From an optimization exercise on the open Yosys and OpenROAD flow, aimed at small area, a short achievable clock period and few clock cycles per item; shortcuts taken in it are not production practice.
Where RTL was checked, it was by simulation tests only, not by an equivalence proof against the original.
The series may have gaps, and a smaller design here may also do less where the tests do not look.
Only the layout flow was run in runs 3 to 8; the RTL was not checked for function there.

==> design.v <==
module knn_sqrt_pipeline #(parameter data_with=32)(
    input  wire        clk,       
    input  wire        rst,       
    input  wire        en,        
    input  wire [32:0] data_in,   
    output reg  [16:0] data_out   
);
reg [34:0] rem [0:17];
reg [16:0] quo [0:17];
reg [33:0] rad [0:17];
reg [36:0] trial;
integer i;
always @(posedge clk) begin
    if (rst) begin
        for (i = 0; i <= 17; i = i + 1) begin
            rem[i] <= 0;
            quo[i] <= 0;
            rad[i] <= 0;
        end
        data_out <= 0;
    end else if (en) begin
        rem[0] <= 0;
        quo[0] <= 0;
        rad[0] <= {1'b0, data_in};
        for (i = 0; i < 17; i = i + 1) begin
            if (rem[i][34] == 0) begin   
                trial = {rem[i], rad[i][33:32]} - {18'b0, quo[i], 2'b01};
            end else begin                
                trial = {rem[i], rad[i][33:32]} + {18'b0, quo[i], 2'b11};
            end
            rem[i+1] <= trial[34:0];
            quo[i+1] <= {quo[i][15:0], ~trial[34]};
            rad[i+1] <= {rad[i][31:0], 2'b00};
        end
        data_out <= quo[17];
    end
end
endmodule
module knn_distance #(
	parameter data_with=32
)(
    input clk,
    input rst,
    input en,
    input [data_with-1:0] x_data_df,
    input [data_with-1:0] y_data_df,
    input [data_with-1:0] new_x_data_point,
    input [data_with-1:0] new_y_data_point,
    output reg [data_with-1:0] distance 
);
reg [data_with-1:0] dx_reg, dy_reg;        
reg [data_with*2-1:0] dx_sq, dy_sq;         
reg [data_with*2-1:0] sum_sq;               
wire [16:0] sqrt_out;                       
knn_sqrt_pipeline knn_sqrt_pipeline_inst(
    .clk(clk),
    .rst(rst),
    .en(en),
    .data_in(sum_sq[32:0]), 
    .data_out(sqrt_out)
);
always @(posedge clk) begin
    if (rst) begin
        dx_reg <= 0;
        dy_reg <= 0;
    end else if (en) begin
        dx_reg <= new_x_data_point - x_data_df;
        dy_reg <= new_y_data_point - y_data_df;
    end
end
always @(posedge clk) begin
    if (rst) begin
        dx_sq <= 0;
        dy_sq <= 0;
    end else if (en) begin
        dx_sq <= dx_reg * dx_reg;
        dy_sq <= dy_reg * dy_reg;
    end
end
always @(posedge clk) begin
    if (rst) begin
        sum_sq <= 0;
    end else if (en) begin
        sum_sq <= dx_sq + dy_sq;
    end
end
always @(posedge clk) begin
    if (rst) begin
        distance <= 0;
    end else if (en) begin
        distance <= {15'b0, sqrt_out};
    end
end
endmodule
module k_nn #( 
    parameter NUMBER_ELEMENTS = 6,
    parameter DATA_WIDTH = 32,
    parameter CLASS_WIDTH = 8
)(
    input  wire                     clk,
    input  wire                     rst,  
    output reg                      m_axis_tvalid,
    input  wire                     m_axis_tready,
    output reg  [DATA_WIDTH-1:0]    m_axis_tdata,
    output reg                      m_axis_tlast,
    input  wire                     s_axis_tvalid,
    output wire                     s_axis_tready,
    input  wire [DATA_WIDTH-1:0]    s_axis_tdata,
    input  wire                     s_axis_tlast,
    output reg  [DATA_WIDTH-1:0]    distance_result
);
    localparam LAT = 23;    
    function [DATA_WIDTH-1:0] ref_x (input [2:0] k);
        case (k)
            3'd0: ref_x = 5100;  3'd1: ref_x = 4900;  3'd2: ref_x = 4700;
            3'd3: ref_x = 7000;  3'd4: ref_x = 6400;  default: ref_x = 6900;
        endcase
    endfunction
    function [DATA_WIDTH-1:0] ref_y (input [2:0] k);
        case (k)
            3'd0: ref_y = 3500;  3'd1: ref_y = 3000;  3'd2: ref_y = 3200;
            3'd3: ref_y = 3200;  3'd4: ref_y = 3200;  default: ref_y = 3100;
        endcase
    endfunction
    function [CLASS_WIDTH-1:0] ref_class (input [2:0] k);
        ref_class = (k >= 3) ? 1 : 0;
    endfunction
    wire adv = !m_axis_tvalid || m_axis_tready;
    reg                  busy;
    reg [2:0]            idx;
    reg [DATA_WIDTH-1:0] new_x_data_point;
    reg [DATA_WIDTH-1:0] new_y_data_point;
    reg [DATA_WIDTH-1:0] x_data;
    reg [DATA_WIDTH-1:0] y_data;
    assign s_axis_tready = adv && (!busy || idx == NUMBER_ELEMENTS-1);
    always @(posedge clk) begin
        if (!rst) begin
            busy <= 0;
            idx  <= 0;
        end else if (adv) begin
            if (s_axis_tvalid && s_axis_tready) begin
                busy <= 1;
                idx  <= 0;
                new_x_data_point <= {{(DATA_WIDTH-16){1'b0}}, s_axis_tdata[15:0]};
                new_y_data_point <= {{(DATA_WIDTH-16){1'b0}}, s_axis_tdata[31:16]};
            end else if (busy) begin
                if (idx == NUMBER_ELEMENTS-1)
                    busy <= 0;
                else
                    idx <= idx + 1;
            end
        end
    end
    always @(*) begin
        x_data = ref_x(idx);
        y_data = ref_y(idx);
    end
    reg [LAT-1:0] tag_v;
    reg [2:0]     tag_i [0:LAT-1];
    integer k;
    always @(posedge clk) begin
        if (!rst) begin
            tag_v <= 0;
        end else if (adv) begin
            tag_v <= {tag_v[LAT-2:0], busy};
        end
    end
    always @(posedge clk) begin
        if (adv) begin
            tag_i[0] <= idx;
            for (k = 1; k < LAT; k = k + 1)
                tag_i[k] <= tag_i[k-1];
        end
    end
    wire [DATA_WIDTH-1:0] distance_result_parallel;
    knn_distance dist_calc (
        .clk(clk),
        .rst(~rst),
        .en(adv),
        .new_x_data_point(new_x_data_point),
        .new_y_data_point(new_y_data_point),
        .x_data_df(x_data),
        .y_data_df(y_data),
        .distance(distance_result_parallel)
    );
    wire                  p_valid = tag_v[LAT-1];
    wire [2:0]            p_idx   = tag_i[LAT-1];
    wire [16:0]           p_dist  = distance_result_parallel[16:0];
    reg  [16:0]           nd0, nd1, nd2;
    reg  [CLASS_WIDTH-1:0] nc0, nc1, nc2;
    reg  [16:0]           td0, td1, td2;
    reg  [CLASS_WIDTH-1:0] tc0, tc1, tc2;
    reg  [CLASS_WIDTH-1:0] p_class;
    reg  [CLASS_WIDTH-1:0] vote;
    always @(*) begin
        p_class = ref_class(p_idx);
        if (p_idx == 0) begin
            td0 = 17'h1ffff; td1 = 17'h1ffff; td2 = 17'h1ffff;
            tc0 = 0; tc1 = 0; tc2 = 0;
        end else begin
            td0 = nd0; td1 = nd1; td2 = nd2;
            tc0 = nc0; tc1 = nc1; tc2 = nc2;
        end
        if (p_dist < td0 || p_idx == 0) begin
            td2 = td1; tc2 = tc1;
            td1 = td0; tc1 = tc0;
            td0 = p_dist; tc0 = p_class;
        end else if (p_dist < td1 || p_idx == 1) begin
            td2 = td1; tc2 = tc1;
            td1 = p_dist; tc1 = p_class;
        end else if (p_dist < td2 || p_idx == 2) begin
            td2 = p_dist; tc2 = p_class;
        end
        if (tc0 == tc1 || tc0 == tc2)
            vote = tc0;
        else if (tc1 == tc2)
            vote = tc1;
        else
            vote = tc0;
    end
    always @(posedge clk) begin
        if (adv && p_valid) begin
            nd0 <= td0; nd1 <= td1; nd2 <= td2;
            nc0 <= tc0; nc1 <= tc1; nc2 <= tc2;
        end
    end
    always @(posedge clk) begin
        if (!rst) begin
            m_axis_tvalid <= 0;
        end else if (adv) begin
            m_axis_tvalid <= p_valid;
        end
    end
    always @(posedge clk) begin
        if (adv && p_valid) begin
            m_axis_tdata <= {{(DATA_WIDTH-17){1'b0}}, p_dist};
            m_axis_tlast <= (p_idx == NUMBER_ELEMENTS-1);
            if (p_idx == NUMBER_ELEMENTS-1)
                distance_result <= {vote, {(DATA_WIDTH-CLASS_WIDTH-17){1'b0}}, td0};
        end
    end
endmodule
==> run.sh <==
#!/bin/bash
# synth_recipe.tcl (not shown) runs the flow's synth.tcl, then flattens the netlist and writes it again
# the make line also repeats each setting of config.mk as NAME=value (left out here)
make -C /OpenROAD-flow-scripts/flow DESIGN_CONFIG=/design/flow/config.mk WORK_HOME=/design/flow/orfs CLKGATE_MAP_FILE= SYNTH_SCRIPT=/design/flow/synth_recipe.tcl finish
==> config.mk <==
export PLATFORM = sky130hd
export DESIGN_NAME = k_nn
export DESIGN_NICKNAME = k_nn
export VERILOG_FILES = /design/flow/design.v
export SDC_FILE = /design/flow/constraint.sdc
export NUM_CORES = 4
export LEC_CHECK = 0
export CAP_MARGIN = 20
export CORE_MARGIN = 2
export CORE_UTILIZATION = 40
export SLEW_MARGIN = 20
==> constraint.sdc <==
create_clock -name core_clock -period 9.0 [get_ports {clk}]
set_input_delay 1.8000 -clock core_clock [delete_from_list [all_inputs] [get_ports {clk}]]
set_output_delay 1.8000 -clock core_clock [all_outputs]
set_load 0.01 [all_outputs]
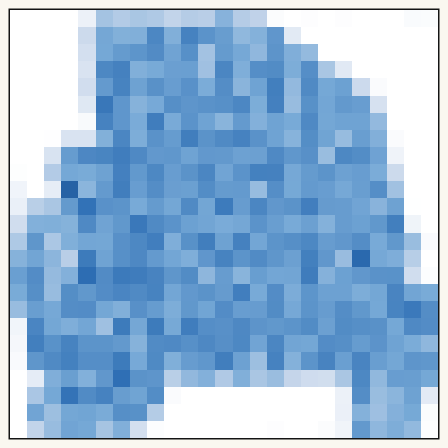
Fig. 1. Cell density map (run 1).
The die is cut into 25 by 25 equal tiles; white is low, dark blue is high, 0 to 100% covered.
19% of the tiles are nearly empty. The fullest tile reaches 80%. The mean over all tiles is 42%. The densest ninth of the die: center. 0.50% of the tiles are over 75% full.
Initial Util: 0.403
Final Core Density: 0.441

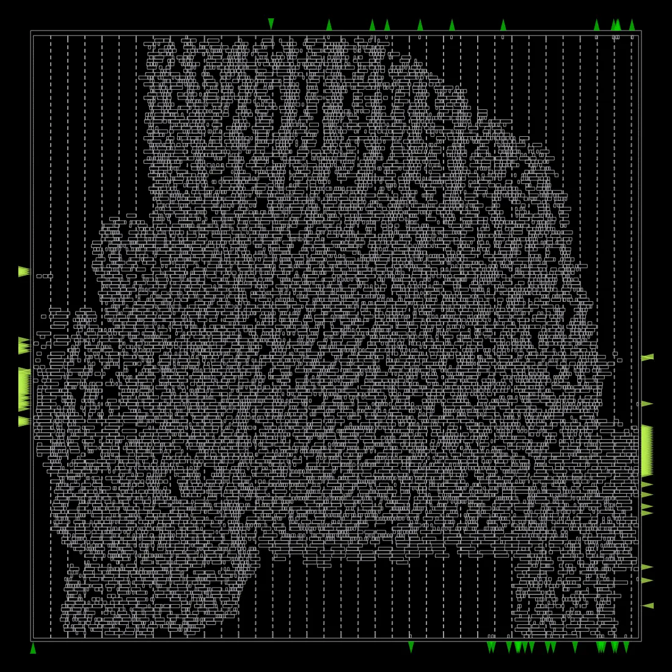
Fig. 2. Placement view (run 1).
Core ar.: 238000 sq um
Seq Cell Count: 1352
sequential portion of the cell area: 0.279
Fillers: 23300
Tap Cells: 3167

==> flow_metrics.tcl, run 1 <==
set metrics [dict create \
    clk_pin_slew_ns 0.06 \
    critical-path-slowest-cell "dfxtp_1" \
    async_reset_ff_frac 0 \
    gr-usage-met2 0.303 \
    area_delta_synth_final_pct 9.47 \
    yosysWarnings 7 \
    required_ns 9.66 \
    detail-route-antenna-nets 0 \
    cpPeakStageDelay_ns 0.77 \
    final_common_cell "nand2_1" \
    cts_htree_levels 4 \
    met1_usage 0.253 \
    final_area_sq_um 105000 \
    drt_wl_total_um 226000 \
    top_register "dist_calc.knn_sqrt_pipeline_inst.rem" \
    largest_reg_flops 482 \
    ios 104 \
    initialDrtViolationCount 4349 \
    synth_area_sq_um 95900 \
    final_cell_mix "nand2_1 (2104), a21oi_1 (1244), dfxtp_1 (1133)" \
    root_buffer "clkbuf_16" \
    grt_pass1_vias 73700 \
    setup.worst_path.start "dist_calc.dy_reg[7]" \
    grt_overflow 0 \
    met2_length_um 103000 \
    wl_met3_um 8560 \
    holdWs_ns 0.386 \
    fmax_mhz 120 \
    synth_top_family_by_area "adder cells" \
    busiest_layer "met2" \
    period_minus_slack_ns 8.34 \
    r2r_start "dist_calc.dy_reg[7]" \
    fin_skew_ns 0.0624 \
    arrival_ns 9.00 \
    final_max_slew_viol_count 0 \
    yosys.area_share.adder 0.245 \
    dr_total_vias 73800 \
    grt_pass1_wl_um 377000 \
    crit_top_cell "fa_1" \
    place_ws_ns 0.693 \
    worstMarginPinSlew_ns 1.09 \
    status "no timing/DRC/antenna violations" \
    clk_latency_ns 0.86 \
    stdcell_count 14400 \
    hold_depth 0 \
    min_path_type "reg -> reg" \
    wl_met1_um 109000 \
    fin_nets 12600 \
]
Testbench counts for the RTL of run 1, summed over its fixed seeds: cycles 7,880, queries 1,280.
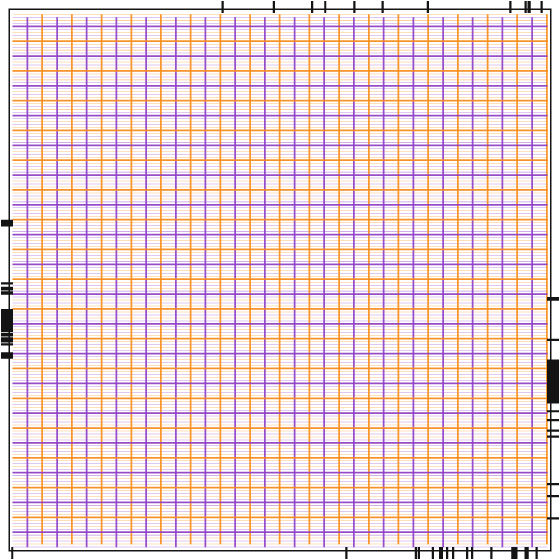
Fig. 3. Power grid (run 1).
Pins as bars on the die edge.
VSS: drawn in purple. VDD: drawn in orange.
35 straps on met5. 180 met1 rails follow the rows. 104 signal pins sit on the boundary. 36 straps on met4. The core has 179 rows.
die width: 494 um
die height: 494 um

## run 1: worst paths after layout
kind | end | slack, ns
max | dist_calc.dy_sq[32] | 0.66
min | tag_i[11][2] | 0.39
max reg2reg | dist_calc.dy_sq[32] | 0.66
min reg2reg | tag_i[11][2] | 0.39
## run 1: area by class of cell
type                       instances  area, sq um
fill                           23300       133000
multi-input combinational       8295        60500
sequential                      1352        29300
clock buffer                     209         4320
inverter                        1128         4250
tap                             3167         3960
timing repair buffer             163         1550
clock inverter                    68         1090
antenna                            1         2.50
## run 1: synthesized netlist by cell type, drive strengths merged (129+ instances only)
| library cell | instances | area (sq um) |
|---|---|---|
| nand3 | 160 | 806 |
| a21o | 245 | 1840 |
| nor2 | 510 | 1910 |
| o21ai | 457 | 2290 |
| clkbuf | 442 | 1660 |
| xor2 | 180 | 1580 |
| fa | 643 | 12900 |
| xnor2 | 479 | 4200 |
| edfxtp | 219 | 6580 |
| ha | 848 | 10600 |
| nand2 | 2106 | 7910 |
| inv | 1128 | 4230 |
| and2 | 160 | 1000 |
| dfxtp | 1133 | 22700 |
| a211oi | 129 | 973 |
| a21oi | 1247 | 6260 |
==> run 2: a larger rewrite; changed files in full <==
==> design.v <==
module knn_sqrt_pipeline #(
    parameter [16:0] CUT = 17'b1_0010_0100_1001_0010
)(
    input  wire        clk,
    input  wire        rst,       
    input  wire        en,        
    input  wire        vin,
    input  wire [32:0] data_in,
    output wire        vout,
    output wire [16:0] data_out
);
    wire [35:0] rem_w [0:17];
    wire [35:0] quo_w [0:17];
    wire [35:0] rad_w [0:17];
    wire        v_w   [0:17];
    assign rem_w[0] = 36'd0;
    assign quo_w[0] = 36'd0;
    assign rad_w[0] = {3'b000, data_in};
    assign v_w[0]   = vin;
    genvar j;
    generate
        for (j = 0; j < 17; j = j + 1) begin : step
            wire [j+2:0] r2 = {rem_w[j][j:0], rad_w[j][33-2*j:32-2*j]};
            wire [j+2:0] d  = {quo_w[j][j:0], 2'b01};
            wire [j+3:0] t  = {1'b0, r2} - {1'b0, d};
            wire         ok = !t[j+3];
            wire [j+1:0] rn = ok ? t[j+1:0] : r2[j+1:0];
            wire [j:0]   qn = {quo_w[j][j:0], ok};
            if (CUT[j]) begin : reg_s
                reg [j+1:0]      rr;
                reg [j:0]        qr;
                reg [35:0]       sr;
                reg              vr;
                always @(posedge clk) begin
                    if (!rst) vr <= 1'b0;
                    else if (en) vr <= v_w[j];
                end
                always @(posedge clk) begin
                    if (en) begin
                        rr <= rn;
                        qr <= qn;
                        sr <= rad_w[j];
                    end
                end
                assign rem_w[j+1] = rr;
                assign quo_w[j+1] = qr;
                assign rad_w[j+1] = sr;
                assign v_w[j+1]   = vr;
            end else begin : wire_s
                assign rem_w[j+1] = rn;
                assign quo_w[j+1] = qn;
                assign rad_w[j+1] = rad_w[j];
                assign v_w[j+1]   = v_w[j];
            end
        end
    endgenerate
    assign data_out = quo_w[17][16:0];
    assign vout     = v_w[17];
endmodule
module knn_distance (
    input  wire        clk,
    input  wire        rst,       
    input  wire        en,        
    input  wire        vin,
    input  wire [2:0]  k,
    input  wire [15:0] qx,
    input  wire [15:0] qy,
    output reg         vout,
    output reg  [32:0] sum_sq
);
    reg [15:0] rx, ry;
    always @(*) begin
        case (k)
            3'd0: begin rx = 16'd5100; ry = 16'd3500; end
            3'd1: begin rx = 16'd4900; ry = 16'd3000; end
            3'd2: begin rx = 16'd4700; ry = 16'd3200; end
            3'd3: begin rx = 16'd7000; ry = 16'd3200; end
            3'd4: begin rx = 16'd6400; ry = 16'd3200; end
            default: begin rx = 16'd6900; ry = 16'd3100; end
        endcase
    end
    wire [16:0] dx = {1'b0, qx} - {1'b0, rx};
    wire [16:0] dy = {1'b0, qy} - {1'b0, ry};
    wire [15:0] adx = dx[16] ? (rx - qx) : dx[15:0];
    wire [15:0] ady = dy[16] ? (ry - qy) : dy[15:0];
    reg        v1;
    reg [15:0] ax, ay;
    always @(posedge clk) begin
        if (!rst) begin
            v1   <= 1'b0;
            vout <= 1'b0;
        end else if (en) begin
            v1   <= vin;
            vout <= v1;
        end
    end
    always @(posedge clk) begin
        if (en) begin
            ax     <= adx;
            ay     <= ady;
            sum_sq <= ax * ax + ay * ay;
        end
    end
endmodule
module k_nn #(
    parameter NUMBER_ELEMENTS = 6,
    parameter DATA_WIDTH = 32,
    parameter CLASS_WIDTH = 8
)(
    input  wire                     clk,
    input  wire                     rst,  
    output reg                      m_axis_tvalid,
    input  wire                     m_axis_tready,
    output wire [DATA_WIDTH-1:0]    m_axis_tdata,
    output reg                      m_axis_tlast,
    input  wire                     s_axis_tvalid,
    output wire                     s_axis_tready,
    input  wire [DATA_WIDTH-1:0]    s_axis_tdata,
    input  wire                     s_axis_tlast,
    output wire [DATA_WIDTH-1:0]    distance_result
);
    reg         sk_v;
    wire        en = !sk_v;
    reg         busy;
    reg  [2:0]  idx;
    reg  [15:0] qx, qy;
    assign s_axis_tready = en && (!busy || idx == NUMBER_ELEMENTS-1);
    wire accept = s_axis_tvalid && s_axis_tready;
    always @(posedge clk) begin
        if (!rst) begin
            busy <= 1'b0;
            idx  <= 3'd0;
        end else if (accept) begin
            busy <= 1'b1;
            idx  <= 3'd0;
        end else if (en && busy) begin
            if (idx == NUMBER_ELEMENTS-1)
                busy <= 1'b0;
            else
                idx <= idx + 3'd1;
        end
    end
    always @(posedge clk) begin
        if (accept) begin
            qx <= s_axis_tdata[15:0];
            qy <= s_axis_tdata[31:16];
        end
    end
    wire        sq_v;
    wire [32:0] sum_sq;
    knn_distance dist_calc (
        .clk(clk), .rst(rst), .en(en),
        .vin(busy), .k(idx), .qx(qx), .qy(qy),
        .vout(sq_v), .sum_sq(sum_sq)
    );
    wire        p_v;
    wire [16:0] p_d;
    knn_sqrt_pipeline sqrt_calc (
        .clk(clk), .rst(rst), .en(en),
        .vin(sq_v), .data_in(sum_sq),
        .vout(p_v), .data_out(p_d)
    );
    reg  [16:0] m_d, sk_d;
    wire        take     = en && p_v;
    wire        out_free = !m_axis_tvalid || m_axis_tready;
    wire        load_m   = out_free && (sk_v || take);
    wire [16:0] din      = sk_v ? sk_d : p_d;
    always @(posedge clk) begin
        if (!rst) begin
            m_axis_tvalid <= 1'b0;
            sk_v          <= 1'b0;
        end else begin
            if (out_free)
                m_axis_tvalid <= sk_v || take;
            if (out_free)
                sk_v <= 1'b0;
            else if (take)
                sk_v <= 1'b1;
        end
    end
    always @(posedge clk) begin
        if (take && !out_free)
            sk_d <= p_d;
        if (load_m)
            m_d <= din;
    end
    assign m_axis_tdata = {{(DATA_WIDTH-17){1'b0}}, m_d};
    reg  [2:0]  ko;
    reg  [16:0] nd, sd;
    reg  [1:0]  cnt;
    wire        lt_n = din < nd;
    wire        lt_s = din < sd;
    always @(posedge clk) begin
        if (!rst)
            ko <= 3'd0;
        else if (load_m)
            ko <= (ko == NUMBER_ELEMENTS-1) ? 3'd0 : ko + 3'd1;
    end
    always @(posedge clk) begin
        if (load_m) begin
            m_axis_tlast <= (ko == NUMBER_ELEMENTS-1);
            if (ko == 3'd0) begin
                nd  <= din;
                sd  <= 17'h1ffff;
                cnt <= 2'd0;
            end else if (ko < 3'd3) begin
                if (lt_n) begin
                    nd <= din;
                    sd <= nd;
                end else if (lt_s) begin
                    sd <= din;
                end
            end else begin
                if (lt_n)
                    nd <= din;
                if (lt_s)
                    cnt <= cnt + 2'd1;
            end
        end
    end
    assign distance_result = {{(CLASS_WIDTH-1){1'b0}}, cnt[1],
                              {(DATA_WIDTH-CLASS_WIDTH-17){1'b0}}, nd};
endmodule
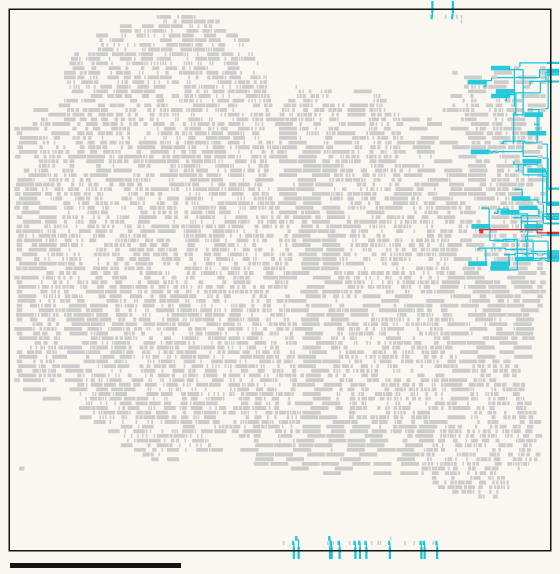
Fig. 4. I/O nets highlighted (run 2).
Bar = 100 um.
m_axis_tready: drawn in red, bits 1, direction input, end cells 1, buffers 1, wire 45.8 um. distance_result: drawn in cyan, bits 32, direction output, end cells 32, buffers 18, wire 948 um.
I/O Pins: 104
# port buffers: 73

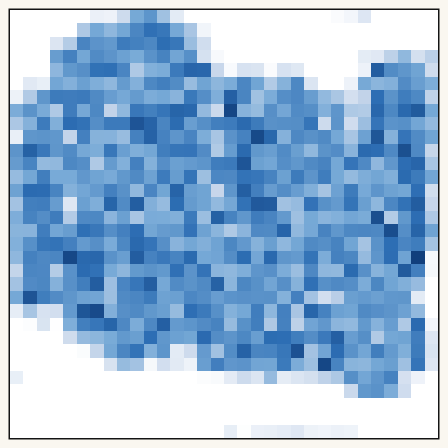
Fig. 5. Cell density map (run 2).
The die is cut into 32 by 32 equal tiles; white is low, dark blue is high, 0 to 100% covered.
7.6% of the tiles are over 75% full. The emptiest ninth of the die: south-west. The fullest tile reaches 94%. 23% of the tiles are nearly empty. The mean over all tiles is 41%.
Final Core Density: 0.442
Core ar.: 96400 sq um

==> flow_metrics.tcl, run 2 <==
set metrics [dict create \
    ff_latch_area_sq_um 11200 \
    yosysWarnings 3 \
    sh_seq_area 0.262 \
    required_ns 9.35 \
    fillers 9375 \
    clkCellAreaFrac 0.0347 \
    cpPeakStageDelay_ns 0.55 \
    multi_input_gates 2799 \
    grt_pass1_vias 26900 \
    wl_met3_um 2790 \
    fmax_mhz 116 \
    grt_pass1_wl_um 136000 \
    hold_depth 0 \
    tapCellCount 1276 \
    clk_pin_slew_ns 0.07 \
    largest_cell_class "multi-input gates" \
    cts_htree_levels 2 \
    busiest_layer "met2" \
    final_common_cell "inv_1" \
    fin_skew_ns 0.0260 \
    status "no timing/DRC/antenna violations" \
    area_delta_synth_final_pct 9.79 \
    final_cell_mix "inv_1 (672), ha_1 (462), edfxtp_1 (360)" \
    multi_input_area_share 0.579 \
    top_register "sqrt_calc.step.reg_s.sr" \
    r2r-end "dist_calc.sum_sq[31]" \
    root_buffer "clkbuf_16" \
    met1_usage 0.219 \
    arrival_ns 8.97 \
    final_max_slew_viol_count 0 \
    gr-usage-met2 0.297 \
    synth_area_leaders "edfxtp_1 (28%), fa_1 (17%), ha_1 (15%), inv_1 (6.5%), xnor2_1 (3.5%)" \
    synth.most_common_cell "inv_1" \
    n_sequential_cell 377 \
    met2_length_um 39900 \
    yosys.area_share.adder 0.317 \
    synth_common_cells "inv_1 (674), ha_1 (462), edfxtp_1 (360)" \
    fin_nets 4849 \
    largest_reg_flops 90 \
    critical-path-slowest-cell "fa_1" \
    initialDrtViolationCount 1371 \
    rrSetupSlack_ns 0.38 \
    nClkBuffers 51 \
    synth_top_family_by_area "adder cells" \
    detail-route-antenna-nets 0 \
    period_minus_slack_ns 8.62 \
    min_path_type "reg -> reg" \
    dr_total_vias 26600 \
    worstMarginPinSlew_ns 1.07 \
    wl_met1_um 37200 \
    place_ws_ns 0.352 \
    async_reset_ff_frac 0 \
    clk_latency_ns 0.60 \
    diodes 0 \
]
Testbench counts for the RTL of run 2, summed over its fixed seeds: cycles 7,760, queries 1,280.
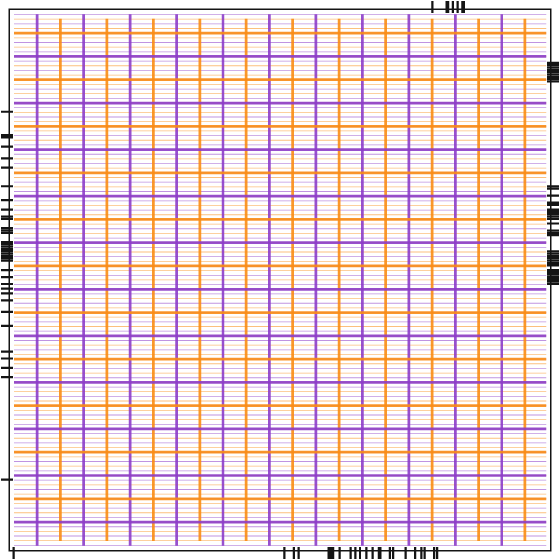
Fig. 6. Power grid (run 2).
Pins as bars on the die edge.
VDD: drawn in orange. VSS: drawn in purple.
22 straps on met5. The core has 114 rows. 115 met1 rails follow the rows.
die width: 315 um

[run 2: stage by stage]
step / utilization / std cells / area, sq um / hold slack [ns]
after global routing: 0.442 / 5335 / 42600 / 0.404
after global placement: 0.426 / 5249 / 41000 / 0.401
final: 0.442 / 5335 / 42600 / 0.393
after floorplan: - / 3964 / 38900 / 0.400
after CTS: 0.441 / 5328 / 42500 / 0.391
after detailed placement: 0.426 / 5249 / 41000 / 0.405
[run 2: how the worst max path moves through the flow]
stage,end,slack (ns),cells after the start,startpoint
2_1_floorplan,dist_calc.sum_sq[31],0.77,34,dist_calc.ax[1]
3_3_place_gp,dist_calc.sum_sq[31],0.39,31,dist_calc.ax[2]
3_5_place_dp,dist_calc.sum_sq[31],0.35,31,dist_calc.ax[2]
4_1_cts,dist_calc.sum_sq[31],0.32,31,dist_calc.ax[2]
5_1_grt,dist_calc.sum_sq[31],0.02,31,dist_calc.ax[8]
6_report,dist_calc.sum_sq[31],0.38,31,dist_calc.ax[8]
==> run 3: too many edits to list; what changed since run 2 <==
design.v: 223 -> 1826 lines; modules unchanged: 0
  knn_sqrt_pipeline: edited, 59 -> 59 lines
  knn_distance: edited, 45 -> 1626 lines
  k_nn: edited, 119 -> 141 lines
==> module knn_sqrt_pipeline as of run 3 <==
module knn_sqrt_pipeline #(
    parameter [16:0] CUT = 17'b11111111111101010
)(
    input  wire        clk,
    input  wire        rst,       
    input  wire        en,        
    input  wire        vin,
    input  wire [32:0] data_in,
    output wire        vout,
    output wire [16:0] data_out
);
    wire [35:0] rem_w [0:17];
    wire [35:0] quo_w [0:17];
    wire [35:0] rad_w [0:17];
    wire        v_w   [0:17];
    assign rem_w[0] = 36'd0;
    assign quo_w[0] = 36'd0;
    assign rad_w[0] = {3'b000, data_in};
    assign v_w[0]   = vin;
    genvar j;
    generate
        for (j = 0; j < 17; j = j + 1) begin : step
            wire [j+2:0] r2 = {rem_w[j][j:0], rad_w[j][33-2*j:32-2*j]};
            wire [j+2:0] d  = {quo_w[j][j:0], 2'b01};
            wire [j+3:0] t  = {1'b0, r2} - {1'b0, d};
            wire         ok = !t[j+3];
            wire [j+1:0] rn = ok ? t[j+1:0] : r2[j+1:0];
            wire [j:0]   qn = {quo_w[j][j:0], ok};
            if (CUT[j]) begin : reg_s
                reg [j+1:0]      rr;
                reg [j:0]        qr;
                reg [35:0]       sr;
                reg              vr;
                always @(posedge clk) begin
                    if (!rst) vr <= 1'b0;
                    else if (en) vr <= v_w[j];
                end
                always @(posedge clk) begin
                    if (en) begin
                        rr <= rn;
                        qr <= qn;
                        sr <= rad_w[j];
                    end
                end
                assign rem_w[j+1] = rr;
                assign quo_w[j+1] = qr;
                assign rad_w[j+1] = sr;
                assign v_w[j+1]   = vr;
            end else begin : wire_s
                assign rem_w[j+1] = rn;
                assign quo_w[j+1] = qn;
                assign rad_w[j+1] = rad_w[j];
                assign v_w[j+1]   = v_w[j];
            end
        end
    endgenerate
    assign data_out = quo_w[17][16:0];
    assign vout     = v_w[17];
endmodule
==> module k_nn as of run 3 <==
module k_nn #(
    parameter NUMBER_ELEMENTS = 6,
    parameter DATA_WIDTH = 32,
    parameter CLASS_WIDTH = 8
)(
    input  wire                     clk,
    input  wire                     rst,  
    output reg                      m_axis_tvalid,
    input  wire                     m_axis_tready,
    output wire [DATA_WIDTH-1:0]    m_axis_tdata,
    output wire                     m_axis_tlast,
    input  wire                     s_axis_tvalid,
    output wire                     s_axis_tready,
    input  wire [DATA_WIDTH-1:0]    s_axis_tdata,
    input  wire                     s_axis_tlast,
    output wire [DATA_WIDTH-1:0]    distance_result
);
    reg         full;
    wire        en = !full;
    reg         busy;
    reg  [2:0]  idx;
    reg  [15:0] qx, qy;
    assign s_axis_tready = en && (!busy || idx == NUMBER_ELEMENTS-1);
    wire accept = s_axis_tvalid && s_axis_tready;
    always @(posedge clk) begin
        if (!rst) begin
            busy <= 1'b0;
            idx  <= 3'd0;
        end else if (accept) begin
            busy <= 1'b1;
            idx  <= 3'd0;
        end else if (en && busy) begin
            if (idx == NUMBER_ELEMENTS-1)
                busy <= 1'b0;
            else
                idx <= idx + 3'd1;
        end
    end
    always @(posedge clk) begin
        if (s_axis_tready) begin
            qx <= s_axis_tdata[15:0];
            qy <= s_axis_tdata[31:16];
        end
    end
    wire        sq_v;
    wire [32:0] sum_sq;
    knn_distance dist_calc (
        .clk(clk), .rst(rst), .en(en),
        .vin(busy), .k(idx), .qx(qx), .qy(qy),
        .vout(sq_v), .sum_sq(sum_sq)
    );
    wire        p_v;
    wire [16:0] p_d;
    knn_sqrt_pipeline sqrt_calc (
        .clk(clk), .rst(rst), .en(en),
        .vin(sq_v), .data_in(sum_sq),
        .vout(p_v), .data_out(p_d)
    );
    wire take = en && p_v;
    reg  [2:0]  ko;
    reg  [16:0] nd, sd;
    reg  [1:0]  cnt;
    reg  [16:0] res_d;
    reg         res_c;
    wire        lt_n = p_d < nd;
    wire        lt_s = p_d < sd;
    wire        last = (ko == NUMBER_ELEMENTS-1);
    always @(posedge clk) begin
        if (!rst)
            ko <= 3'd0;
        else if (take)
            ko <= last ? 3'd0 : ko + 3'd1;
    end
    always @(posedge clk) begin
        if (take) begin
            if (ko == 3'd0) begin
                nd  <= p_d;
                sd  <= 17'h1ffff;
                cnt <= 2'd0;
            end else if (ko < 3'd3) begin
                if (lt_n) begin
                    nd <= p_d;
                    sd <= nd;
                end else if (lt_s) begin
                    sd <= p_d;
                end
            end else begin
                if (lt_n)
                    nd <= p_d;
                if (lt_s)
                    cnt <= cnt + 2'd1;
            end
            if (last) begin
                res_d <= lt_n ? p_d : nd;
                res_c <= (cnt + lt_s) >= 2'd2;
            end
        end
    end
    assign distance_result = {{(CLASS_WIDTH-1){1'b0}}, res_c,
                              {(DATA_WIDTH-CLASS_WIDTH-17){1'b0}}, res_d};
    reg  [16:0] q0_d, q1_d;
    reg         q0_l, q1_l;
    reg         wp;
    reg         rd0, rd1;
    reg  [1:0]  qn;
    wire        pop = m_axis_tvalid && m_axis_tready;
    wire [1:0]  qn_next = qn + {1'b0, take} - {1'b0, pop};
    always @(posedge clk) begin
        if (!rst) begin
            wp            <= 1'b0;
            rd0           <= 1'b1;
            rd1           <= 1'b0;
            qn            <= 2'd0;
            full          <= 1'b0;
            m_axis_tvalid <= 1'b0;
        end else begin
            if (take)
                wp <= !wp;
            if (pop) begin
                rd0 <= !rd0;
                rd1 <= !rd1;
            end
            qn            <= qn_next;
            full          <= qn_next[1];
            m_axis_tvalid <= qn_next != 2'd0;
        end
    end
    always @(posedge clk) begin
        if (take && !wp) begin
            q0_d <= p_d;
            q0_l <= last;
        end
        if (take && wp) begin
            q1_d <= p_d;
            q1_l <= last;
        end
    end
    assign m_axis_tdata = {{(DATA_WIDTH-17){1'b0}},
                           ({17{rd0}} & q0_d) | ({17{rd1}} & q1_d)};
    assign m_axis_tlast = (rd0 & q0_l) | (rd1 & q1_l);
endmodule
--- a/config.mk
+++ b/config.mk
@@ -6,4 +6,5 @@
 export NUM_CORES = 4
 export LEC_CHECK = 0
+export ABC_CLOCK_PERIOD_IN_PS = 1900
 export CAP_MARGIN = 20
 export CORE_MARGIN = 2
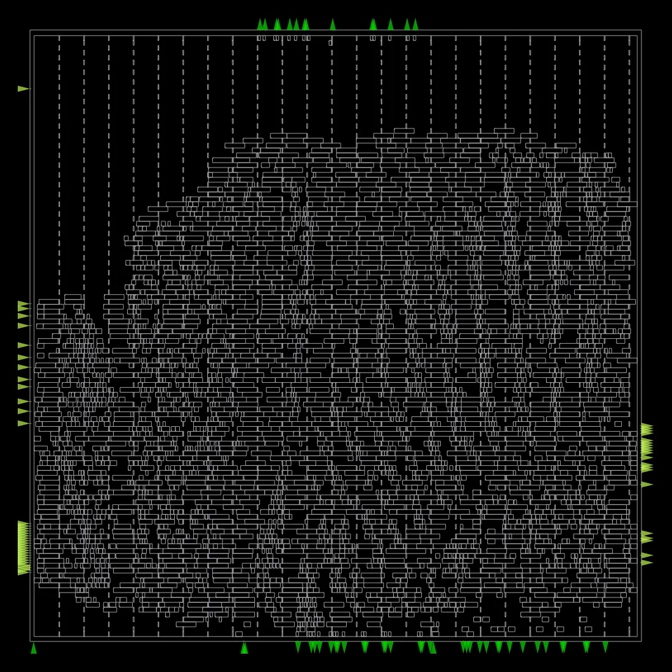
Fig. 7. Placement view (run 3).
Tap Cells: 1500
Row Count: 123
Seq Cell Count: 834
Final Core Density: 0.450
sequential portion of the cell area: 0.489

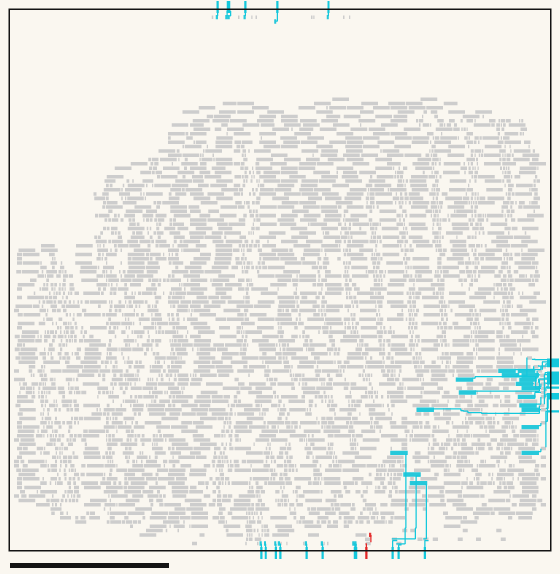
Fig. 8. I/O nets highlighted (run 3).
Bar = 100 um.
m_axis_tready: drawn in red, bits 1, direction input, end cells 1, buffers 1, wire 8.40 um. distance_result: drawn in cyan, bits 32, direction output, end cells 32, buffers 18, wire 613 um.

==> flow_metrics.tcl, run 3 <==
set metrics [dict create \
    status "no timing/DRC/antenna violations" \
    place_ws_ns 4.61 \
    stdcell_count 5213 \
    post_dp_cell_area_sq_um 47600 \
    holdWs_ns 0.367 \
    critical-path-slowest-cell "clkdlybuf4s50_1" \
    root_buffer "clkbuf_16" \
    die_w_um 340 \
    cts_htree_levels 3 \
    synth_common_cells "edfxtp_1 (804), inv_1 (421), ha_1 (280)" \
    period_minus_slack_ns 4.68 \
    fin_skew_ns 0.0513 \
    grt_pass1_vias 26200 \
    dr_total_vias 25700 \
    yosysWarnings 3 \
    final_max_slew_viol_count 0 \
    clk_latency_ns 0.67 \
    dp.cells 5050 \
    synth_top_area_frac 0.533 \
    top_register "sqrt_calc.step.reg_s.sr" \
    fillers 10200 \
    synth.most_common_cell "edfxtp_1" \
]
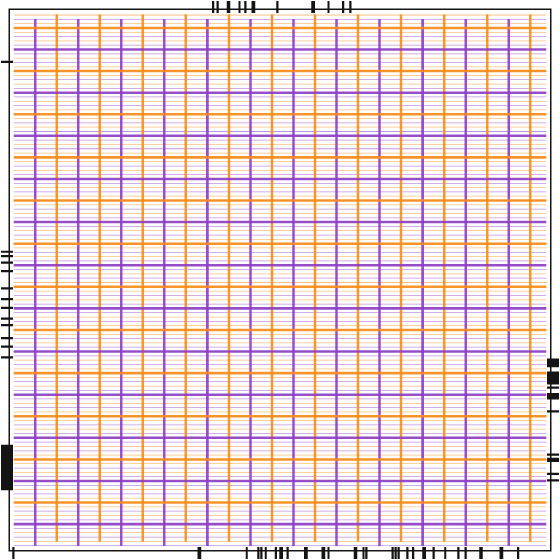
Fig. 9. Power grid (run 3).
Pins as bars on the die edge.
VDD: drawn in orange. VSS: drawn in purple.
124 met1 rails follow the rows. The core has 123 rows. 24 straps on met5.
die height: 340 um
Core ar.: 112000 sq um

-- run 3: cell types whose count changed after synthesis, moves of 47 or more --
cell,previous run,this run
and2_1,118,204
edfxtp_1,360,804
fa_1,325,197
ha_1,462,280
inv_1,674,421
nand2_1,308,168
xnor2_1,156,109
-- run 3: per-layer routing --
| layer | GRT usage | up-vias | wire length (um) |
|---|---|---|---|
| met5 | 0 | - | 0 |
| met1 | 0.167 | 12500 | 33700 |
| met2 | 0.250 | 413 | 40700 |
| li1 | - | 12600 | - |
| met3 | 0.0236 | 181 | 2850 |
| met4 | 0.0486 | 0 | 2570 |
-- run 3: cells by family (layout without fill, tap and decap cells) --
kind of cell	Yosys count	after routing	synth area share
simple gates	787	787	0.0893
compound gates	623	623	0.0902
fa+ha+maj	477	477	0.164
xor+xnor	167	167	0.0325
other cells	1	29	0.0000828
mux	122	122	0.0293
buf+inv	534	674	0.0476
flops	834	834	0.547
-- run 3: layout make-up --
cell class,count,area (sq um),share of cell area
inverter,421,1580,0.0313
sequential,834,24700,0.489
tap,1500,1880,0.0371
timing repair buffer,90,871,0.0172
clock inverter,51,632,0.0125
clock buffer,112,2360,0.0467
multi-input combinational,2205,18500,0.366
==> run 4, diff against run 3 <==
--- a/config.mk
+++ b/config.mk
@@ -9,4 +9,5 @@
 export CAP_MARGIN = 20
 export CORE_MARGIN = 2
 export CORE_UTILIZATION = 40
+export SETUP_SLACK_MARGIN = 5
 export SLEW_MARGIN = 20
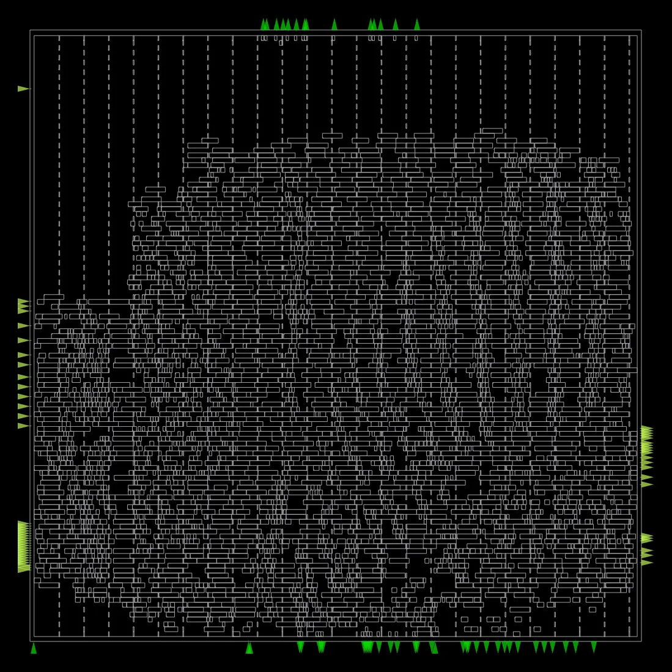
Fig. 10. Placement view (run 4).
sequential portion of the cell area: 0.489
post-route insts no fill: 5216
Fillers: 10100
Final Core Density: 0.450

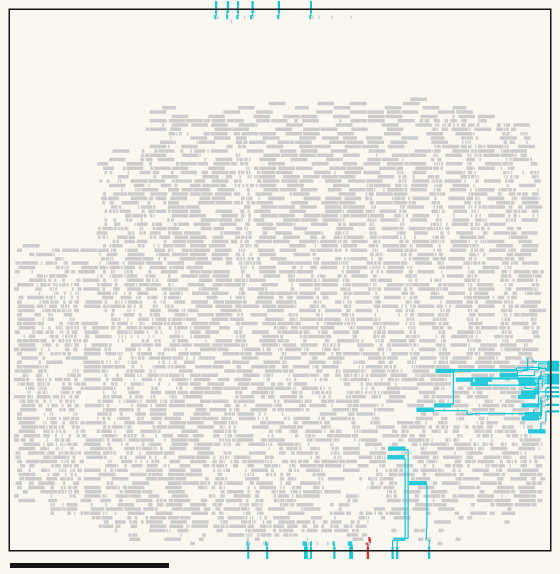
Fig. 11. I/O nets highlighted (run 4).
Bar = 100 um.
m_axis_tready: drawn in red, bits 1, direction input, end cells 1, buffers 1, wire 7.50 um. distance_result: drawn in cyan, bits 32, direction output, end cells 32, buffers 18, wire 735 um.

==> flow_metrics.tcl, run 4 <==
set metrics [dict create \
    status "no timing/DRC/antenna violations" \
    synth_area_sq_um 45300 \
    layout.nonclk_buf_frac 0.0193 \
    busiest_layer "met2" \
    initialDrtViolationCount 1258 \
    die_w_um 340 \
    cts_htree_levels 3 \
    arrival_ns 2.01 \
    grt_overflow 0 \
    synth_top_cell_by_area "edfxtp_1" \
    multi_input_gates 2206 \
    synth_area_leaders "edfxtp_1 (53%), fa_1 (8.7%), ha_1 (7.7%), inv_1 (3.5%), and2_1 (2.8%)" \
    fmax_mhz 262 \
    place_ws_ns 4.58 \
    n_sequential_cell 834 \
    grt_pass1_vias 26200 \
    gr-usage-met3 0.0226 \
    largest_cell_class "registers" \
    num-nonclk-buffers 98 \
    post_dp_cell_area_sq_um 47600 \
    min_path_type "reg -> reg" \
    area_delta_synth_final_pct 11.7 \
    fin_skew_ns 0.0277 \
    clkCellAreaFrac 0.0553 \
    grt_pass1_wl_um 131000 \
    start_util 0.403 \
    dp.cells 5049 \
    core_sq_um 112000 \
]
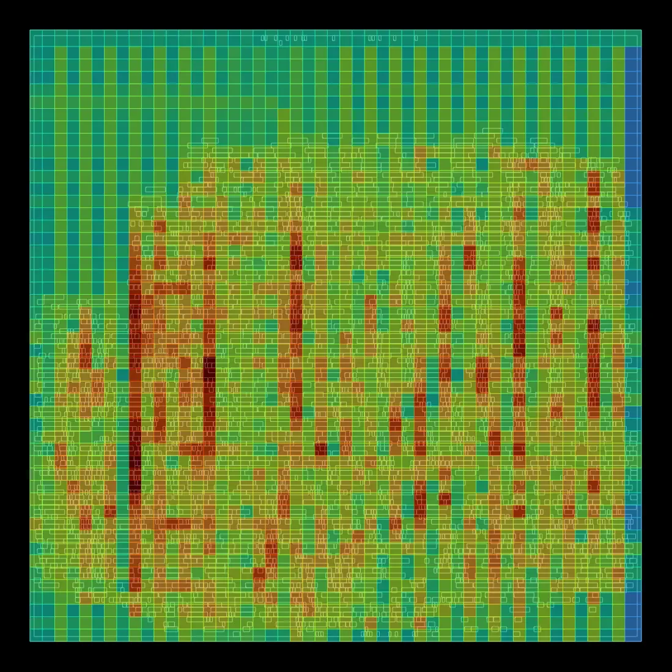
Fig. 12. Routing congestion map (run 4).
All-Layer GR Usage: 0.138
routing usage on met1: 0.167

## run 4: cell counts after synthesis
Identical to the previous run, type by type.
## run 4: worst paths after layout
check                                                    from                       endpoint  slack [ns]  depth (start not counted)
worst min register to register  sqrt_calc.step[3].reg_s.sr[1]  sqrt_calc.step[5].reg_s.sr[1]        0.41                          0
worst max-delay path                                      rd0                m_axis_tdata[1]        5.19                          2
worst min-delay path            sqrt_calc.step[3].reg_s.sr[1]  sqrt_calc.step[5].reg_s.sr[1]        0.41                          0
worst max register to register                dist_calc.t6[3]  sqrt_calc.step[1].reg_s.rr[2]        5.21                         14
## run 4: metal layers
layer,share of wire,vias to the layer above
li1,-,12700
met1,0.42,12400
met2,0.51,408
met3,0.033,182
met4,0.031,0
met5,0,-
## run 4: kinds of logic after synthesis
group                      synth area share
adders and majority gates             0.164
xor gates and xnor gates             0.0325
AOI/OAI and AO/OA                    0.0902
muxes                                0.0293
and+or+nand+nor                      0.0893
DFF                                   0.547
buffers and inverters                0.0476
other                             0.0000828
==> run 5, diff against run 4 <==
--- a/config.mk
+++ b/config.mk
@@ -8,6 +8,6 @@
 export ABC_CLOCK_PERIOD_IN_PS = 1900
 export CAP_MARGIN = 20
 export CORE_MARGIN = 2
-export CORE_UTILIZATION = 40
-export SETUP_SLACK_MARGIN = 5
+export CORE_UTILIZATION = 60
+export PLACE_DENSITY = 0.7
 export SLEW_MARGIN = 20
==> flow_metrics.tcl, run 5 <==
set metrics [dict create \
    critical-path-slowest-cell "clkdlybuf4s50_1" \
    status "no timing/DRC/antenna violations" \
    cpPeakStageDelay_ns 0.62 \
    yosys.area_share.adder 0.164 \
    max_cap_viol_count 0 \
    synth-simple-area-share 0.0893 \
    holdWs_ns 0.412 \
    initialDrtViolationCount 1772 \
    final_common_cell "edfxtp_1" \
    fin_nets 4156 \
    worstMarginPinSlew_ns 1.02 \
    yosysWarnings 3 \
    top_register "sqrt_calc.step.reg_s.sr" \
    dr_total_vias 26400 \
    synth-xor-area-share 0.0325 \
    highest_layer "met4" \
    final_cell_mix "edfxtp_1 (804), inv_1 (420), ha_1 (280)" \
    wl_met1_um 33300 \
    final_max_slew_viol_count 0 \
    synth_top_area_frac 0.533 \
    ios 104 \
    post_dp_cell_area_sq_um 46900 \
    muxShareOfSynthArea 0.0293 \
    final_area_sq_um 49800 \
    fmax_mhz 214 \
    async_reset_ff_frac 0 \
    grt_max_degree 177 \
    area_delta_synth_final_pct 9.96 \
    synth_common_cells "edfxtp_1 (804), inv_1 (421), ha_1 (280)" \
    min_path_type "reg -> reg" \
    required_ns 7.20 \
    grt_pass1_wl_um 139000 \
    synth_compound_area_frac 0.0902 \
    arrival_ns 2.88 \
    gr-usage-met2 0.413 \
    met2_length_um 44700 \
    place_ws_ns 4.60 \
    grt_overflow 0 \
    diodes 0 \
    rows 100 \
    largest_reg_flops 188 \
    start_util 0.607 \
    root_buffer "clkbuf_16" \
    synth_area_leaders "edfxtp_1 (53%), fa_1 (8.7%), ha_1 (7.7%), inv_1 (3.5%), and2_1 (2.8%)" \
    grt_usage 0.222 \
    period_minus_slack_ns 4.68 \
    drt_wl_total_um 84200 \
    busiest_layer "met2" \
    grt_pass1_vias 27900 \
    gr-usage-met3 0.0312 \
]
[run 5: cell counts after synthesis]
Identical to the previous run, type by type.
[run 5: area by class of cell]
class                           count  area, sq um  area share
Sequential cell                   834        24700       0.497
Multi-Input combinational cell   2205        18500       0.372
Clock buffer                      117         2500      0.0502
Inverter                          421         1580      0.0318
Tap cell                          969         1210      0.0244
Timing Repair Buffer               91          903      0.0181
Clock inverter                     44          340     0.00684
[run 5: worst paths after layout]
check                                 startpoint                        endpoint  slack (ns)  cells past startpoint
setup / recovery                          idx[0]                   s_axis_tready        4.32                      5
hold / removal    sqrt_calc.step[6].reg_s.sr[10]  sqrt_calc.step[7].reg_s.sr[10]        0.41                      0
setup reg to reg                          idx[0]                 dist_calc.ax[5]        4.50                     17
hold reg to reg   sqrt_calc.step[6].reg_s.sr[10]  sqrt_calc.step[7].reg_s.sr[10]        0.41                      0
[run 5: critical path, delay by kind of cell (launching register included)]
family,cells,cell delay (ns)
buffers and inverters,2,1.01
AO/OA/AOI/OAI,1,0.19
AND/OR/NAND/NOR,1,0.21
flip-flops,1,0.45
adder cells (fa/ha/maj),1,0.37
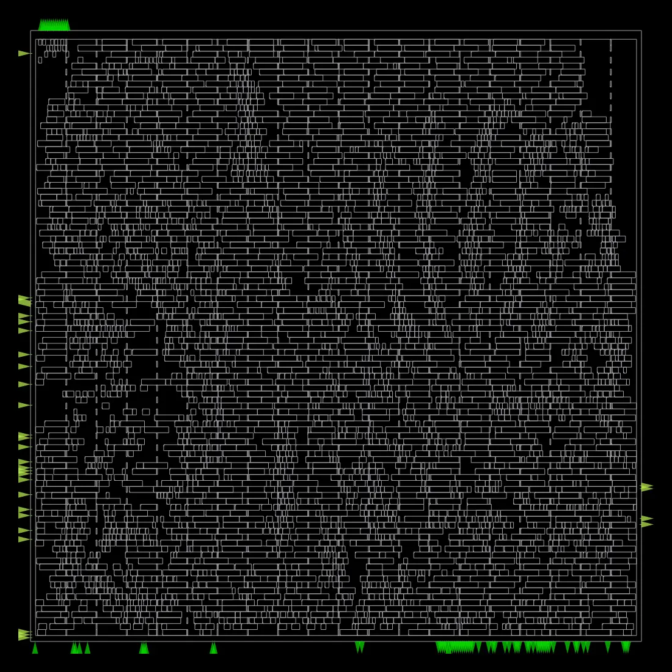
Fig. 13. Placement view (run 5).
post-route insts no fill: 4681
Fillers: 5375
sequential portion of the cell area: 0.497
Final Core Density: 0.668

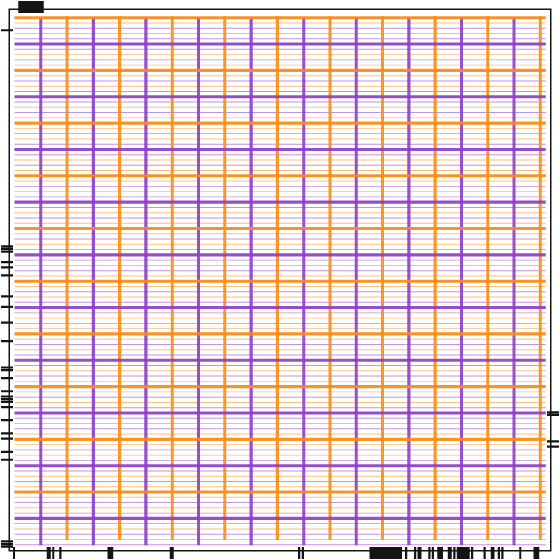
Fig. 14. Power grid (run 5).
Pins as bars on the die edge.
VDD: drawn in orange. VSS: drawn in purple.
20 straps on met4. 101 met1 rails follow the rows. The core has 100 rows. 20 straps on met5. 104 signal pins sit on the boundary.
die width: 279 um
Core ar.: 74600 sq um

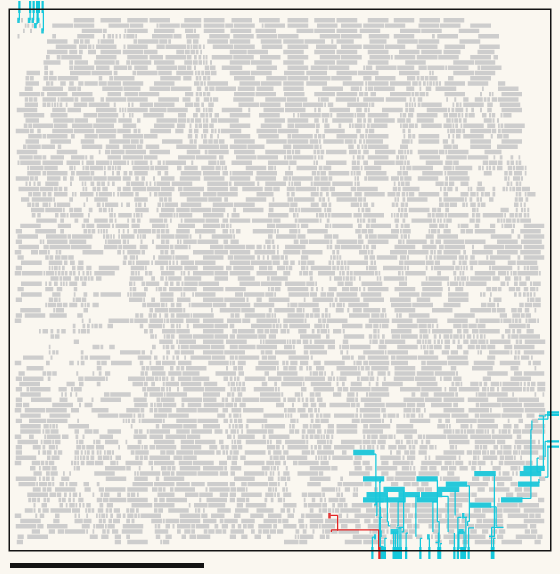
Fig. 15. I/O nets highlighted (run 5).
Bar = 100 um.
distance_result: drawn in cyan, bits 32, direction output, end cells 32, buffers 18, wire 726 um. m_axis_tready: drawn in red, bits 1, direction input, end cells 1, buffers 1, wire 47.4 um.

Fig. 16: run 5, routing congestion map
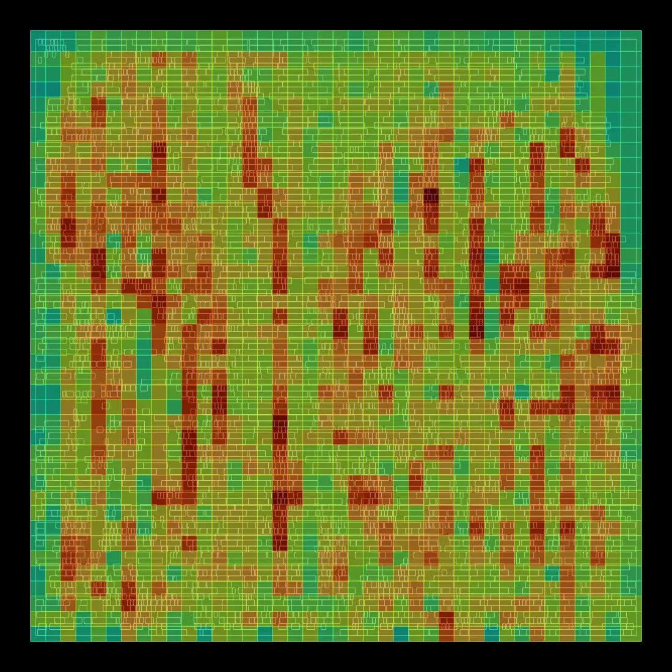

==> run 6, diff against run 5 <==
==> flow/run.sh (new file) <==
#!/bin/bash
# Standard ORFS layout (standard.sh, unchanged synthesis), with the
# resizer's setup repair aimed below the 9 ns clock: repair_timing keeps
# working until setup slack reaches SETUP_SLACK_MARGIN.
set -euo pipefail
bash standard.sh SETUP_SLACK_MARGIN=${MARGIN:-6.2} finish > standard.log 2>&1
==> standard.sh (new file) <==
#!/bin/bash
# synth_recipe.tcl (not shown) runs the flow's synth.tcl, then flattens the netlist and writes it again
# the make line also repeats each setting of config.mk as NAME=value (left out here)
make -C /OpenROAD-flow-scripts/flow DESIGN_CONFIG=/design/flow/config.mk WORK_HOME=/design/flow/orfs CLKGATE_MAP_FILE= SYNTH_SCRIPT=/design/flow/synth_recipe.tcl "${@:-finish}"
--- a/config.mk
+++ b/config.mk
@@ -8,6 +8,5 @@
 export ABC_CLOCK_PERIOD_IN_PS = 1900
 export CAP_MARGIN = 20
 export CORE_MARGIN = 2
-export CORE_UTILIZATION = 60
-export PLACE_DENSITY = 0.7
+export CORE_UTILIZATION = 40
 export SLEW_MARGIN = 20
removed: run.sh
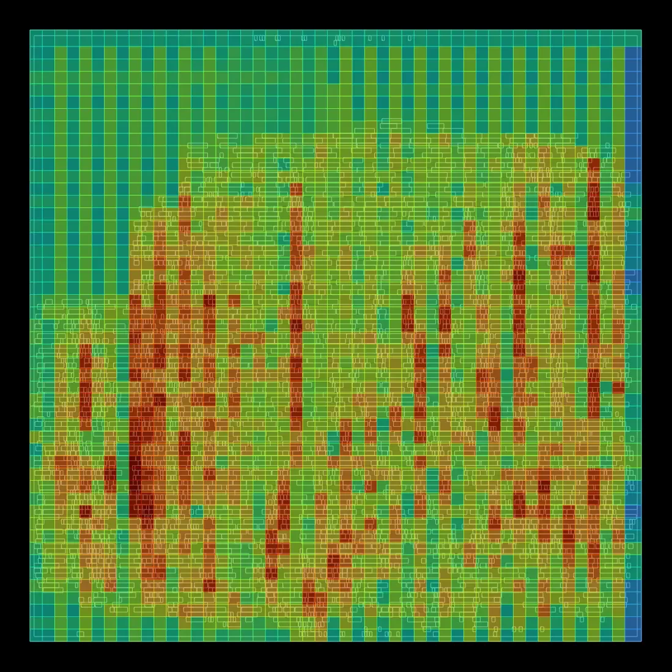
Fig. 17. Routing congestion map (run 6).
met2 Track Usage GR: 0.270
routing usage on met1: 0.176
All-Layer GR Usage: 0.149

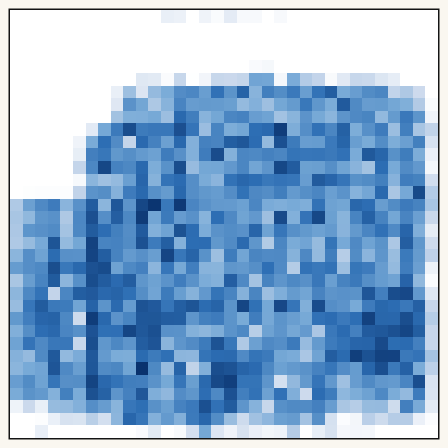
Fig. 18. Cell density map (run 6).
The die is cut into 34 by 34 equal tiles; white is low, dark blue is high, 0 to 100% covered.
15% of the tiles are over 75% full. The mean over all tiles is 45%. The fullest tile reaches 99%. The emptiest ninth of the die: north-west. 22% of the tiles are nearly empty.
Core ar.: 112000 sq um
Final Core Density: 0.482
Initial Util: 0.403

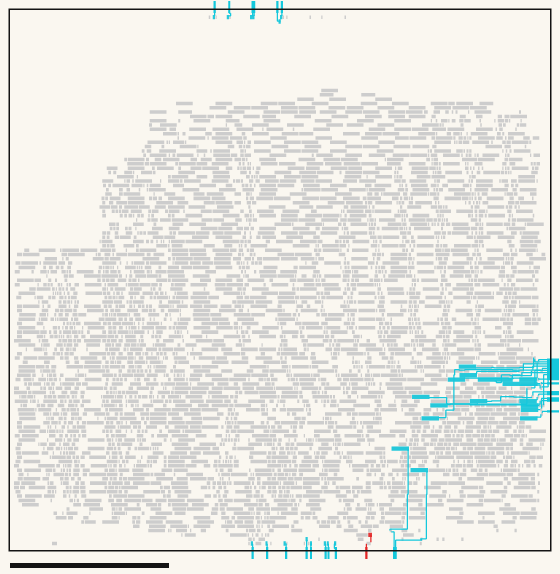
Fig. 19. I/O nets highlighted (run 6).
Bar = 100 um.
distance_result: drawn in cyan, bits 32, direction output, end cells 32, buffers 18, wire 854 um. m_axis_tready: drawn in red, bits 1, direction input, end cells 1, buffers 1, wire 8.00 um.

==> flow_metrics.tcl, run 6 <==
set metrics [dict create \
    status "no timing/DRC/antenna violations" \
    multi_input_gates 2211 \
    synth_area_leaders "edfxtp_1 (53%), fa_1 (8.7%), ha_1 (7.7%), inv_1 (3.5%), and2_1 (2.8%)" \
    synth_common_cells "edfxtp_1 (804), inv_1 (421), ha_1 (280)" \
    stdcell_count 5453 \
    hold_depth 0 \
    synth_area_sq_um 45300 \
    largest_reg_flops 188 \
    multi_input_area_share 0.365 \
    largest_cell_class "registers" \
    detail-route-antenna-nets 0 \
    clkCellAreaFrac 0.0553 \
    grt_pass1_wl_um 140000 \
    place_ws_ns 4.83 \
    initialDrtViolationCount 1339 \
    diodes 0 \
    final_area_sq_um 54100 \
    synth_compound_area_frac 0.0902 \
    synth_top_area_frac 0.533 \
    multi_input_area_sq_um 19800 \
    final_common_cell "edfxtp_1" \
    ff_latch_area_sq_um 24800 \
    required_ns 9.39 \
    fillers 9793 \
    fin_skew_ns 0.0280 \
    dr_total_vias 27000 \
    n_sequential_cell 834 \
    arrival_ns 3.83 \
    synth_top_cell_by_area "edfxtp_1" \
    max_cap_viol_count 0 \
    grt_overflow 0 \
]
==> run 6: cell counts after synthesis <==
No cell type changed its count.
==> run 6: worst paths after layout <==
path	slack (ns)	endpoint	startpoint
setup / recovery	5.56	dist_calc.ax[10]	idx[1]
hold / removal	0.39	sqrt_calc.step[6].reg_s.sr[17]	sqrt_calc.step[5].reg_s.sr[17]
setup reg to reg	5.56	dist_calc.ax[10]	idx[1]
hold reg to reg	0.39	sqrt_calc.step[6].reg_s.sr[17]	sqrt_calc.step[5].reg_s.sr[17]
==> run 6: worst max-delay path, cell delays in order, from the launching register on <==
cell and delay [ns]:
dfxtp_4 0.36, buf_6 0.12, ha_4 0.18, nor3_4 0.18, nor3_2 0.06, a21oi_2 0.18
inv_2 0.08, o21ai_2 0.07, ha_2 0.21, fa_2 0.21, nor2b_2 0.05, o21ai_2 0.16
a21oi_2 0.09, o31a_1 0.28, o221a_4 0.25, buf_4 0.14, or3_1 0.31, o31a_1 0.12
xnor2_1 0.12
==> run 6: routing by layer <==
layer	routed length, um	track usage
met5	0	0
met4	3190	0.0600
met3	2860	0.0207
met2	46100	0.270
met1	36000	0.176
Fig. 20: run 6, placement view
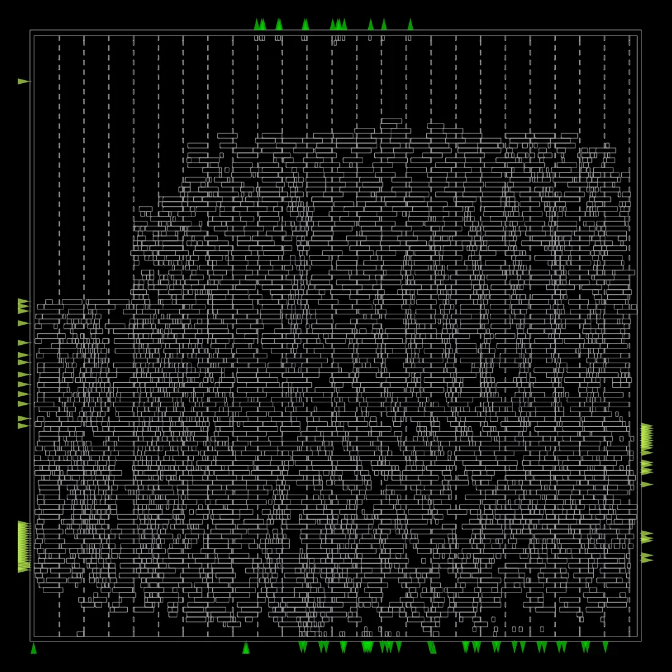

==> run 7, diff against run 6 <==
--- a/design.v
+++ b/design.v
@@ -1693,36 +1693,74 @@
     output reg                      m_axis_tvalid,
     input  wire                     m_axis_tready,
     output wire [DATA_WIDTH-1:0]    m_axis_tdata,
-    output wire                     m_axis_tlast,
+    output reg                      m_axis_tlast,
     input  wire                     s_axis_tvalid,
     output wire                     s_axis_tready,
     input  wire [DATA_WIDTH-1:0]    s_axis_tdata,
     input  wire                     s_axis_tlast,
     output wire [DATA_WIDTH-1:0]    distance_result
 );
-    reg         full;
-    wire        en = !full;
+    reg         sk_v;
+    wire        en = !sk_v;
+    wire        p_v;
+    wire [16:0] p_d;
+    reg  [16:0] m_d, sk_d;
+    wire        take     = en && p_v;
+    wire        out_free = !m_axis_tvalid || m_axis_tready;
+    wire        load_m   = out_free && (sk_v || take);
+    wire [16:0] din      = sk_v ? sk_d : p_d;
+    wire        sk_v_n   = out_free ? 1'b0 : (sk_v || take);
+    always @(posedge clk) begin
+        if (!rst) begin
+            m_axis_tvalid <= 1'b0;
+            sk_v          <= 1'b0;
+        end else begin
+            if (out_free)
+                m_axis_tvalid <= sk_v || take;
+            sk_v <= sk_v_n;
+        end
+    end
+    always @(posedge clk) begin
+        if (take && !out_free)
+            sk_d <= p_d;
+        if (load_m)
+            m_d <= din;
+    end
+    assign m_axis_tdata = {{(DATA_WIDTH-17){1'b0}}, m_d};
     reg         busy;
     reg  [2:0]  idx;
     reg  [15:0] qx, qy;
-    assign s_axis_tready = en && (!busy || idx == NUMBER_ELEMENTS-1);
-    wire accept = s_axis_tvalid && s_axis_tready;
-    always @(posedge clk) begin
-        if (!rst) begin
-            busy <= 1'b0;
-            idx  <= 3'd0;
-        end else if (accept) begin
-            busy <= 1'b1;
-            idx  <= 3'd0;
+    reg         s_rdy;
+    wire        accept = s_axis_tvalid && s_rdy;
+    reg         busy_n;
+    reg  [2:0]  idx_n;
+    always @(*) begin
+        busy_n = busy;
+        idx_n  = idx;
+        if (accept) begin
+            busy_n = 1'b1;
+            idx_n  = 3'd0;
         end else if (en && busy) begin
             if (idx == NUMBER_ELEMENTS-1)
-                busy <= 1'b0;
+                busy_n = 1'b0;
             else
-                idx <= idx + 3'd1;
+                idx_n = idx + 3'd1;
         end
     end
     always @(posedge clk) begin
-        if (s_axis_tready) begin
+        if (!rst) begin
+            busy  <= 1'b0;
+            idx   <= 3'd0;
+            s_rdy <= 1'b0;
+        end else begin
+            busy  <= busy_n;
+            idx   <= idx_n;
+            s_rdy <= !sk_v_n && (!busy_n || idx_n == NUMBER_ELEMENTS-1);
+        end
+    end
+    assign s_axis_tready = s_rdy;
+    always @(posedge clk) begin
+        if (s_rdy) begin
             qx <= s_axis_tdata[15:0];
             qy <= s_axis_tdata[31:16];
         end
@@ -1734,93 +1772,44 @@
         .vin(busy), .k(idx), .qx(qx), .qy(qy),
         .vout(sq_v), .sum_sq(sum_sq)
     );
-    wire        p_v;
-    wire [16:0] p_d;
     knn_sqrt_pipeline sqrt_calc (
         .clk(clk), .rst(rst), .en(en),
         .vin(sq_v), .data_in(sum_sq),
         .vout(p_v), .data_out(p_d)
     );
-    wire take = en && p_v;
     reg  [2:0]  ko;
     reg  [16:0] nd, sd;
     reg  [1:0]  cnt;
-    reg  [16:0] res_d;
-    reg         res_c;
-    wire        lt_n = p_d < nd;
-    wire        lt_s = p_d < sd;
-    wire        last = (ko == NUMBER_ELEMENTS-1);
+    wire        lt_n = din < nd;
+    wire        lt_s = din < sd;
     always @(posedge clk) begin
         if (!rst)
             ko <= 3'd0;
-        else if (take)
-            ko <= last ? 3'd0 : ko + 3'd1;
+        else if (load_m)
+            ko <= (ko == NUMBER_ELEMENTS-1) ? 3'd0 : ko + 3'd1;
     end
     always @(posedge clk) begin
-        if (take) begin
+        if (load_m) begin
+            m_axis_tlast <= (ko == NUMBER_ELEMENTS-1);
             if (ko == 3'd0) begin
-                nd  <= p_d;
+                nd  <= din;
                 sd  <= 17'h1ffff;
                 cnt <= 2'd0;
             end else if (ko < 3'd3) begin
                 if (lt_n) begin
-                    nd <= p_d;
+                    nd <= din;
                     sd <= nd;
                 end else if (lt_s) begin
-                    sd <= p_d;
+                    sd <= din;
                 end
             end else begin
                 if (lt_n)
-                    nd <= p_d;
+                    nd <= din;
                 if (lt_s)
                     cnt <= cnt + 2'd1;
             end
-            if (last) begin
-                res_d <= lt_n ? p_d : nd;
-                res_c <= (cnt + lt_s) >= 2'd2;
-            end
-        end
-    end
-    assign distance_result = {{(CLASS_WIDTH-1){1'b0}}, res_c,
-                              {(DATA_WIDTH-CLASS_WIDTH-17){1'b0}}, res_d};
-    reg  [16:0] q0_d, q1_d;
-    reg         q0_l, q1_l;
-    reg         wp;
-    reg         rd0, rd1;
-    reg  [1:0]  qn;
-    wire        pop = m_axis_tvalid && m_axis_tready;
-    wire [1:0]  qn_next = qn + {1'b0, take} - {1'b0, pop};
-    always @(posedge clk) begin
-        if (!rst) begin
-            wp            <= 1'b0;
-            rd0           <= 1'b1;
-            rd1           <= 1'b0;
-            qn            <= 2'd0;
-            full          <= 1'b0;
-            m_axis_tvalid <= 1'b0;
-        end else begin
-            if (take)
-                wp <= !wp;
-            if (pop) begin
-                rd0 <= !rd0;
-                rd1 <= !rd1;
-            end
-            qn            <= qn_next;
-            full          <= qn_next[1];
-            m_axis_tvalid <= qn_next != 2'd0;
-        end
-    end
-    always @(posedge clk) begin
-        if (take && !wp) begin
-            q0_d <= p_d;
-            q0_l <= last;
-        end
-        if (take && wp) begin
-            q1_d <= p_d;
-            q1_l <= last;
         end
     end
-    assign m_axis_tdata = {{(DATA_WIDTH-17){1'b0}},
-                           ({17{rd0}} & q0_d) | ({17{rd1}} & q1_d)};
-    assign m_axis_tlast = (rd0 & q0_l) | (rd1 & q1_l);
+    assign distance_result = {{(CLASS_WIDTH-1){1'b0}}, cnt[1],
+                              {(DATA_WIDTH-CLASS_WIDTH-17){1'b0}}, nd};
 endmodule
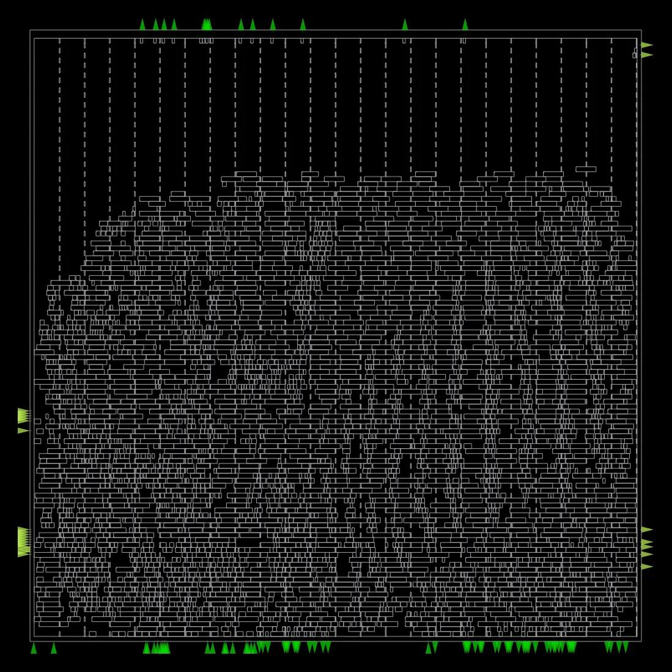
Fig. 21. Placement view (run 7).
Row Count: 121
Core ar.: 109000 sq um
sequential portion of the cell area: 0.444
Seq Cell Count: 812

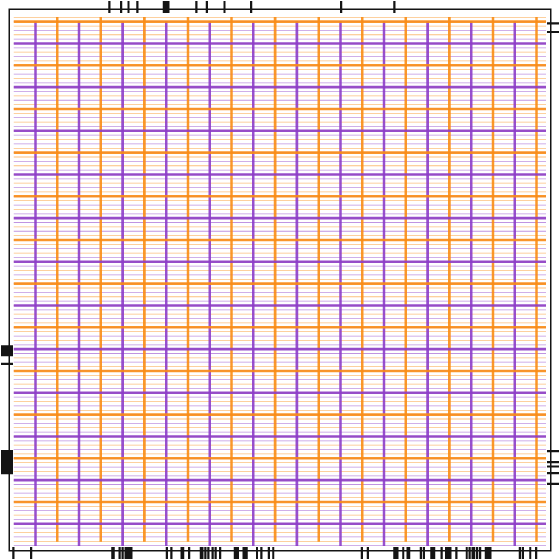
Fig. 22. Power grid (run 7).
Pins as bars on the die edge.
VSS: drawn in purple. VDD: drawn in orange.
104 signal pins sit on the boundary. 122 met1 rails follow the rows. 24 straps on met5.
die width: 336 um
die height: 336 um

==> flow_metrics.tcl, run 7 <==
set metrics [dict create \
    cpPeakStageDelay_ns 0.40 \
    synth_common_cells "edfxtp_1 (785), inv_1 (422), ha_1 (278)" \
    dr_total_vias 27200 \
    critical-path-slowest-cell "dfxtp_4" \
    place_ws_ns 4.36 \
    ios 104 \
    grt_overflow 0 \
    final_area_sq_um 54300 \
    required_ns 9.50 \
    fin_nets 4389 \
    final_common_cell "edfxtp_1" \
    cp.buffers_inverters 4 \
    crit_family "compound AO/OA/AOI/OAI gates" \
    largest_reg_flops 188 \
    synth_top_family_by_area "adder cells" \
    async_reset_ff_frac 0 \
    period_minus_slack_ns 3.42 \
    final_cell_mix "edfxtp_1 (785), inv_1 (371), ha_1 (227)" \
    status "no timing/DRC/antenna violations" \
    area_delta_synth_final_pct 23.0 \
    multi_input_area_sq_um 20100 \
    muxShareOfSynthArea 0.0216 \
    start_util 0.405 \
]
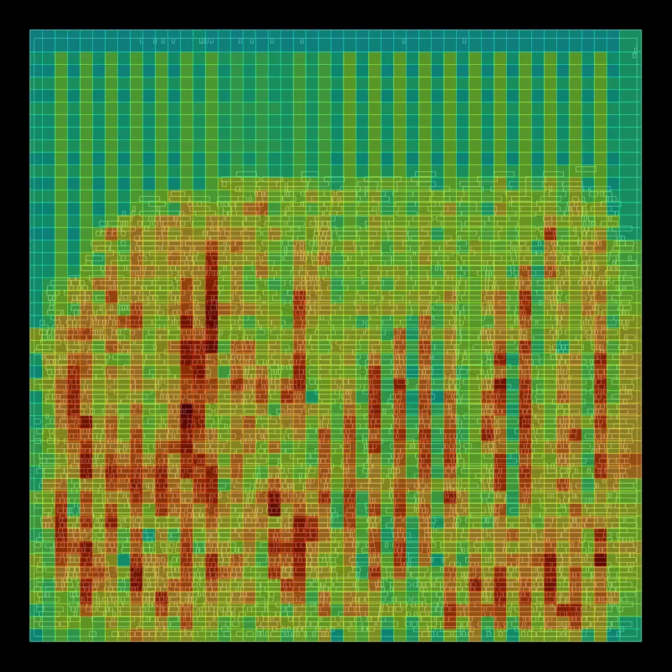
Fig. 23. Routing congestion map (run 7).
grt peak-use layer: met2
Final Core Density: 0.498
GRT met3 Usage: 0.0268
All-Layer GR Usage: 0.161
routing usage on met1: 0.192

## run 7: layer usage
metal	vias up	track usage
met5	-	0
met3	209	0.0268
li1	13000	-
met2	532	0.294
met4	0	0.0514
met1	13400	0.192
## run 7: through the flow
stage	std cells	TNS, ns
2_1_floorplan	3517	-1464.06
3_3_place_gp	4979	0
3_5_place_dp	4979	0
4_1_cts	5364	0
5_1_grt	5423	0
6_report	5423	0
## run 7: path summary, 6_finish.rpt
check                           cells past startpoint  slack (ns)                             to                          start
worst max-delay path                               20        5.58                dist_calc.ax[3]                         idx[0]
worst min-delay path                                0        0.41  sqrt_calc.step[9].reg_s.sr[0]  sqrt_calc.step[8].reg_s.sr[0]
worst max register to register                     20        5.58                dist_calc.ax[3]                         idx[0]
worst min register to register                      0        0.41  sqrt_calc.step[9].reg_s.sr[0]  sqrt_calc.step[8].reg_s.sr[0]
## run 7: layout make-up
| type | count | share of cell area |
|---|---|---|
| timing repair inverter | 1 | 0.000138 |
| timing repair buffer | 380 | 0.0687 |
| multi-input combinational | 2174 | 0.370 |
| inverter | 423 | 0.0296 |
| clock buffer | 103 | 0.0408 |
| sequential | 812 | 0.444 |
| tap | 1476 | 0.0340 |
| clock inverter | 54 | 0.0127 |
Fig. 24: run 7, sequential cells grouped by signal name
Other sequential cells in the stronger gray, the rest of the logic in the fainter gray.
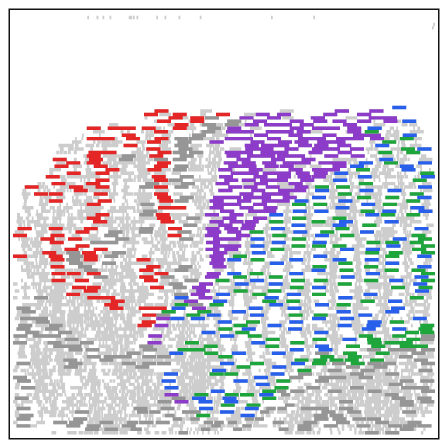

==> run 8, diff against run 7 <==
--- a/design.v
+++ b/design.v
@@ -1,5 +1,5 @@
 module knn_sqrt_pipeline #(
-    parameter [16:0] CUT = 17'b11111111111101010
+    parameter [16:0] CUT = 17'b11111111111111101
 )(
     input  wire        clk,
     input  wire        rst,       
@@ -62,23 +62,26 @@
     input  wire        rst,       
     input  wire        en,        
     input  wire        vin,
-    input  wire [2:0]  k,
+    input  wire [5:0]  k,         
     input  wire [15:0] qx,
     input  wire [15:0] qy,
     output wire        vout,
     output wire [32:0] sum_sq
 );
-    reg [15:0] rx, ry;
-    always @(*) begin
-        case (k)
-            3'd0: begin rx = 16'd5100; ry = 16'd3500; end
-            3'd1: begin rx = 16'd4900; ry = 16'd3000; end
-            3'd2: begin rx = 16'd4700; ry = 16'd3200; end
-            3'd3: begin rx = 16'd7000; ry = 16'd3200; end
-            3'd4: begin rx = 16'd6400; ry = 16'd3200; end
-            default: begin rx = 16'd6900; ry = 16'd3100; end
-        endcase
-    end
+    wire [15:0] rx =
+        ({16{k[0]}} & 16'd5100) |
+        ({16{k[1]}} & 16'd4900) |
+        ({16{k[2]}} & 16'd4700) |
+        ({16{k[3]}} & 16'd7000) |
+        ({16{k[4]}} & 16'd6400) |
+        ({16{k[5]}} & 16'd6900);
+    wire [15:0] ry =
+        ({16{k[0]}} & 16'd3500) |
+        ({16{k[1]}} & 16'd3000) |
+        ({16{k[2]}} & 16'd3200) |
+        ({16{k[3]}} & 16'd3200) |
+        ({16{k[4]}} & 16'd3200) |
+        ({16{k[5]}} & 16'd3100);
     wire [16:0] dx = {1'b0, qx} - {1'b0, rx};
     wire [16:0] dy = {1'b0, qy} - {1'b0, ry};
     wire [15:0] nx = rx - qx;
@@ -1704,11 +1707,11 @@
     wire        en = !sk_v;
     wire        p_v;
     wire [16:0] p_d;
+    reg  [5:0]  ko;           
     reg  [16:0] m_d, sk_d;
+    reg         sk_l;
     wire        take     = en && p_v;
     wire        out_free = !m_axis_tvalid || m_axis_tready;
-    wire        load_m   = out_free && (sk_v || take);
-    wire [16:0] din      = sk_v ? sk_d : p_d;
     wire        sk_v_n   = out_free ? 1'b0 : (sk_v || take);
     always @(posedge clk) begin
         if (!rst) begin
@@ -1721,41 +1724,50 @@
         end
     end
     always @(posedge clk) begin
-        if (take && !out_free)
+        if (take && !out_free) begin
             sk_d <= p_d;
-        if (load_m)
-            m_d <= din;
+            sk_l <= ko[5];
+        end
+        if (out_free) begin
+            if (sk_v) begin
+                m_d          <= sk_d;
+                m_axis_tlast <= sk_l;
+            end else if (take) begin
+                m_d          <= p_d;
+                m_axis_tlast <= ko[5];
+            end
+        end
     end
     assign m_axis_tdata = {{(DATA_WIDTH-17){1'b0}}, m_d};
     reg         busy;
-    reg  [2:0]  idx;
+    reg  [5:0]  kx;
     reg  [15:0] qx, qy;
     reg         s_rdy;
     wire        accept = s_axis_tvalid && s_rdy;
     reg         busy_n;
-    reg  [2:0]  idx_n;
+    reg  [5:0]  kx_n;
     always @(*) begin
         busy_n = busy;
-        idx_n  = idx;
+        kx_n   = kx;
         if (accept) begin
             busy_n = 1'b1;
-            idx_n  = 3'd0;
+            kx_n   = 6'b000001;
         end else if (en && busy) begin
-            if (idx == NUMBER_ELEMENTS-1)
+            if (kx[5])
                 busy_n = 1'b0;
             else
-                idx_n = idx + 3'd1;
+                kx_n = {kx[4:0], 1'b0};
         end
     end
     always @(posedge clk) begin
         if (!rst) begin
             busy  <= 1'b0;
-            idx   <= 3'd0;
+            kx    <= 6'b000001;
             s_rdy <= 1'b0;
         end else begin
             busy  <= busy_n;
-            idx   <= idx_n;
-            s_rdy <= !sk_v_n && (!busy_n || idx_n == NUMBER_ELEMENTS-1);
+            kx    <= kx_n;
+            s_rdy <= !sk_v_n && (!busy_n || kx_n[5]);
         end
     end
     assign s_axis_tready = s_rdy;
@@ -1769,7 +1781,7 @@
     wire [32:0] sum_sq;
     knn_distance dist_calc (
         .clk(clk), .rst(rst), .en(en),
-        .vin(busy), .k(idx), .qx(qx), .qy(qy),
+        .vin(busy), .k(kx), .qx(qx), .qy(qy),
         .vout(sq_v), .sum_sq(sum_sq)
     );
     knn_sqrt_pipeline sqrt_calc (
@@ -1777,39 +1789,43 @@
         .vin(sq_v), .data_in(sum_sq),
         .vout(p_v), .data_out(p_d)
     );
-    reg  [2:0]  ko;
     reg  [16:0] nd, sd;
     reg  [1:0]  cnt;
-    wire        lt_n = din < nd;
-    wire        lt_s = din < sd;
+    reg  [16:0] res_d;
+    reg         res_c;
+    wire        lt_n = p_d < nd;
+    wire        lt_s = p_d < sd;
     always @(posedge clk) begin
         if (!rst)
-            ko <= 3'd0;
-        else if (load_m)
-            ko <= (ko == NUMBER_ELEMENTS-1) ? 3'd0 : ko + 3'd1;
+            ko <= 6'b000001;
+        else if (take)
+            ko <= {ko[4:0], ko[5]};
     end
     always @(posedge clk) begin
-        if (load_m) begin
-            m_axis_tlast <= (ko == NUMBER_ELEMENTS-1);
-            if (ko == 3'd0) begin
-                nd  <= din;
+        if (take) begin
+            if (ko[0]) begin
+                nd  <= p_d;
                 sd  <= 17'h1ffff;
                 cnt <= 2'd0;
-            end else if (ko < 3'd3) begin
+            end else if (ko[1] || ko[2]) begin
                 if (lt_n) begin
-                    nd <= din;
+                    nd <= p_d;
                     sd <= nd;
                 end else if (lt_s) begin
-                    sd <= din;
+                    sd <= p_d;
                 end
             end else begin
                 if (lt_n)
-                    nd <= din;
+                    nd <= p_d;
                 if (lt_s)
                     cnt <= cnt + 2'd1;
             end
+            if (ko[5]) begin
+                res_d <= lt_n ? p_d : nd;
+                res_c <= cnt[1] || (cnt[0] && lt_s);
+            end
         end
     end
-    assign distance_result = {{(CLASS_WIDTH-1){1'b0}}, cnt[1],
-                              {(DATA_WIDTH-CLASS_WIDTH-17){1'b0}}, nd};
+    assign distance_result = {{(CLASS_WIDTH-1){1'b0}}, res_c,
+                              {(DATA_WIDTH-CLASS_WIDTH-17){1'b0}}, res_d};
 endmodule
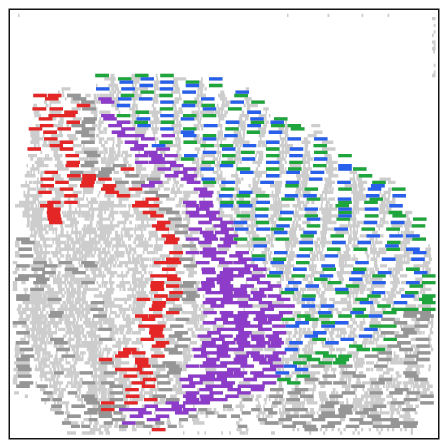
Fig. 25. Sequential cells grouped by signal name (run 8).
Other sequential cells in the stronger gray, the rest of the logic in the fainter gray.
dist_calc.t4: drawn in red, placed flops 116. sqrt_calc.step.reg_s.sr: drawn in purple, placed flops 242. sqrt_calc.step.reg_s.rr: drawn in blue, placed flops 148. sqrt_calc.step.reg_s.qr: drawn in green, placed flops 151.
Final Core Density: 0.478
sequential portion of the cell area: 0.478

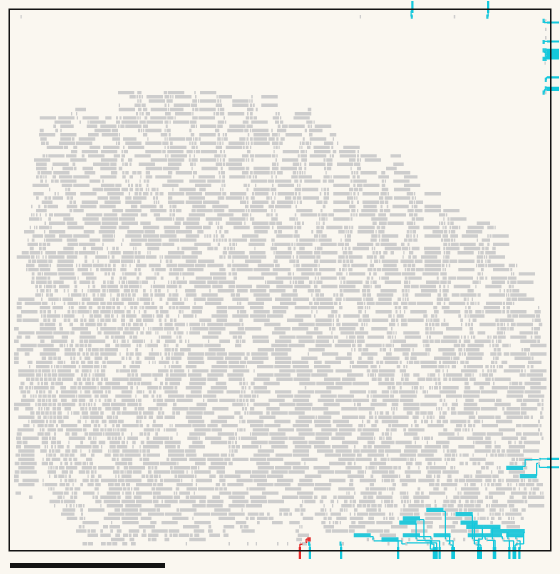
Fig. 26. I/O nets highlighted (run 8).
Bar = 100 um.
distance_result: drawn in cyan, bits 32, direction output, end cells 32, buffers 18, wire 409 um. m_axis_tready: drawn in red, bits 1, direction input, end cells 1, buffers 1, wire 8.40 um.

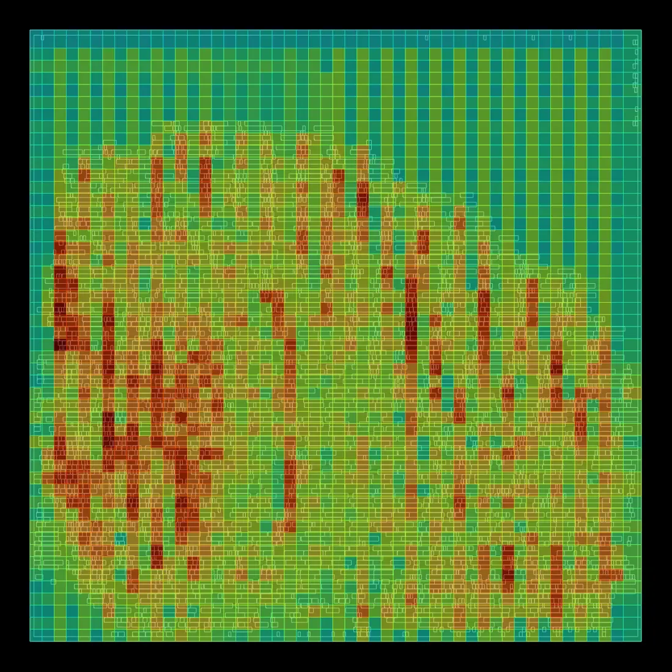
Fig. 27. Routing congestion map (run 8).
met2 Track Usage GR: 0.264
GRT met3 Usage: 0.0203
wire per inst: 16.0 um

==> flow_metrics.tcl, run 8 <==
set metrics [dict create \
    status "no timing/DRC/antenna violations" \
    synth_area_leaders "edfxtp_1 (55%), fa_1 (8.3%), ha_1 (7.2%), inv_1 (3.3%), and2_1 (2.5%)" \
    r2r-end "dist_calc.ay[15]" \
    fin_tns_setup_ns 0 \
    n_sequential_cell 908 \
    synth-xor-area-share 0.0305 \
    ff_latch_area_sq_um 26900 \
    stdcell_count 5529 \
    synth_common_cells "edfxtp_1 (873), inv_1 (423), ha_1 (274)" \
    initialDrtViolationCount 1515 \
    largest_reg_flops 242 \
    largest_cell_class "registers" \
    async_reset_ff_frac 0 \
    period_minus_slack_ns 3.27 \
    setup.worst_path.start "kx[5]" \
    root_buffer "clkbuf_16" \
    grt_usage 0.145 \
    yosysWarnings 3 \
    port_buffers 73 \
    hold_depth 0 \
    grt_max_degree 102 \
    worstMarginPinSlew_ns 1.03 \
    cts_htree_levels 3 \
    grt_overflow 0 \
]
[run 8: cell types whose count changed in the layout (fill, tap and decap cells not counted), moves of 20 or more]
| cell | before | now |
|---|---|---|
| edfxtp_1 | 785 | 873 |
| mux2_2 | 33 | 79 |
| buf_4 | 202 | 162 |
| nand2_1 | 141 | 166 |
| ha_1 | 227 | 251 |
| inv_1 | 371 | 395 |
| a211o_1 | 6 | 28 |
| nor2b_1 | 51 | 72 |
| inv_2 | 46 | 26 |
[run 8: logic make-up (layout without fill, tap and decap cells)]
kind of cell / Yosys count / after routing
flip-flops: 908 / 908
AND/OR/NAND/NOR: 779 / 783
AO/OA/AOI/OAI: 582 / 582
buffers and inverters: 542 / 911
adder cells (fa/ha/maj): 471 / 471
XOR/XNOR: 165 / 165
multiplexers: 143 / 143
other: 1 / 30
[run 8: what timing repair did]
action,4_1_cts,5_1_grt
resized for setup,360,151
cloned,9,3
pin swaps,97,91
setup endpoints to repair,689,254
endpoints found under the hold margin,0,0
setup buffers,153,58
[run 8: per-layer routing]
layer / vias to the layer above / routed length [um]
li1: 13300 / -
met1: 13500 / 36700
met2: 450 / 46000
met3: 189 / 2910
met4: 0 / 3210
met5: - / 0
==> run 9, diff against run 8 <==
--- a/design.v
+++ b/design.v
@@ -1,5 +1,5 @@
 module knn_sqrt_pipeline #(
-    parameter [16:0] CUT = 17'b11111111111111101
+    parameter [16:0] CUT = 17'b11111111111110101
 )(
     input  wire        clk,
     input  wire        rst,       
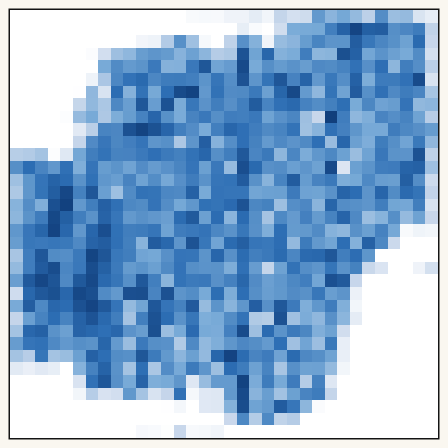
Fig. 28. Cell density map (run 9).
The die is cut into 34 by 34 equal tiles; white is low, dark blue is high, 0 to 100% covered.
14% of the tiles are over 75% full. 22% of the tiles are nearly empty. The emptiest ninth of the die: south-east. The mean over all tiles is 45%. The fullest tile reaches 94%.
Core ar.: 116000 sq um
Initial Util: 0.401
Final Core Density: 0.483

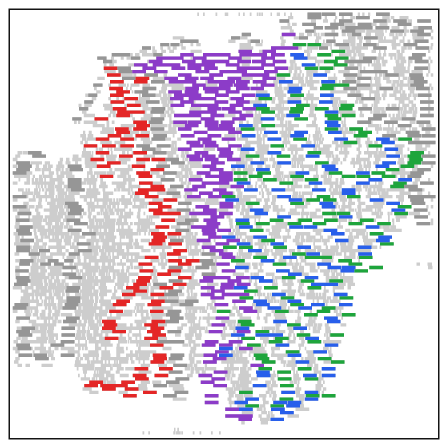
Fig. 29. Sequential cells grouped by signal name (run 9).
Other sequential cells in the stronger gray, the rest of the logic in the fainter gray.
dist_calc.t4: drawn in red, placed flops 116. sqrt_calc.step.reg_s.qr: drawn in green, placed flops 147. sqrt_calc.step.reg_s.rr: drawn in blue, placed flops 143. sqrt_calc.step.reg_s.sr: drawn in purple, placed flops 216, where a vertical strip down the middle.
Another 250 sequential cells are not colored.
FF+latch area: 25900 sq um

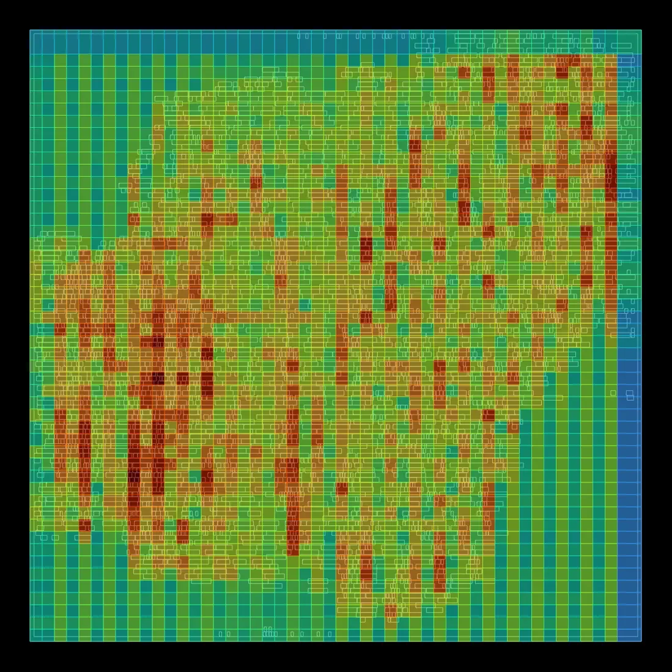
Fig. 30. Routing congestion map (run 9).
wire per inst: 16.3 um
routing usage on met1: 0.189
All-Layer GR Usage: 0.151
met2 Track Usage GR: 0.267
GRT met3 Usage: 0.0252

==> flow_metrics.tcl, run 9 <==
set metrics [dict create \
    worstMarginPinSlew_ns 0.989 \
    num-nonclk-buffers 356 \
    reg2reg_depth 16 \
    synth_area_sq_um 46500 \
    min_to "sqrt_calc.step[4].reg_s.sr[6]" \
    async_reset_ff_frac 0 \
    multi_input_gates 2183 \
    synth_common_cells "edfxtp_1 (838), inv_1 (419), ha_1 (274)" \
    muxShareOfSynthArea 0.0349 \
    die_height_um 345 \
    tapCellCount 1524 \
    wl_met3_um 3420 \
    clkCellAreaFrac 0.0582 \
    grt_pass1_vias 27600 \
    wl_met1_um 38700 \
    period_minus_slack_ns 3.11 \
    root_buffer "clkbuf_16" \
    path_cells "nor2_4, nand2_4, or2_4, ha_4, fa_2, nor2b_2, o21ai_2, o21ai_4, a311oi_4, buf_6, buf_6, buf_6, nand2_4, o31ai_4, o221ai_2, xor2_1" \
    status "no timing/DRC/antenna violations" \
    sh_seq_area 0.463 \
    place_ws_ns 5.05 \
    r2r_start "kx[1]" \
    busiest_layer "met2" \
    synth-xor-area-share 0.0305 \
    nClkBuffers 125 \
    synth-simple-area-share 0.0863 \
    final_area_sq_um 55900 \
    critical-path-slowest-cell "dfxtp_4" \
    stdcell_count 5538 \
    arrival_ns 3.55 \
    grt_overflow 0 \
    yosysWarnings 3 \
    hold_depth 0 \
    r2r-end "dist_calc.ax[11]" \
    min_path_type "reg -> reg" \
    highest_layer "met4" \
    fin_tns_setup_ns 0 \
    detail-route-antenna-nets 0 \
    multi_input_area_sq_um 20000 \
    n_sequential_cell 872 \
    final_cell_mix "edfxtp_1 (838), inv_1 (386), ha_1 (248)" \
    port_buffers 73 \
    cts_htree_levels 3 \
    synth_top_family_by_area "adder cells" \
    largest_reg_flops 216 \
    diodes 0 \
    synth_area_leaders "edfxtp_1 (54%), fa_1 (8.5%), ha_1 (7.4%), inv_1 (3.4%), and2_1 (2.5%)" \
]
Testbench counts for the RTL of run 9, summed over its fixed seeds: cycles 7,840, queries 1,280.
==> run 9: changes by cell type in the layout (fill, tap and decap cells not counted), moves of 17 or more <==
cell	before	now
a211o_1	28	8
mux2_4	29	12
edfxtp_1	873	838
nor2b_1	72	50
nand2_1	166	143
nand3_1	22	60
buf_4	162	204
==> run 9: worst max-delay path by stage <==
stage / start / end / slack, ns / cells past startpoint
after floorplan: sk_v / ko[0] / -4.19 / 6
after global placement: sqrt_calc.step[16].reg_s.qr[14] / sd[13] / 4.69 / 9
after detailed placement: sqrt_calc.step[16].reg_s.qr[14] / sd[12] / 5.05 / 9
after CTS: s_rdy / s_axis_tready / 5.89 / 2
after global routing: kx[1] / dist_calc.ax[9] / 5.77 / 15
final: kx[1] / dist_calc.ax[11] / 5.89 / 16
==> run 10, diff against run 9 <==
==> flow/run.sh (replaced) <==
#!/bin/bash
# Standard ORFS layout (standard.sh, unchanged synthesis), with the
# resizer's setup repair aimed below the 9 ns clock: repair_timing keeps
# working until setup slack reaches SETUP_SLACK_MARGIN.
set -euo pipefail
bash standard.sh SETUP_SLACK_MARGIN=${MARGIN:-5.5} finish > standard.log 2>&1
==> flow_metrics.tcl, run 10 <==
set metrics [dict create \
    yosysWarnings 3 \
    synth_top_family_by_area "adder cells" \
    crit_family "simple AND/OR/NAND/NOR gates" \
    grt_pass1_vias 26600 \
    cts_htree_levels 3 \
    wl_met1_um 34600 \
    gr-usage-met2 0.249 \
    gr-usage-met3 0.0199 \
    muxShareOfSynthArea 0.0349 \
    max_cap_viol_count 0 \
    status "no timing/DRC/antenna violations" \
    area_delta_synth_final_pct 11.9 \
    grt_pass1_wl_um 134000 \
    largest_reg_flops 216 \
    detail-route-antenna-nets 0 \
    synth.most_common_cell "edfxtp_1" \
    largest_cell_class "registers" \
    ios 104 \
    nClkBuffers 121 \
    required_ns 9.37 \
    root_buffer "clkbuf_16" \
    synth-xor-area-share 0.0305 \
    non_clock_inverter_count 424 \
    clk_latency_ns 0.64 \
    grt_usage 0.139 \
    fin_nets 4188 \
    path_cells "or2_2, nor2_1, inv_1, fa_1, nor2b_1, o21ai_0, o21ai_2, a311oi_4, buf_6, nand3b_1, a31oi_4, o21ai_1, xnor2_1" \
    start_util 0.401 \
    final_max_slew_viol_count 0 \
    final_cell_mix "edfxtp_1 (838), inv_1 (417), ha_1 (274)" \
    multi_input_gates 2180 \
    port_buffers 73 \
    min_path_type "reg -> reg" \
    critical-path-slowest-cell "fa_1" \
    diodes 0 \
    num-nonclk-buffers 109 \
    grt_overflow 0 \
    busiest_layer "met2" \
    fin_skew_ns 0.0285 \
    clk_pin_slew_ns 0.06 \
    synth_compound_area_frac 0.0860 \
    fmax_mhz 293 \
    arrival_ns 3.79 \
    grt_max_degree 192 \
    initialDrtViolationCount 1340 \
    met2_length_um 41300 \
    synth_common_cells "edfxtp_1 (838), inv_1 (419), ha_1 (274)" \
    cpPeakStageDelay_ns 0.46 \
    synth_top_area_frac 0.542 \
    clkCellAreaFrac 0.0547 \
    drt_wl_total_um 81700 \
]
## run 10: final timing paths
check,start,to,slack (ns),cells past startpoint
worst max-delay path,kx[2],dist_calc.ax[13],5.59,13
worst min-delay path,sqrt_calc.step[12].reg_s.sr[5],sqrt_calc.step[13].reg_s.sr[5],0.41,0
worst max register to register,kx[2],dist_calc.ax[13],5.59,13
worst min register to register,sqrt_calc.step[12].reg_s.sr[5],sqrt_calc.step[13].reg_s.sr[5],0.41,0
## run 10: kinds of logic (layout without fill, tap and decap cells)
family                     after synthesis  in the layout
adders and majority gates              471            471
muxes                                  146            146
other                                    1             30
AOI/OAI and AO/OA                      596            596
buffers and inverters                  537            699
DFF                                    872            872
xor gates and xnor gates               162            162
and+or+nand+nor                        775            775
## run 10: timing repair
item | in CTS | in global routing
gates resized for setup | 18 | 15
pin swaps | 3 | 6
buffers inserted | 7 | 17
setup endpoints to repair | 57 | 99
## run 10: per-stage QoR
stage / area (sq um) / TNS [ns] / std cells
6_report: 52000 / 0 / 5275
5_1_grt: 52000 / 0 / 5275
2_1_floorplan: 46600 / -2209.75 / 3589
3_3_place_gp: 48800 / 0 / 5085
3_5_place_dp: 48800 / 0 / 5085
4_1_cts: 51700 / 0 / 5258
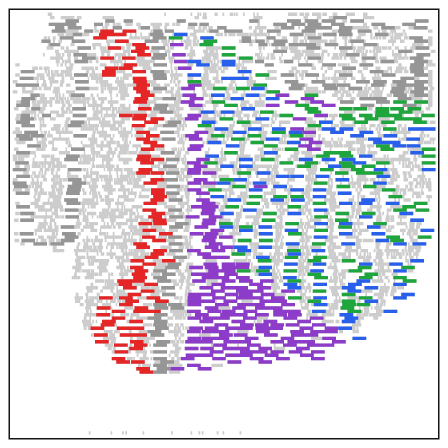
Fig. 31. Sequential cells grouped by signal name (run 10).
Other sequential cells in the stronger gray, the rest of the logic in the fainter gray.
sqrt_calc.step.reg_s.qr: drawn in green, placed flops 147. sqrt_calc.step.reg_s.sr: drawn in purple, placed flops 216. sqrt_calc.step.reg_s.rr: drawn in blue, placed flops 143. dist_calc.t4: drawn in red, placed flops 116.
Final Core Density: 0.449
sequential portion of the cell area: 0.497

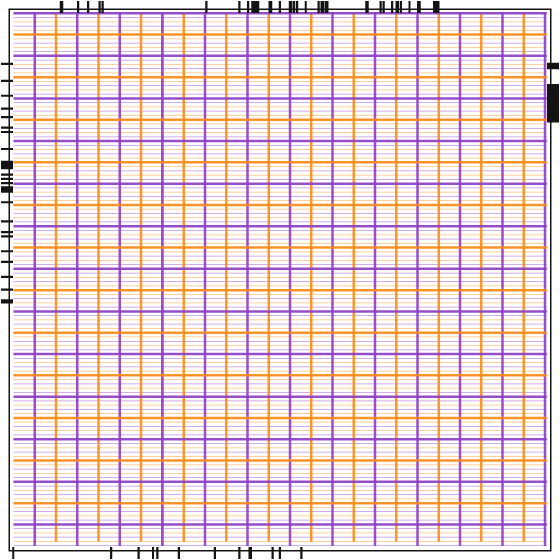
Fig. 32. Power grid (run 10).
Pins as bars on the die edge.
VSS: drawn in purple. VDD: drawn in orange.
126 met1 rails follow the rows. 104 signal pins sit on the boundary. The core has 125 rows.
die width: 345 um
die height: 345 um

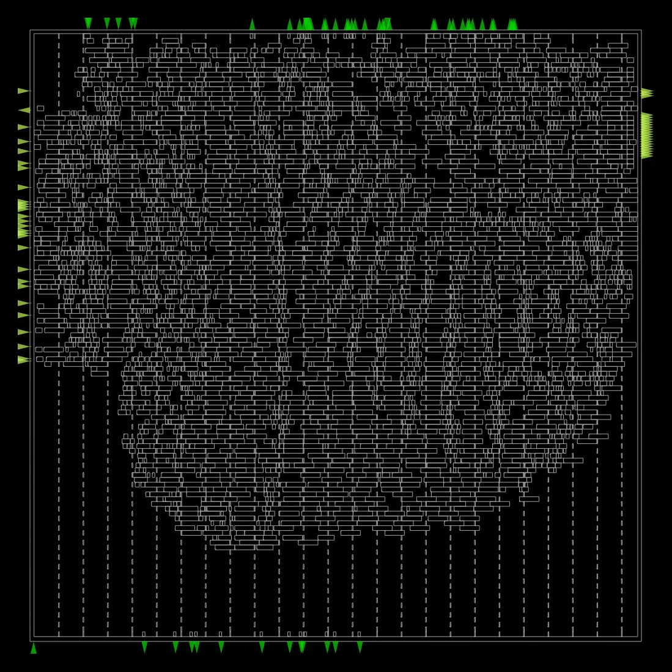
Fig. 33. Placement view (run 10).
post-route insts no fill: 5275
Fillers: 10400
Seq Cell Count: 872
Row Count: 125

==> run 11, diff against run 10 <==
==> flow/run.sh (replaced) <==
#!/bin/bash
# Standard ORFS layout (standard.sh, unchanged synthesis), with the
# resizer's setup repair aimed below the 9 ns clock: repair_timing keeps
# working until setup slack reaches SETUP_SLACK_MARGIN.
set -euo pipefail
bash standard.sh SETUP_SLACK_MARGIN=${MARGIN:-5.9} finish > standard.log 2>&1
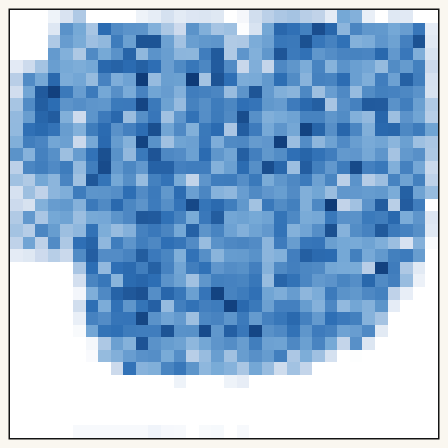
Fig. 34. Cell density map (run 11).
The die is cut into 34 by 34 equal tiles; white is low, dark blue is high, 0 to 100% covered.
The mean over all tiles is 43%. 23% of the tiles are nearly empty. The fullest tile reaches 96%. 9.5% of the tiles are over 75% full. The densest ninth of the die: center.
Final Core Density: 0.459

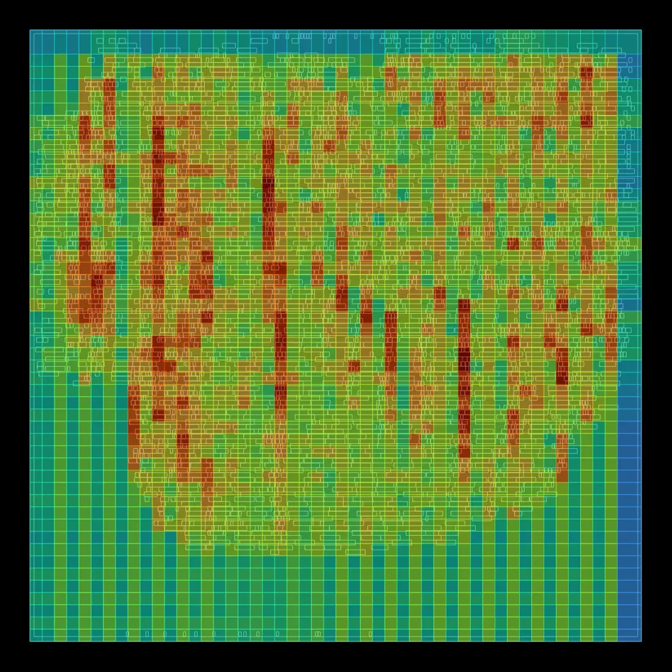
Fig. 35. Routing congestion map (run 11).
GRT met3 Usage: 0.0244
routing usage on met1: 0.176
All-Layer GR Usage: 0.144
met2 Track Usage GR: 0.255
wire per inst: 15.9 um

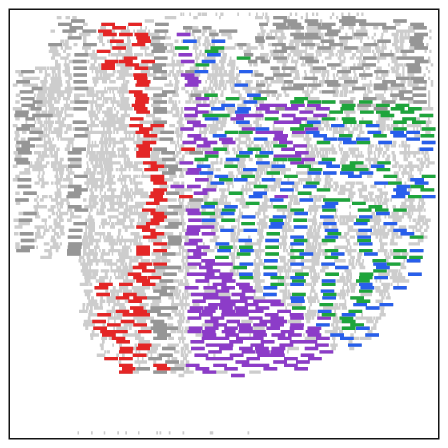
Fig. 36. Sequential cells grouped by signal name (run 11).
Other sequential cells in the stronger gray, the rest of the logic in the fainter gray.
sqrt_calc.step.reg_s.qr: drawn in green, placed flops 147. sqrt_calc.step.reg_s.rr: drawn in blue, placed flops 143. dist_calc.t4: drawn in red, placed flops 116. sqrt_calc.step.reg_s.sr: drawn in purple, placed flops 216.
sequential portion of the cell area: 0.487
FF+latch area: 25900 sq um

==> flow_metrics.tcl, run 11 <==
set metrics [dict create \
    status "no timing/DRC/antenna violations" \
    yosysWarnings 3 \
    async_reset_ff_frac 0 \
    area_delta_synth_final_pct 14.3 \
    fin_tns_setup_ns 0 \
    start_util 0.401 \
    nClkBuffers 100 \
    muxShareOfSynthArea 0.0349 \
    top_register "sqrt_calc.step.reg_s.sr" \
    cts_htree_levels 3 \
    port_buffers 73 \
    synth_area_sq_um 46500 \
    multi_input_gates 2181 \
    wl_met1_um 36200 \
    fmax_mhz 321 \
    synth_top_cell_by_area "edfxtp_1" \
    synth_top_area_frac 0.542 \
    final_cell_mix "edfxtp_1 (838), inv_1 (412), ha_1 (264)" \
    final_area_sq_um 53100 \
    period_minus_slack_ns 3.11 \
    initialDrtViolationCount 1459 \
    root_buffer "clkbuf_16" \
    clk_pin_slew_ns 0.06 \
    synth_top_family_by_area "adder cells" \
    worstMarginPinSlew_ns 1.05 \
    n_sequential_cell 872 \
    required_ns 9.39 \
    path_cells "nor2_4, nand2_4, or2_4, ha_4, fa_2, nor2b_2, o21ai_2, o21ai_2, a311oi_2, buf_6, mux2_4, a31oi_4, o21ai_2, xnor2_1" \
    synth-xor-area-share 0.0305 \
    crit_top_cell "o21ai_2" \
    grt_overflow 0 \
    largest_reg_flops 216 \
    critical-path-slowest-cell "dfxtp_4" \
    tapCellCount 1524 \
    dp.cells 5090 \
    stdcell_count 5364 \
    place_ws_ns 4.79 \
    fin_skew_ns 0.0264 \
    synth.most_common_cell "edfxtp_1" \
    arrival_ns 3.50 \
    die_height_um 345 \
    die_w_um 345 \
    final_common_cell "edfxtp_1" \
    post_dp_cell_area_sq_um 48800 \
    drt_wl_total_um 85100 \
    holdWs_ns 0.412 \
    grt_pass1_wl_um 138000 \
]
-- run 11: changes by cell type in the layout (fill, tap and decap cells not counted), moves of 10 or more --
cell	change
clkdlybuf4s50_1	-38
clkbuf_1	-17
clkinv_1	+17
buf_2	+29
ha_1	-10
bufinv_16	+10
buf_4	+78
-- run 11: worst reg2reg max path, delay by kind of cell (launching register included) --
family | cells | cell delay (ns)
and+or+nand+nor | 4 | 0.66
buffers and inverters | 1 | 0.18
muxes | 1 | 0.31
DFF | 1 | 0.37
AOI/OAI and AO/OA | 5 | 0.67
adders and majority gates | 2 | 0.53
xor gates and xnor gates | 1 | 0.13
-- run 11: worst paths after layout --
path | start | end | slack [ns] | depth (start not counted)
max | kx[5] | dist_calc.ax[13] | 5.89 | 14
min | sqrt_calc.step[5].reg_s.sr[13] | sqrt_calc.step[6].reg_s.sr[13] | 0.41 | 0
max reg2reg | kx[5] | dist_calc.ax[13] | 5.89 | 14
min reg2reg | sqrt_calc.step[5].reg_s.sr[13] | sqrt_calc.step[6].reg_s.sr[13] | 0.41 | 0
-- run 11: repair_timing --
item,4_1_cts,5_1_grt
gates resized for setup,203,55
pin swaps,17,41
setup buffers,62,42
gates cloned,5,0
endpoints found under the setup margin,732,509
==> run 12, diff against run 11 <==
--- a/config.mk
+++ b/config.mk
@@ -5,7 +5,7 @@
 export SDC_FILE = /design/flow/constraint.sdc
 export NUM_CORES = 4
 export LEC_CHECK = 0
-export ABC_CLOCK_PERIOD_IN_PS = 1900
+export ABC_CLOCK_PERIOD_IN_PS = 2500
 export CAP_MARGIN = 20
 export CORE_MARGIN = 2
 export CORE_UTILIZATION = 40
==> flow_metrics.tcl, run 12 <==
set metrics [dict create \
    status "no timing/DRC/antenna violations" \
    period_minus_slack_ns 3.11 \
    place_ws_ns 4.79 \
    rows 125 \
    r2r_start "kx[5]" \
    synth.most_common_cell "edfxtp_1" \
    fin_nets 4277 \
    ios 104 \
    post_dp_cell_area_sq_um 48800 \
    largest_cell_class "registers" \
    grt_pass1_wl_um 138000 \
    max_cap_viol_count 0 \
    largest_reg_flops 216 \
    cp.buffers_inverters 1 \
    initialDrtViolationCount 1459 \
    arrival_ns 3.50 \
    grt_pass1_vias 26800 \
    fmax_mhz 321 \
    synth_area_sq_um 46500 \
    dp.cells 5090 \
    port_buffers 73 \
    num-nonclk-buffers 197 \
    gr-usage-met3 0.0244 \
    cpPeakStageDelay_ns 0.37 \
    final_max_slew_viol_count 0 \
    required_ns 9.39 \
    min_to "sqrt_calc.step[6].reg_s.sr[13]" \
    area_delta_synth_final_pct 14.3 \
    cts_htree_levels 3 \
    fin_skew_ns 0.0264 \
    grt_max_degree 87 \
    clkCellAreaFrac 0.0579 \
]
[run 12: cell counts after synthesis]
No cell type changed its count.
[run 12: what timing repair did]
action | 4_1_cts | 5_1_grt
gates resized for setup | 203 | 55
gates cloned | 5 | 0
pin swaps | 17 | 41
setup buffers | 62 | 42
setup endpoints to repair | 732 | 509
[run 12: cells by family (layout without fill, tap and decap cells)]
family,Yosys count,count (layout),share of synthesized area
mux,146,146,0.0349
flops,872,872,0.556
compound gates,596,597,0.0860
xor+xnor,162,162,0.0305
other cells,1,30,0.0000807
fa+ha+maj,471,471,0.159
buf+inv,537,787,0.0470
simple gates,775,775,0.0863
[run 12: metal layers]
layer  up-vias  wire length, um
met5         -                0
met4         0             2740
met3       178             3350
met2       466            42800
met1     12700            36200
li1      12900                -
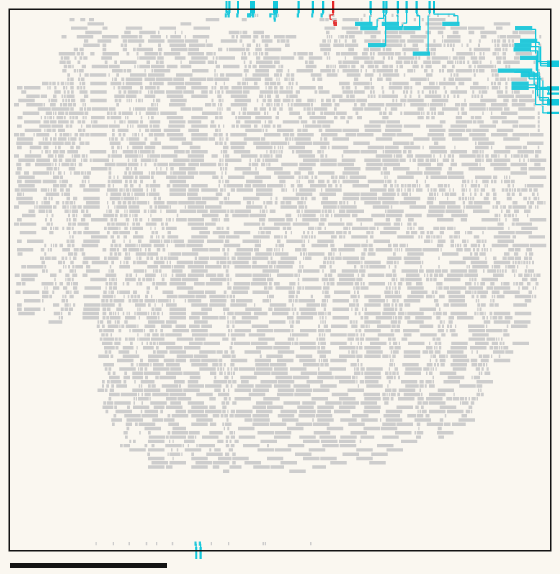
Fig. 37. I/O nets highlighted (run 12).
Bar = 100 um.
distance_result: drawn in cyan, bits 32, direction output, end cells 32, buffers 18, wire 445 um. m_axis_tready: drawn in red, bits 1, direction input, end cells 1, buffers 1, wire 12.2 um.

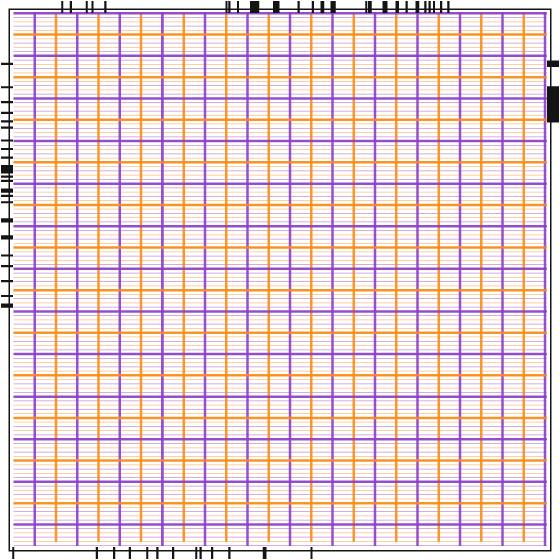
Fig. 38. Power grid (run 12).
Pins as bars on the die edge.
VSS: drawn in purple. VDD: drawn in orange.
104 signal pins sit on the boundary. 126 met1 rails follow the rows. The core has 125 rows. 25 straps on met5. 25 straps on met4.

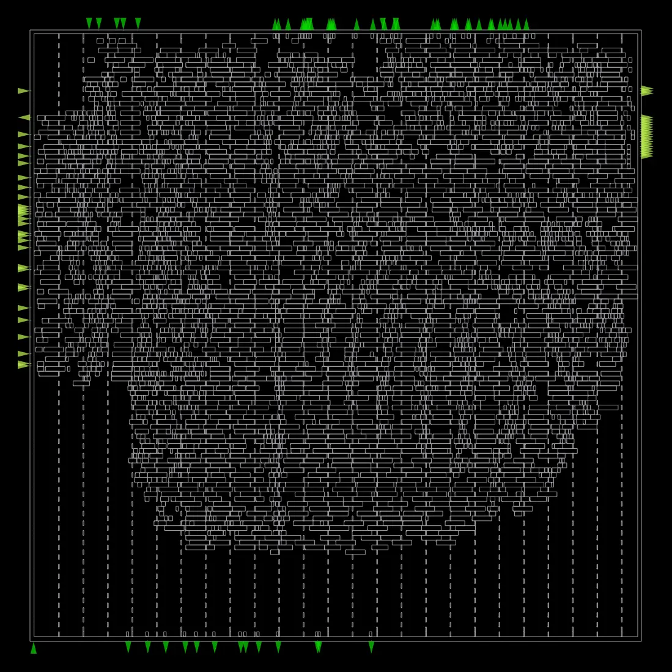
Fig. 39. Placement view (run 12).
post-route insts no fill: 5364
Tap Cells: 1524
Fillers: 10300

==> run 13, diff against run 12 <==
--- a/config.mk
+++ b/config.mk
@@ -5,8 +5,9 @@
 export SDC_FILE = /design/flow/constraint.sdc
 export NUM_CORES = 4
 export LEC_CHECK = 0
-export ABC_CLOCK_PERIOD_IN_PS = 2500
+export ABC_CLOCK_PERIOD_IN_PS = 1900
 export CAP_MARGIN = 20
 export CORE_MARGIN = 2
-export CORE_UTILIZATION = 40
+export CORE_UTILIZATION = 60
+export PLACE_DENSITY = 0.75
 export SLEW_MARGIN = 20
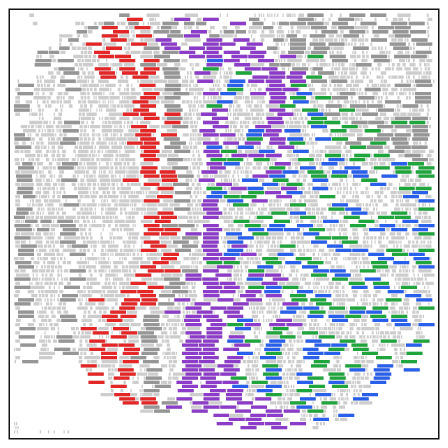
Fig. 40. Sequential cells grouped by signal name (run 13).
Other sequential cells in the stronger gray, the rest of the logic in the fainter gray.
sqrt_calc.step.reg_s.rr: drawn in blue, placed flops 143. sqrt_calc.step.reg_s.sr: drawn in purple, placed flops 216, where a vertical strip down the middle. sqrt_calc.step.reg_s.qr: drawn in green, placed flops 147. dist_calc.t4: drawn in red, placed flops 116.
Another 250 sequential cells are not colored.
Final Core Density: 0.682
sequential portion of the cell area: 0.492

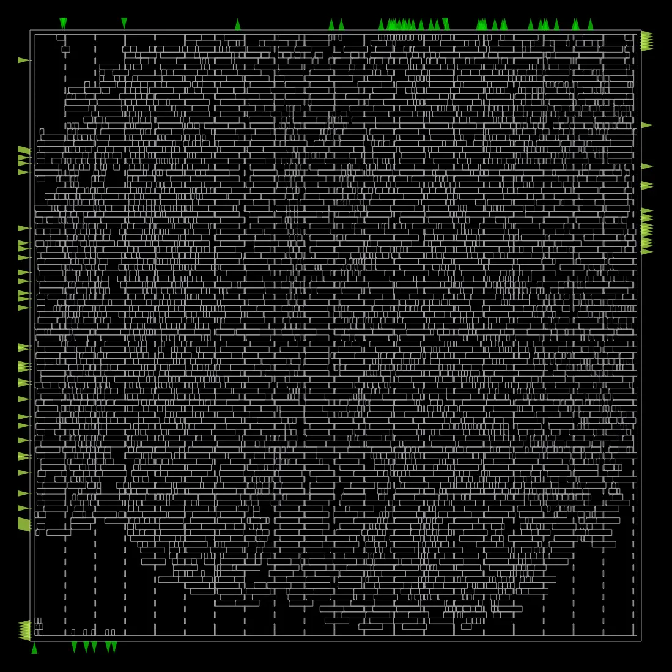
Fig. 41. Placement view (run 13).
Fillers: 5467
Tap Cells: 1040
Core ar.: 77100 sq um

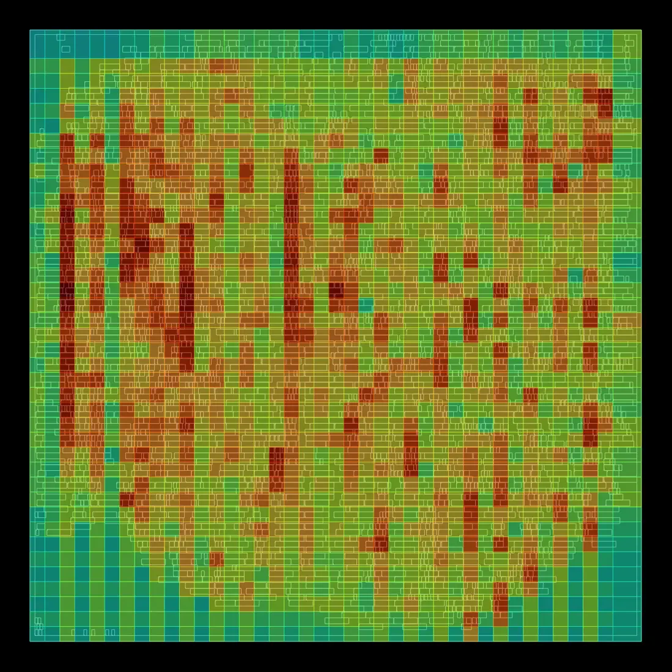
Fig. 42. Routing congestion map (run 13).
met2 Track Usage GR: 0.399
GRT met3 Usage: 0.0311

==> flow_metrics.tcl, run 13 <==
set metrics [dict create \
    status "no timing/DRC/antenna violations" \
    stdcell_count 4873 \
    arrival_ns 3.51 \
    wl_met1_um 34400 \
    initialDrtViolationCount 1570 \
    yosysWarnings 3 \
    wl_met3_um 3080 \
    required_ns 9.38 \
    max_cap_viol_count 0 \
    synth_area_sq_um 46500 \
    grt_overflow 0 \
    path_cells "and2_4, fa_1, inv_2, fa_1, fa_1, inv_2, fa_2" \
    die_w_um 282 \
    rows 102 \
    die_height_um 282 \
    cts_resized 161 \
    synth_top_area_frac 0.542 \
    synth_common_cells "edfxtp_1 (838), inv_1 (419), ha_1 (274)" \
    highest_layer "met4" \
    start_util 0.603 \
    cts_htree_levels 3 \
    root_buffer "clkbuf_16" \
    detail-route-antenna-nets 0 \
    top_register "sqrt_calc.step.reg_s.sr" \
    multi_input_area_sq_um 19100 \
    fin_tns_setup_ns 0 \
    synth.most_common_cell "edfxtp_1" \
    fmax_mhz 320 \
    post_dp_cell_area_sq_um 48200 \
    fin_nets 4265 \
    critical-path-slowest-cell "fa_1" \
    synth_top_cell_by_area "edfxtp_1" \
    cpPeakStageDelay_ns 0.59 \
    wl_per_cell_um 17.6 \
    final_cell_mix "edfxtp_1 (838), inv_1 (406), ha_1 (263)" \
    clkCellAreaFrac 0.0580 \
    largest_reg_flops 216 \
    num-nonclk-buffers 186 \
    met2_length_um 45000 \
    period_minus_slack_ns 3.13 \
    drt_wl_total_um 85800 \
    final_common_cell "edfxtp_1" \
    worstMarginPinSlew_ns 0.958 \
]
-- run 13: cell counts after synthesis --
Identical to the previous run, type by type.
-- run 13: cell families after synthesis --
kind of cell / count (synthesis) / synth area share
flops: 872 / 0.556
xor+xnor: 162 / 0.0305
buf+inv: 537 / 0.0470
mux: 146 / 0.0349
compound gates: 596 / 0.0860
other cells: 1 / 0.0000807
fa+ha+maj: 471 / 0.159
simple gates: 775 / 0.0863
-- run 13: worst paths after layout --
check	startpoint	cells past startpoint	slack (ns)	to
worst max-delay path	dist_calc.ax[12]	7	5.87	dist_calc.t4[52]
worst max register to register	dist_calc.ax[12]	7	5.87	dist_calc.t4[52]
worst min register to register	sqrt_calc.step[10].reg_s.sr[8]	0	0.41	sqrt_calc.step[11].reg_s.sr[8]
worst min-delay path	sqrt_calc.step[10].reg_s.sr[8]	0	0.41	sqrt_calc.step[11].reg_s.sr[8]
-- run 13: stage by stage --
step	worst slack, ns
CTS	5.75
global placement	4.86
finish	5.87
global route	5.77
detailed placement	4.88
floorplan	-4.19

## Gallery

Routing congestion map.
(a)
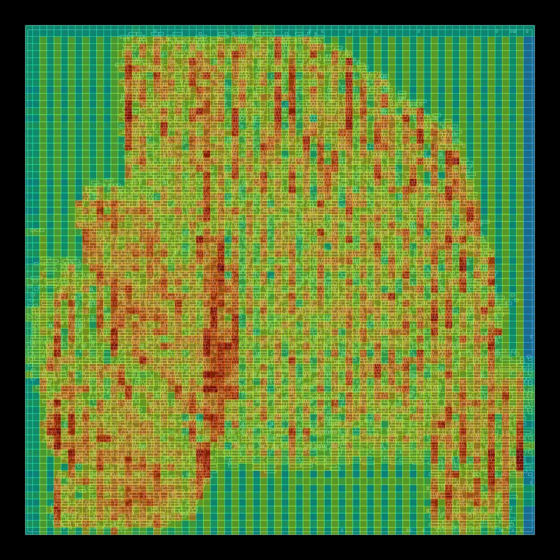
(b)
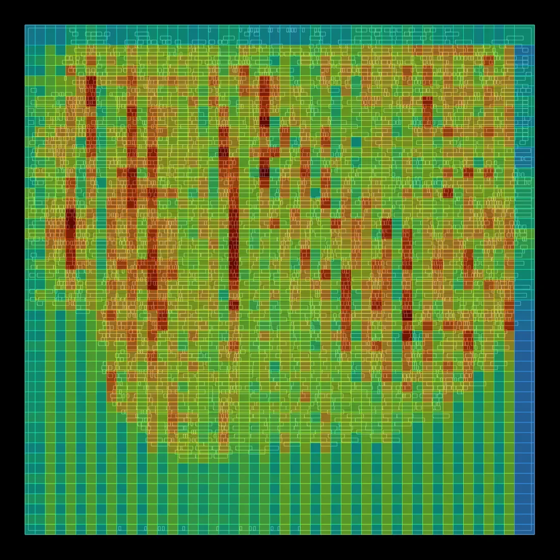
(c)
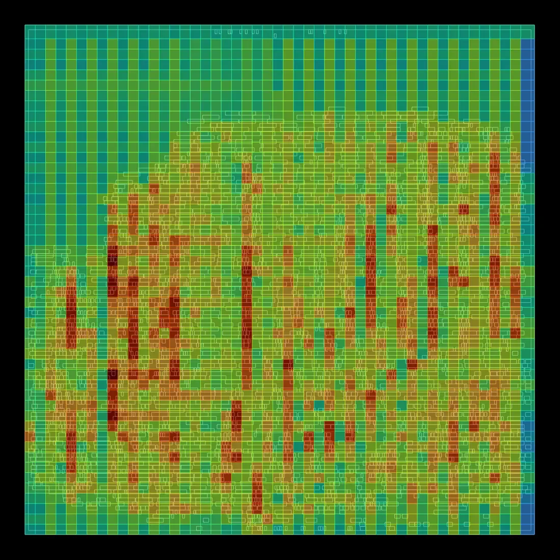
(d)
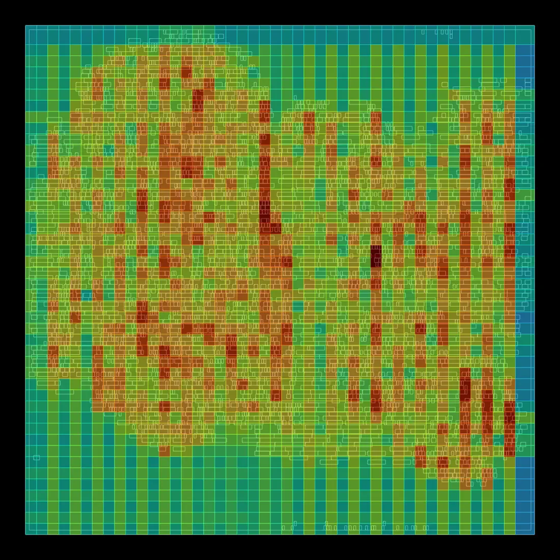
run 10 -> (b)
run 3 -> (c)
run 1 -> (a)
run 2 -> (d)

## static timing again, ports no longer ideal
How much do the figures lean on ideal ports? The routed layouts below were timed once more, with nothing changed but the port constraints. Step 1 sets driving cells, clkbuf_16 on the clock port and buf_2 on the other inputs (assumed; they add their load-dependent delay and slew). Step 2 times the ports against the registers' clock, not the clock port: input delays grow and output delays shrink by t, the midpoint of the rising clock arrivals with the driver on. a / b / c = ideal / step 1 / step 2; a / b = the first two.
run	shift t [ns]	setup WS [ns]	slew at the worst register clock pin (ns)
run 1	0.915	0.665 / 0.665 / 0.665	0.07 / 0.07
run 2	0.654	0.378 / 0.378 / 0.378	0.07 / 0.07
run 3	0.715	4.321 / 4.254 / 4.535	0.06 / 0.06
run 4	0.715	5.186 / 5.116 / 5.206	0.06 / 0.06
run 5	0.676	4.323 / 4.262 / 4.498	0.06 / 0.06
run 6	0.719	5.560 / 5.521 / 5.560	0.07 / 0.07
run 7	0.704	5.575 / 5.575 / 5.575	0.07 / 0.07
run 8	0.721	5.727 / 5.727 / 5.622	0.06 / 0.06
run 9	0.727	5.886 / 5.880 / 5.642	0.06 / 0.06
run 10	0.698	5.588 / 5.563 / 5.375	0.07 / 0.07
run 11	0.704	5.886 / 5.886 / 5.388	0.07 / 0.07
run 12	0.704	5.886 / 5.886 / 5.388	0.07 / 0.07
run 13	0.702	5.871 / 5.871 / 5.390	0.07 / 0.07
After both steps setup and hold are still met in every run listed.
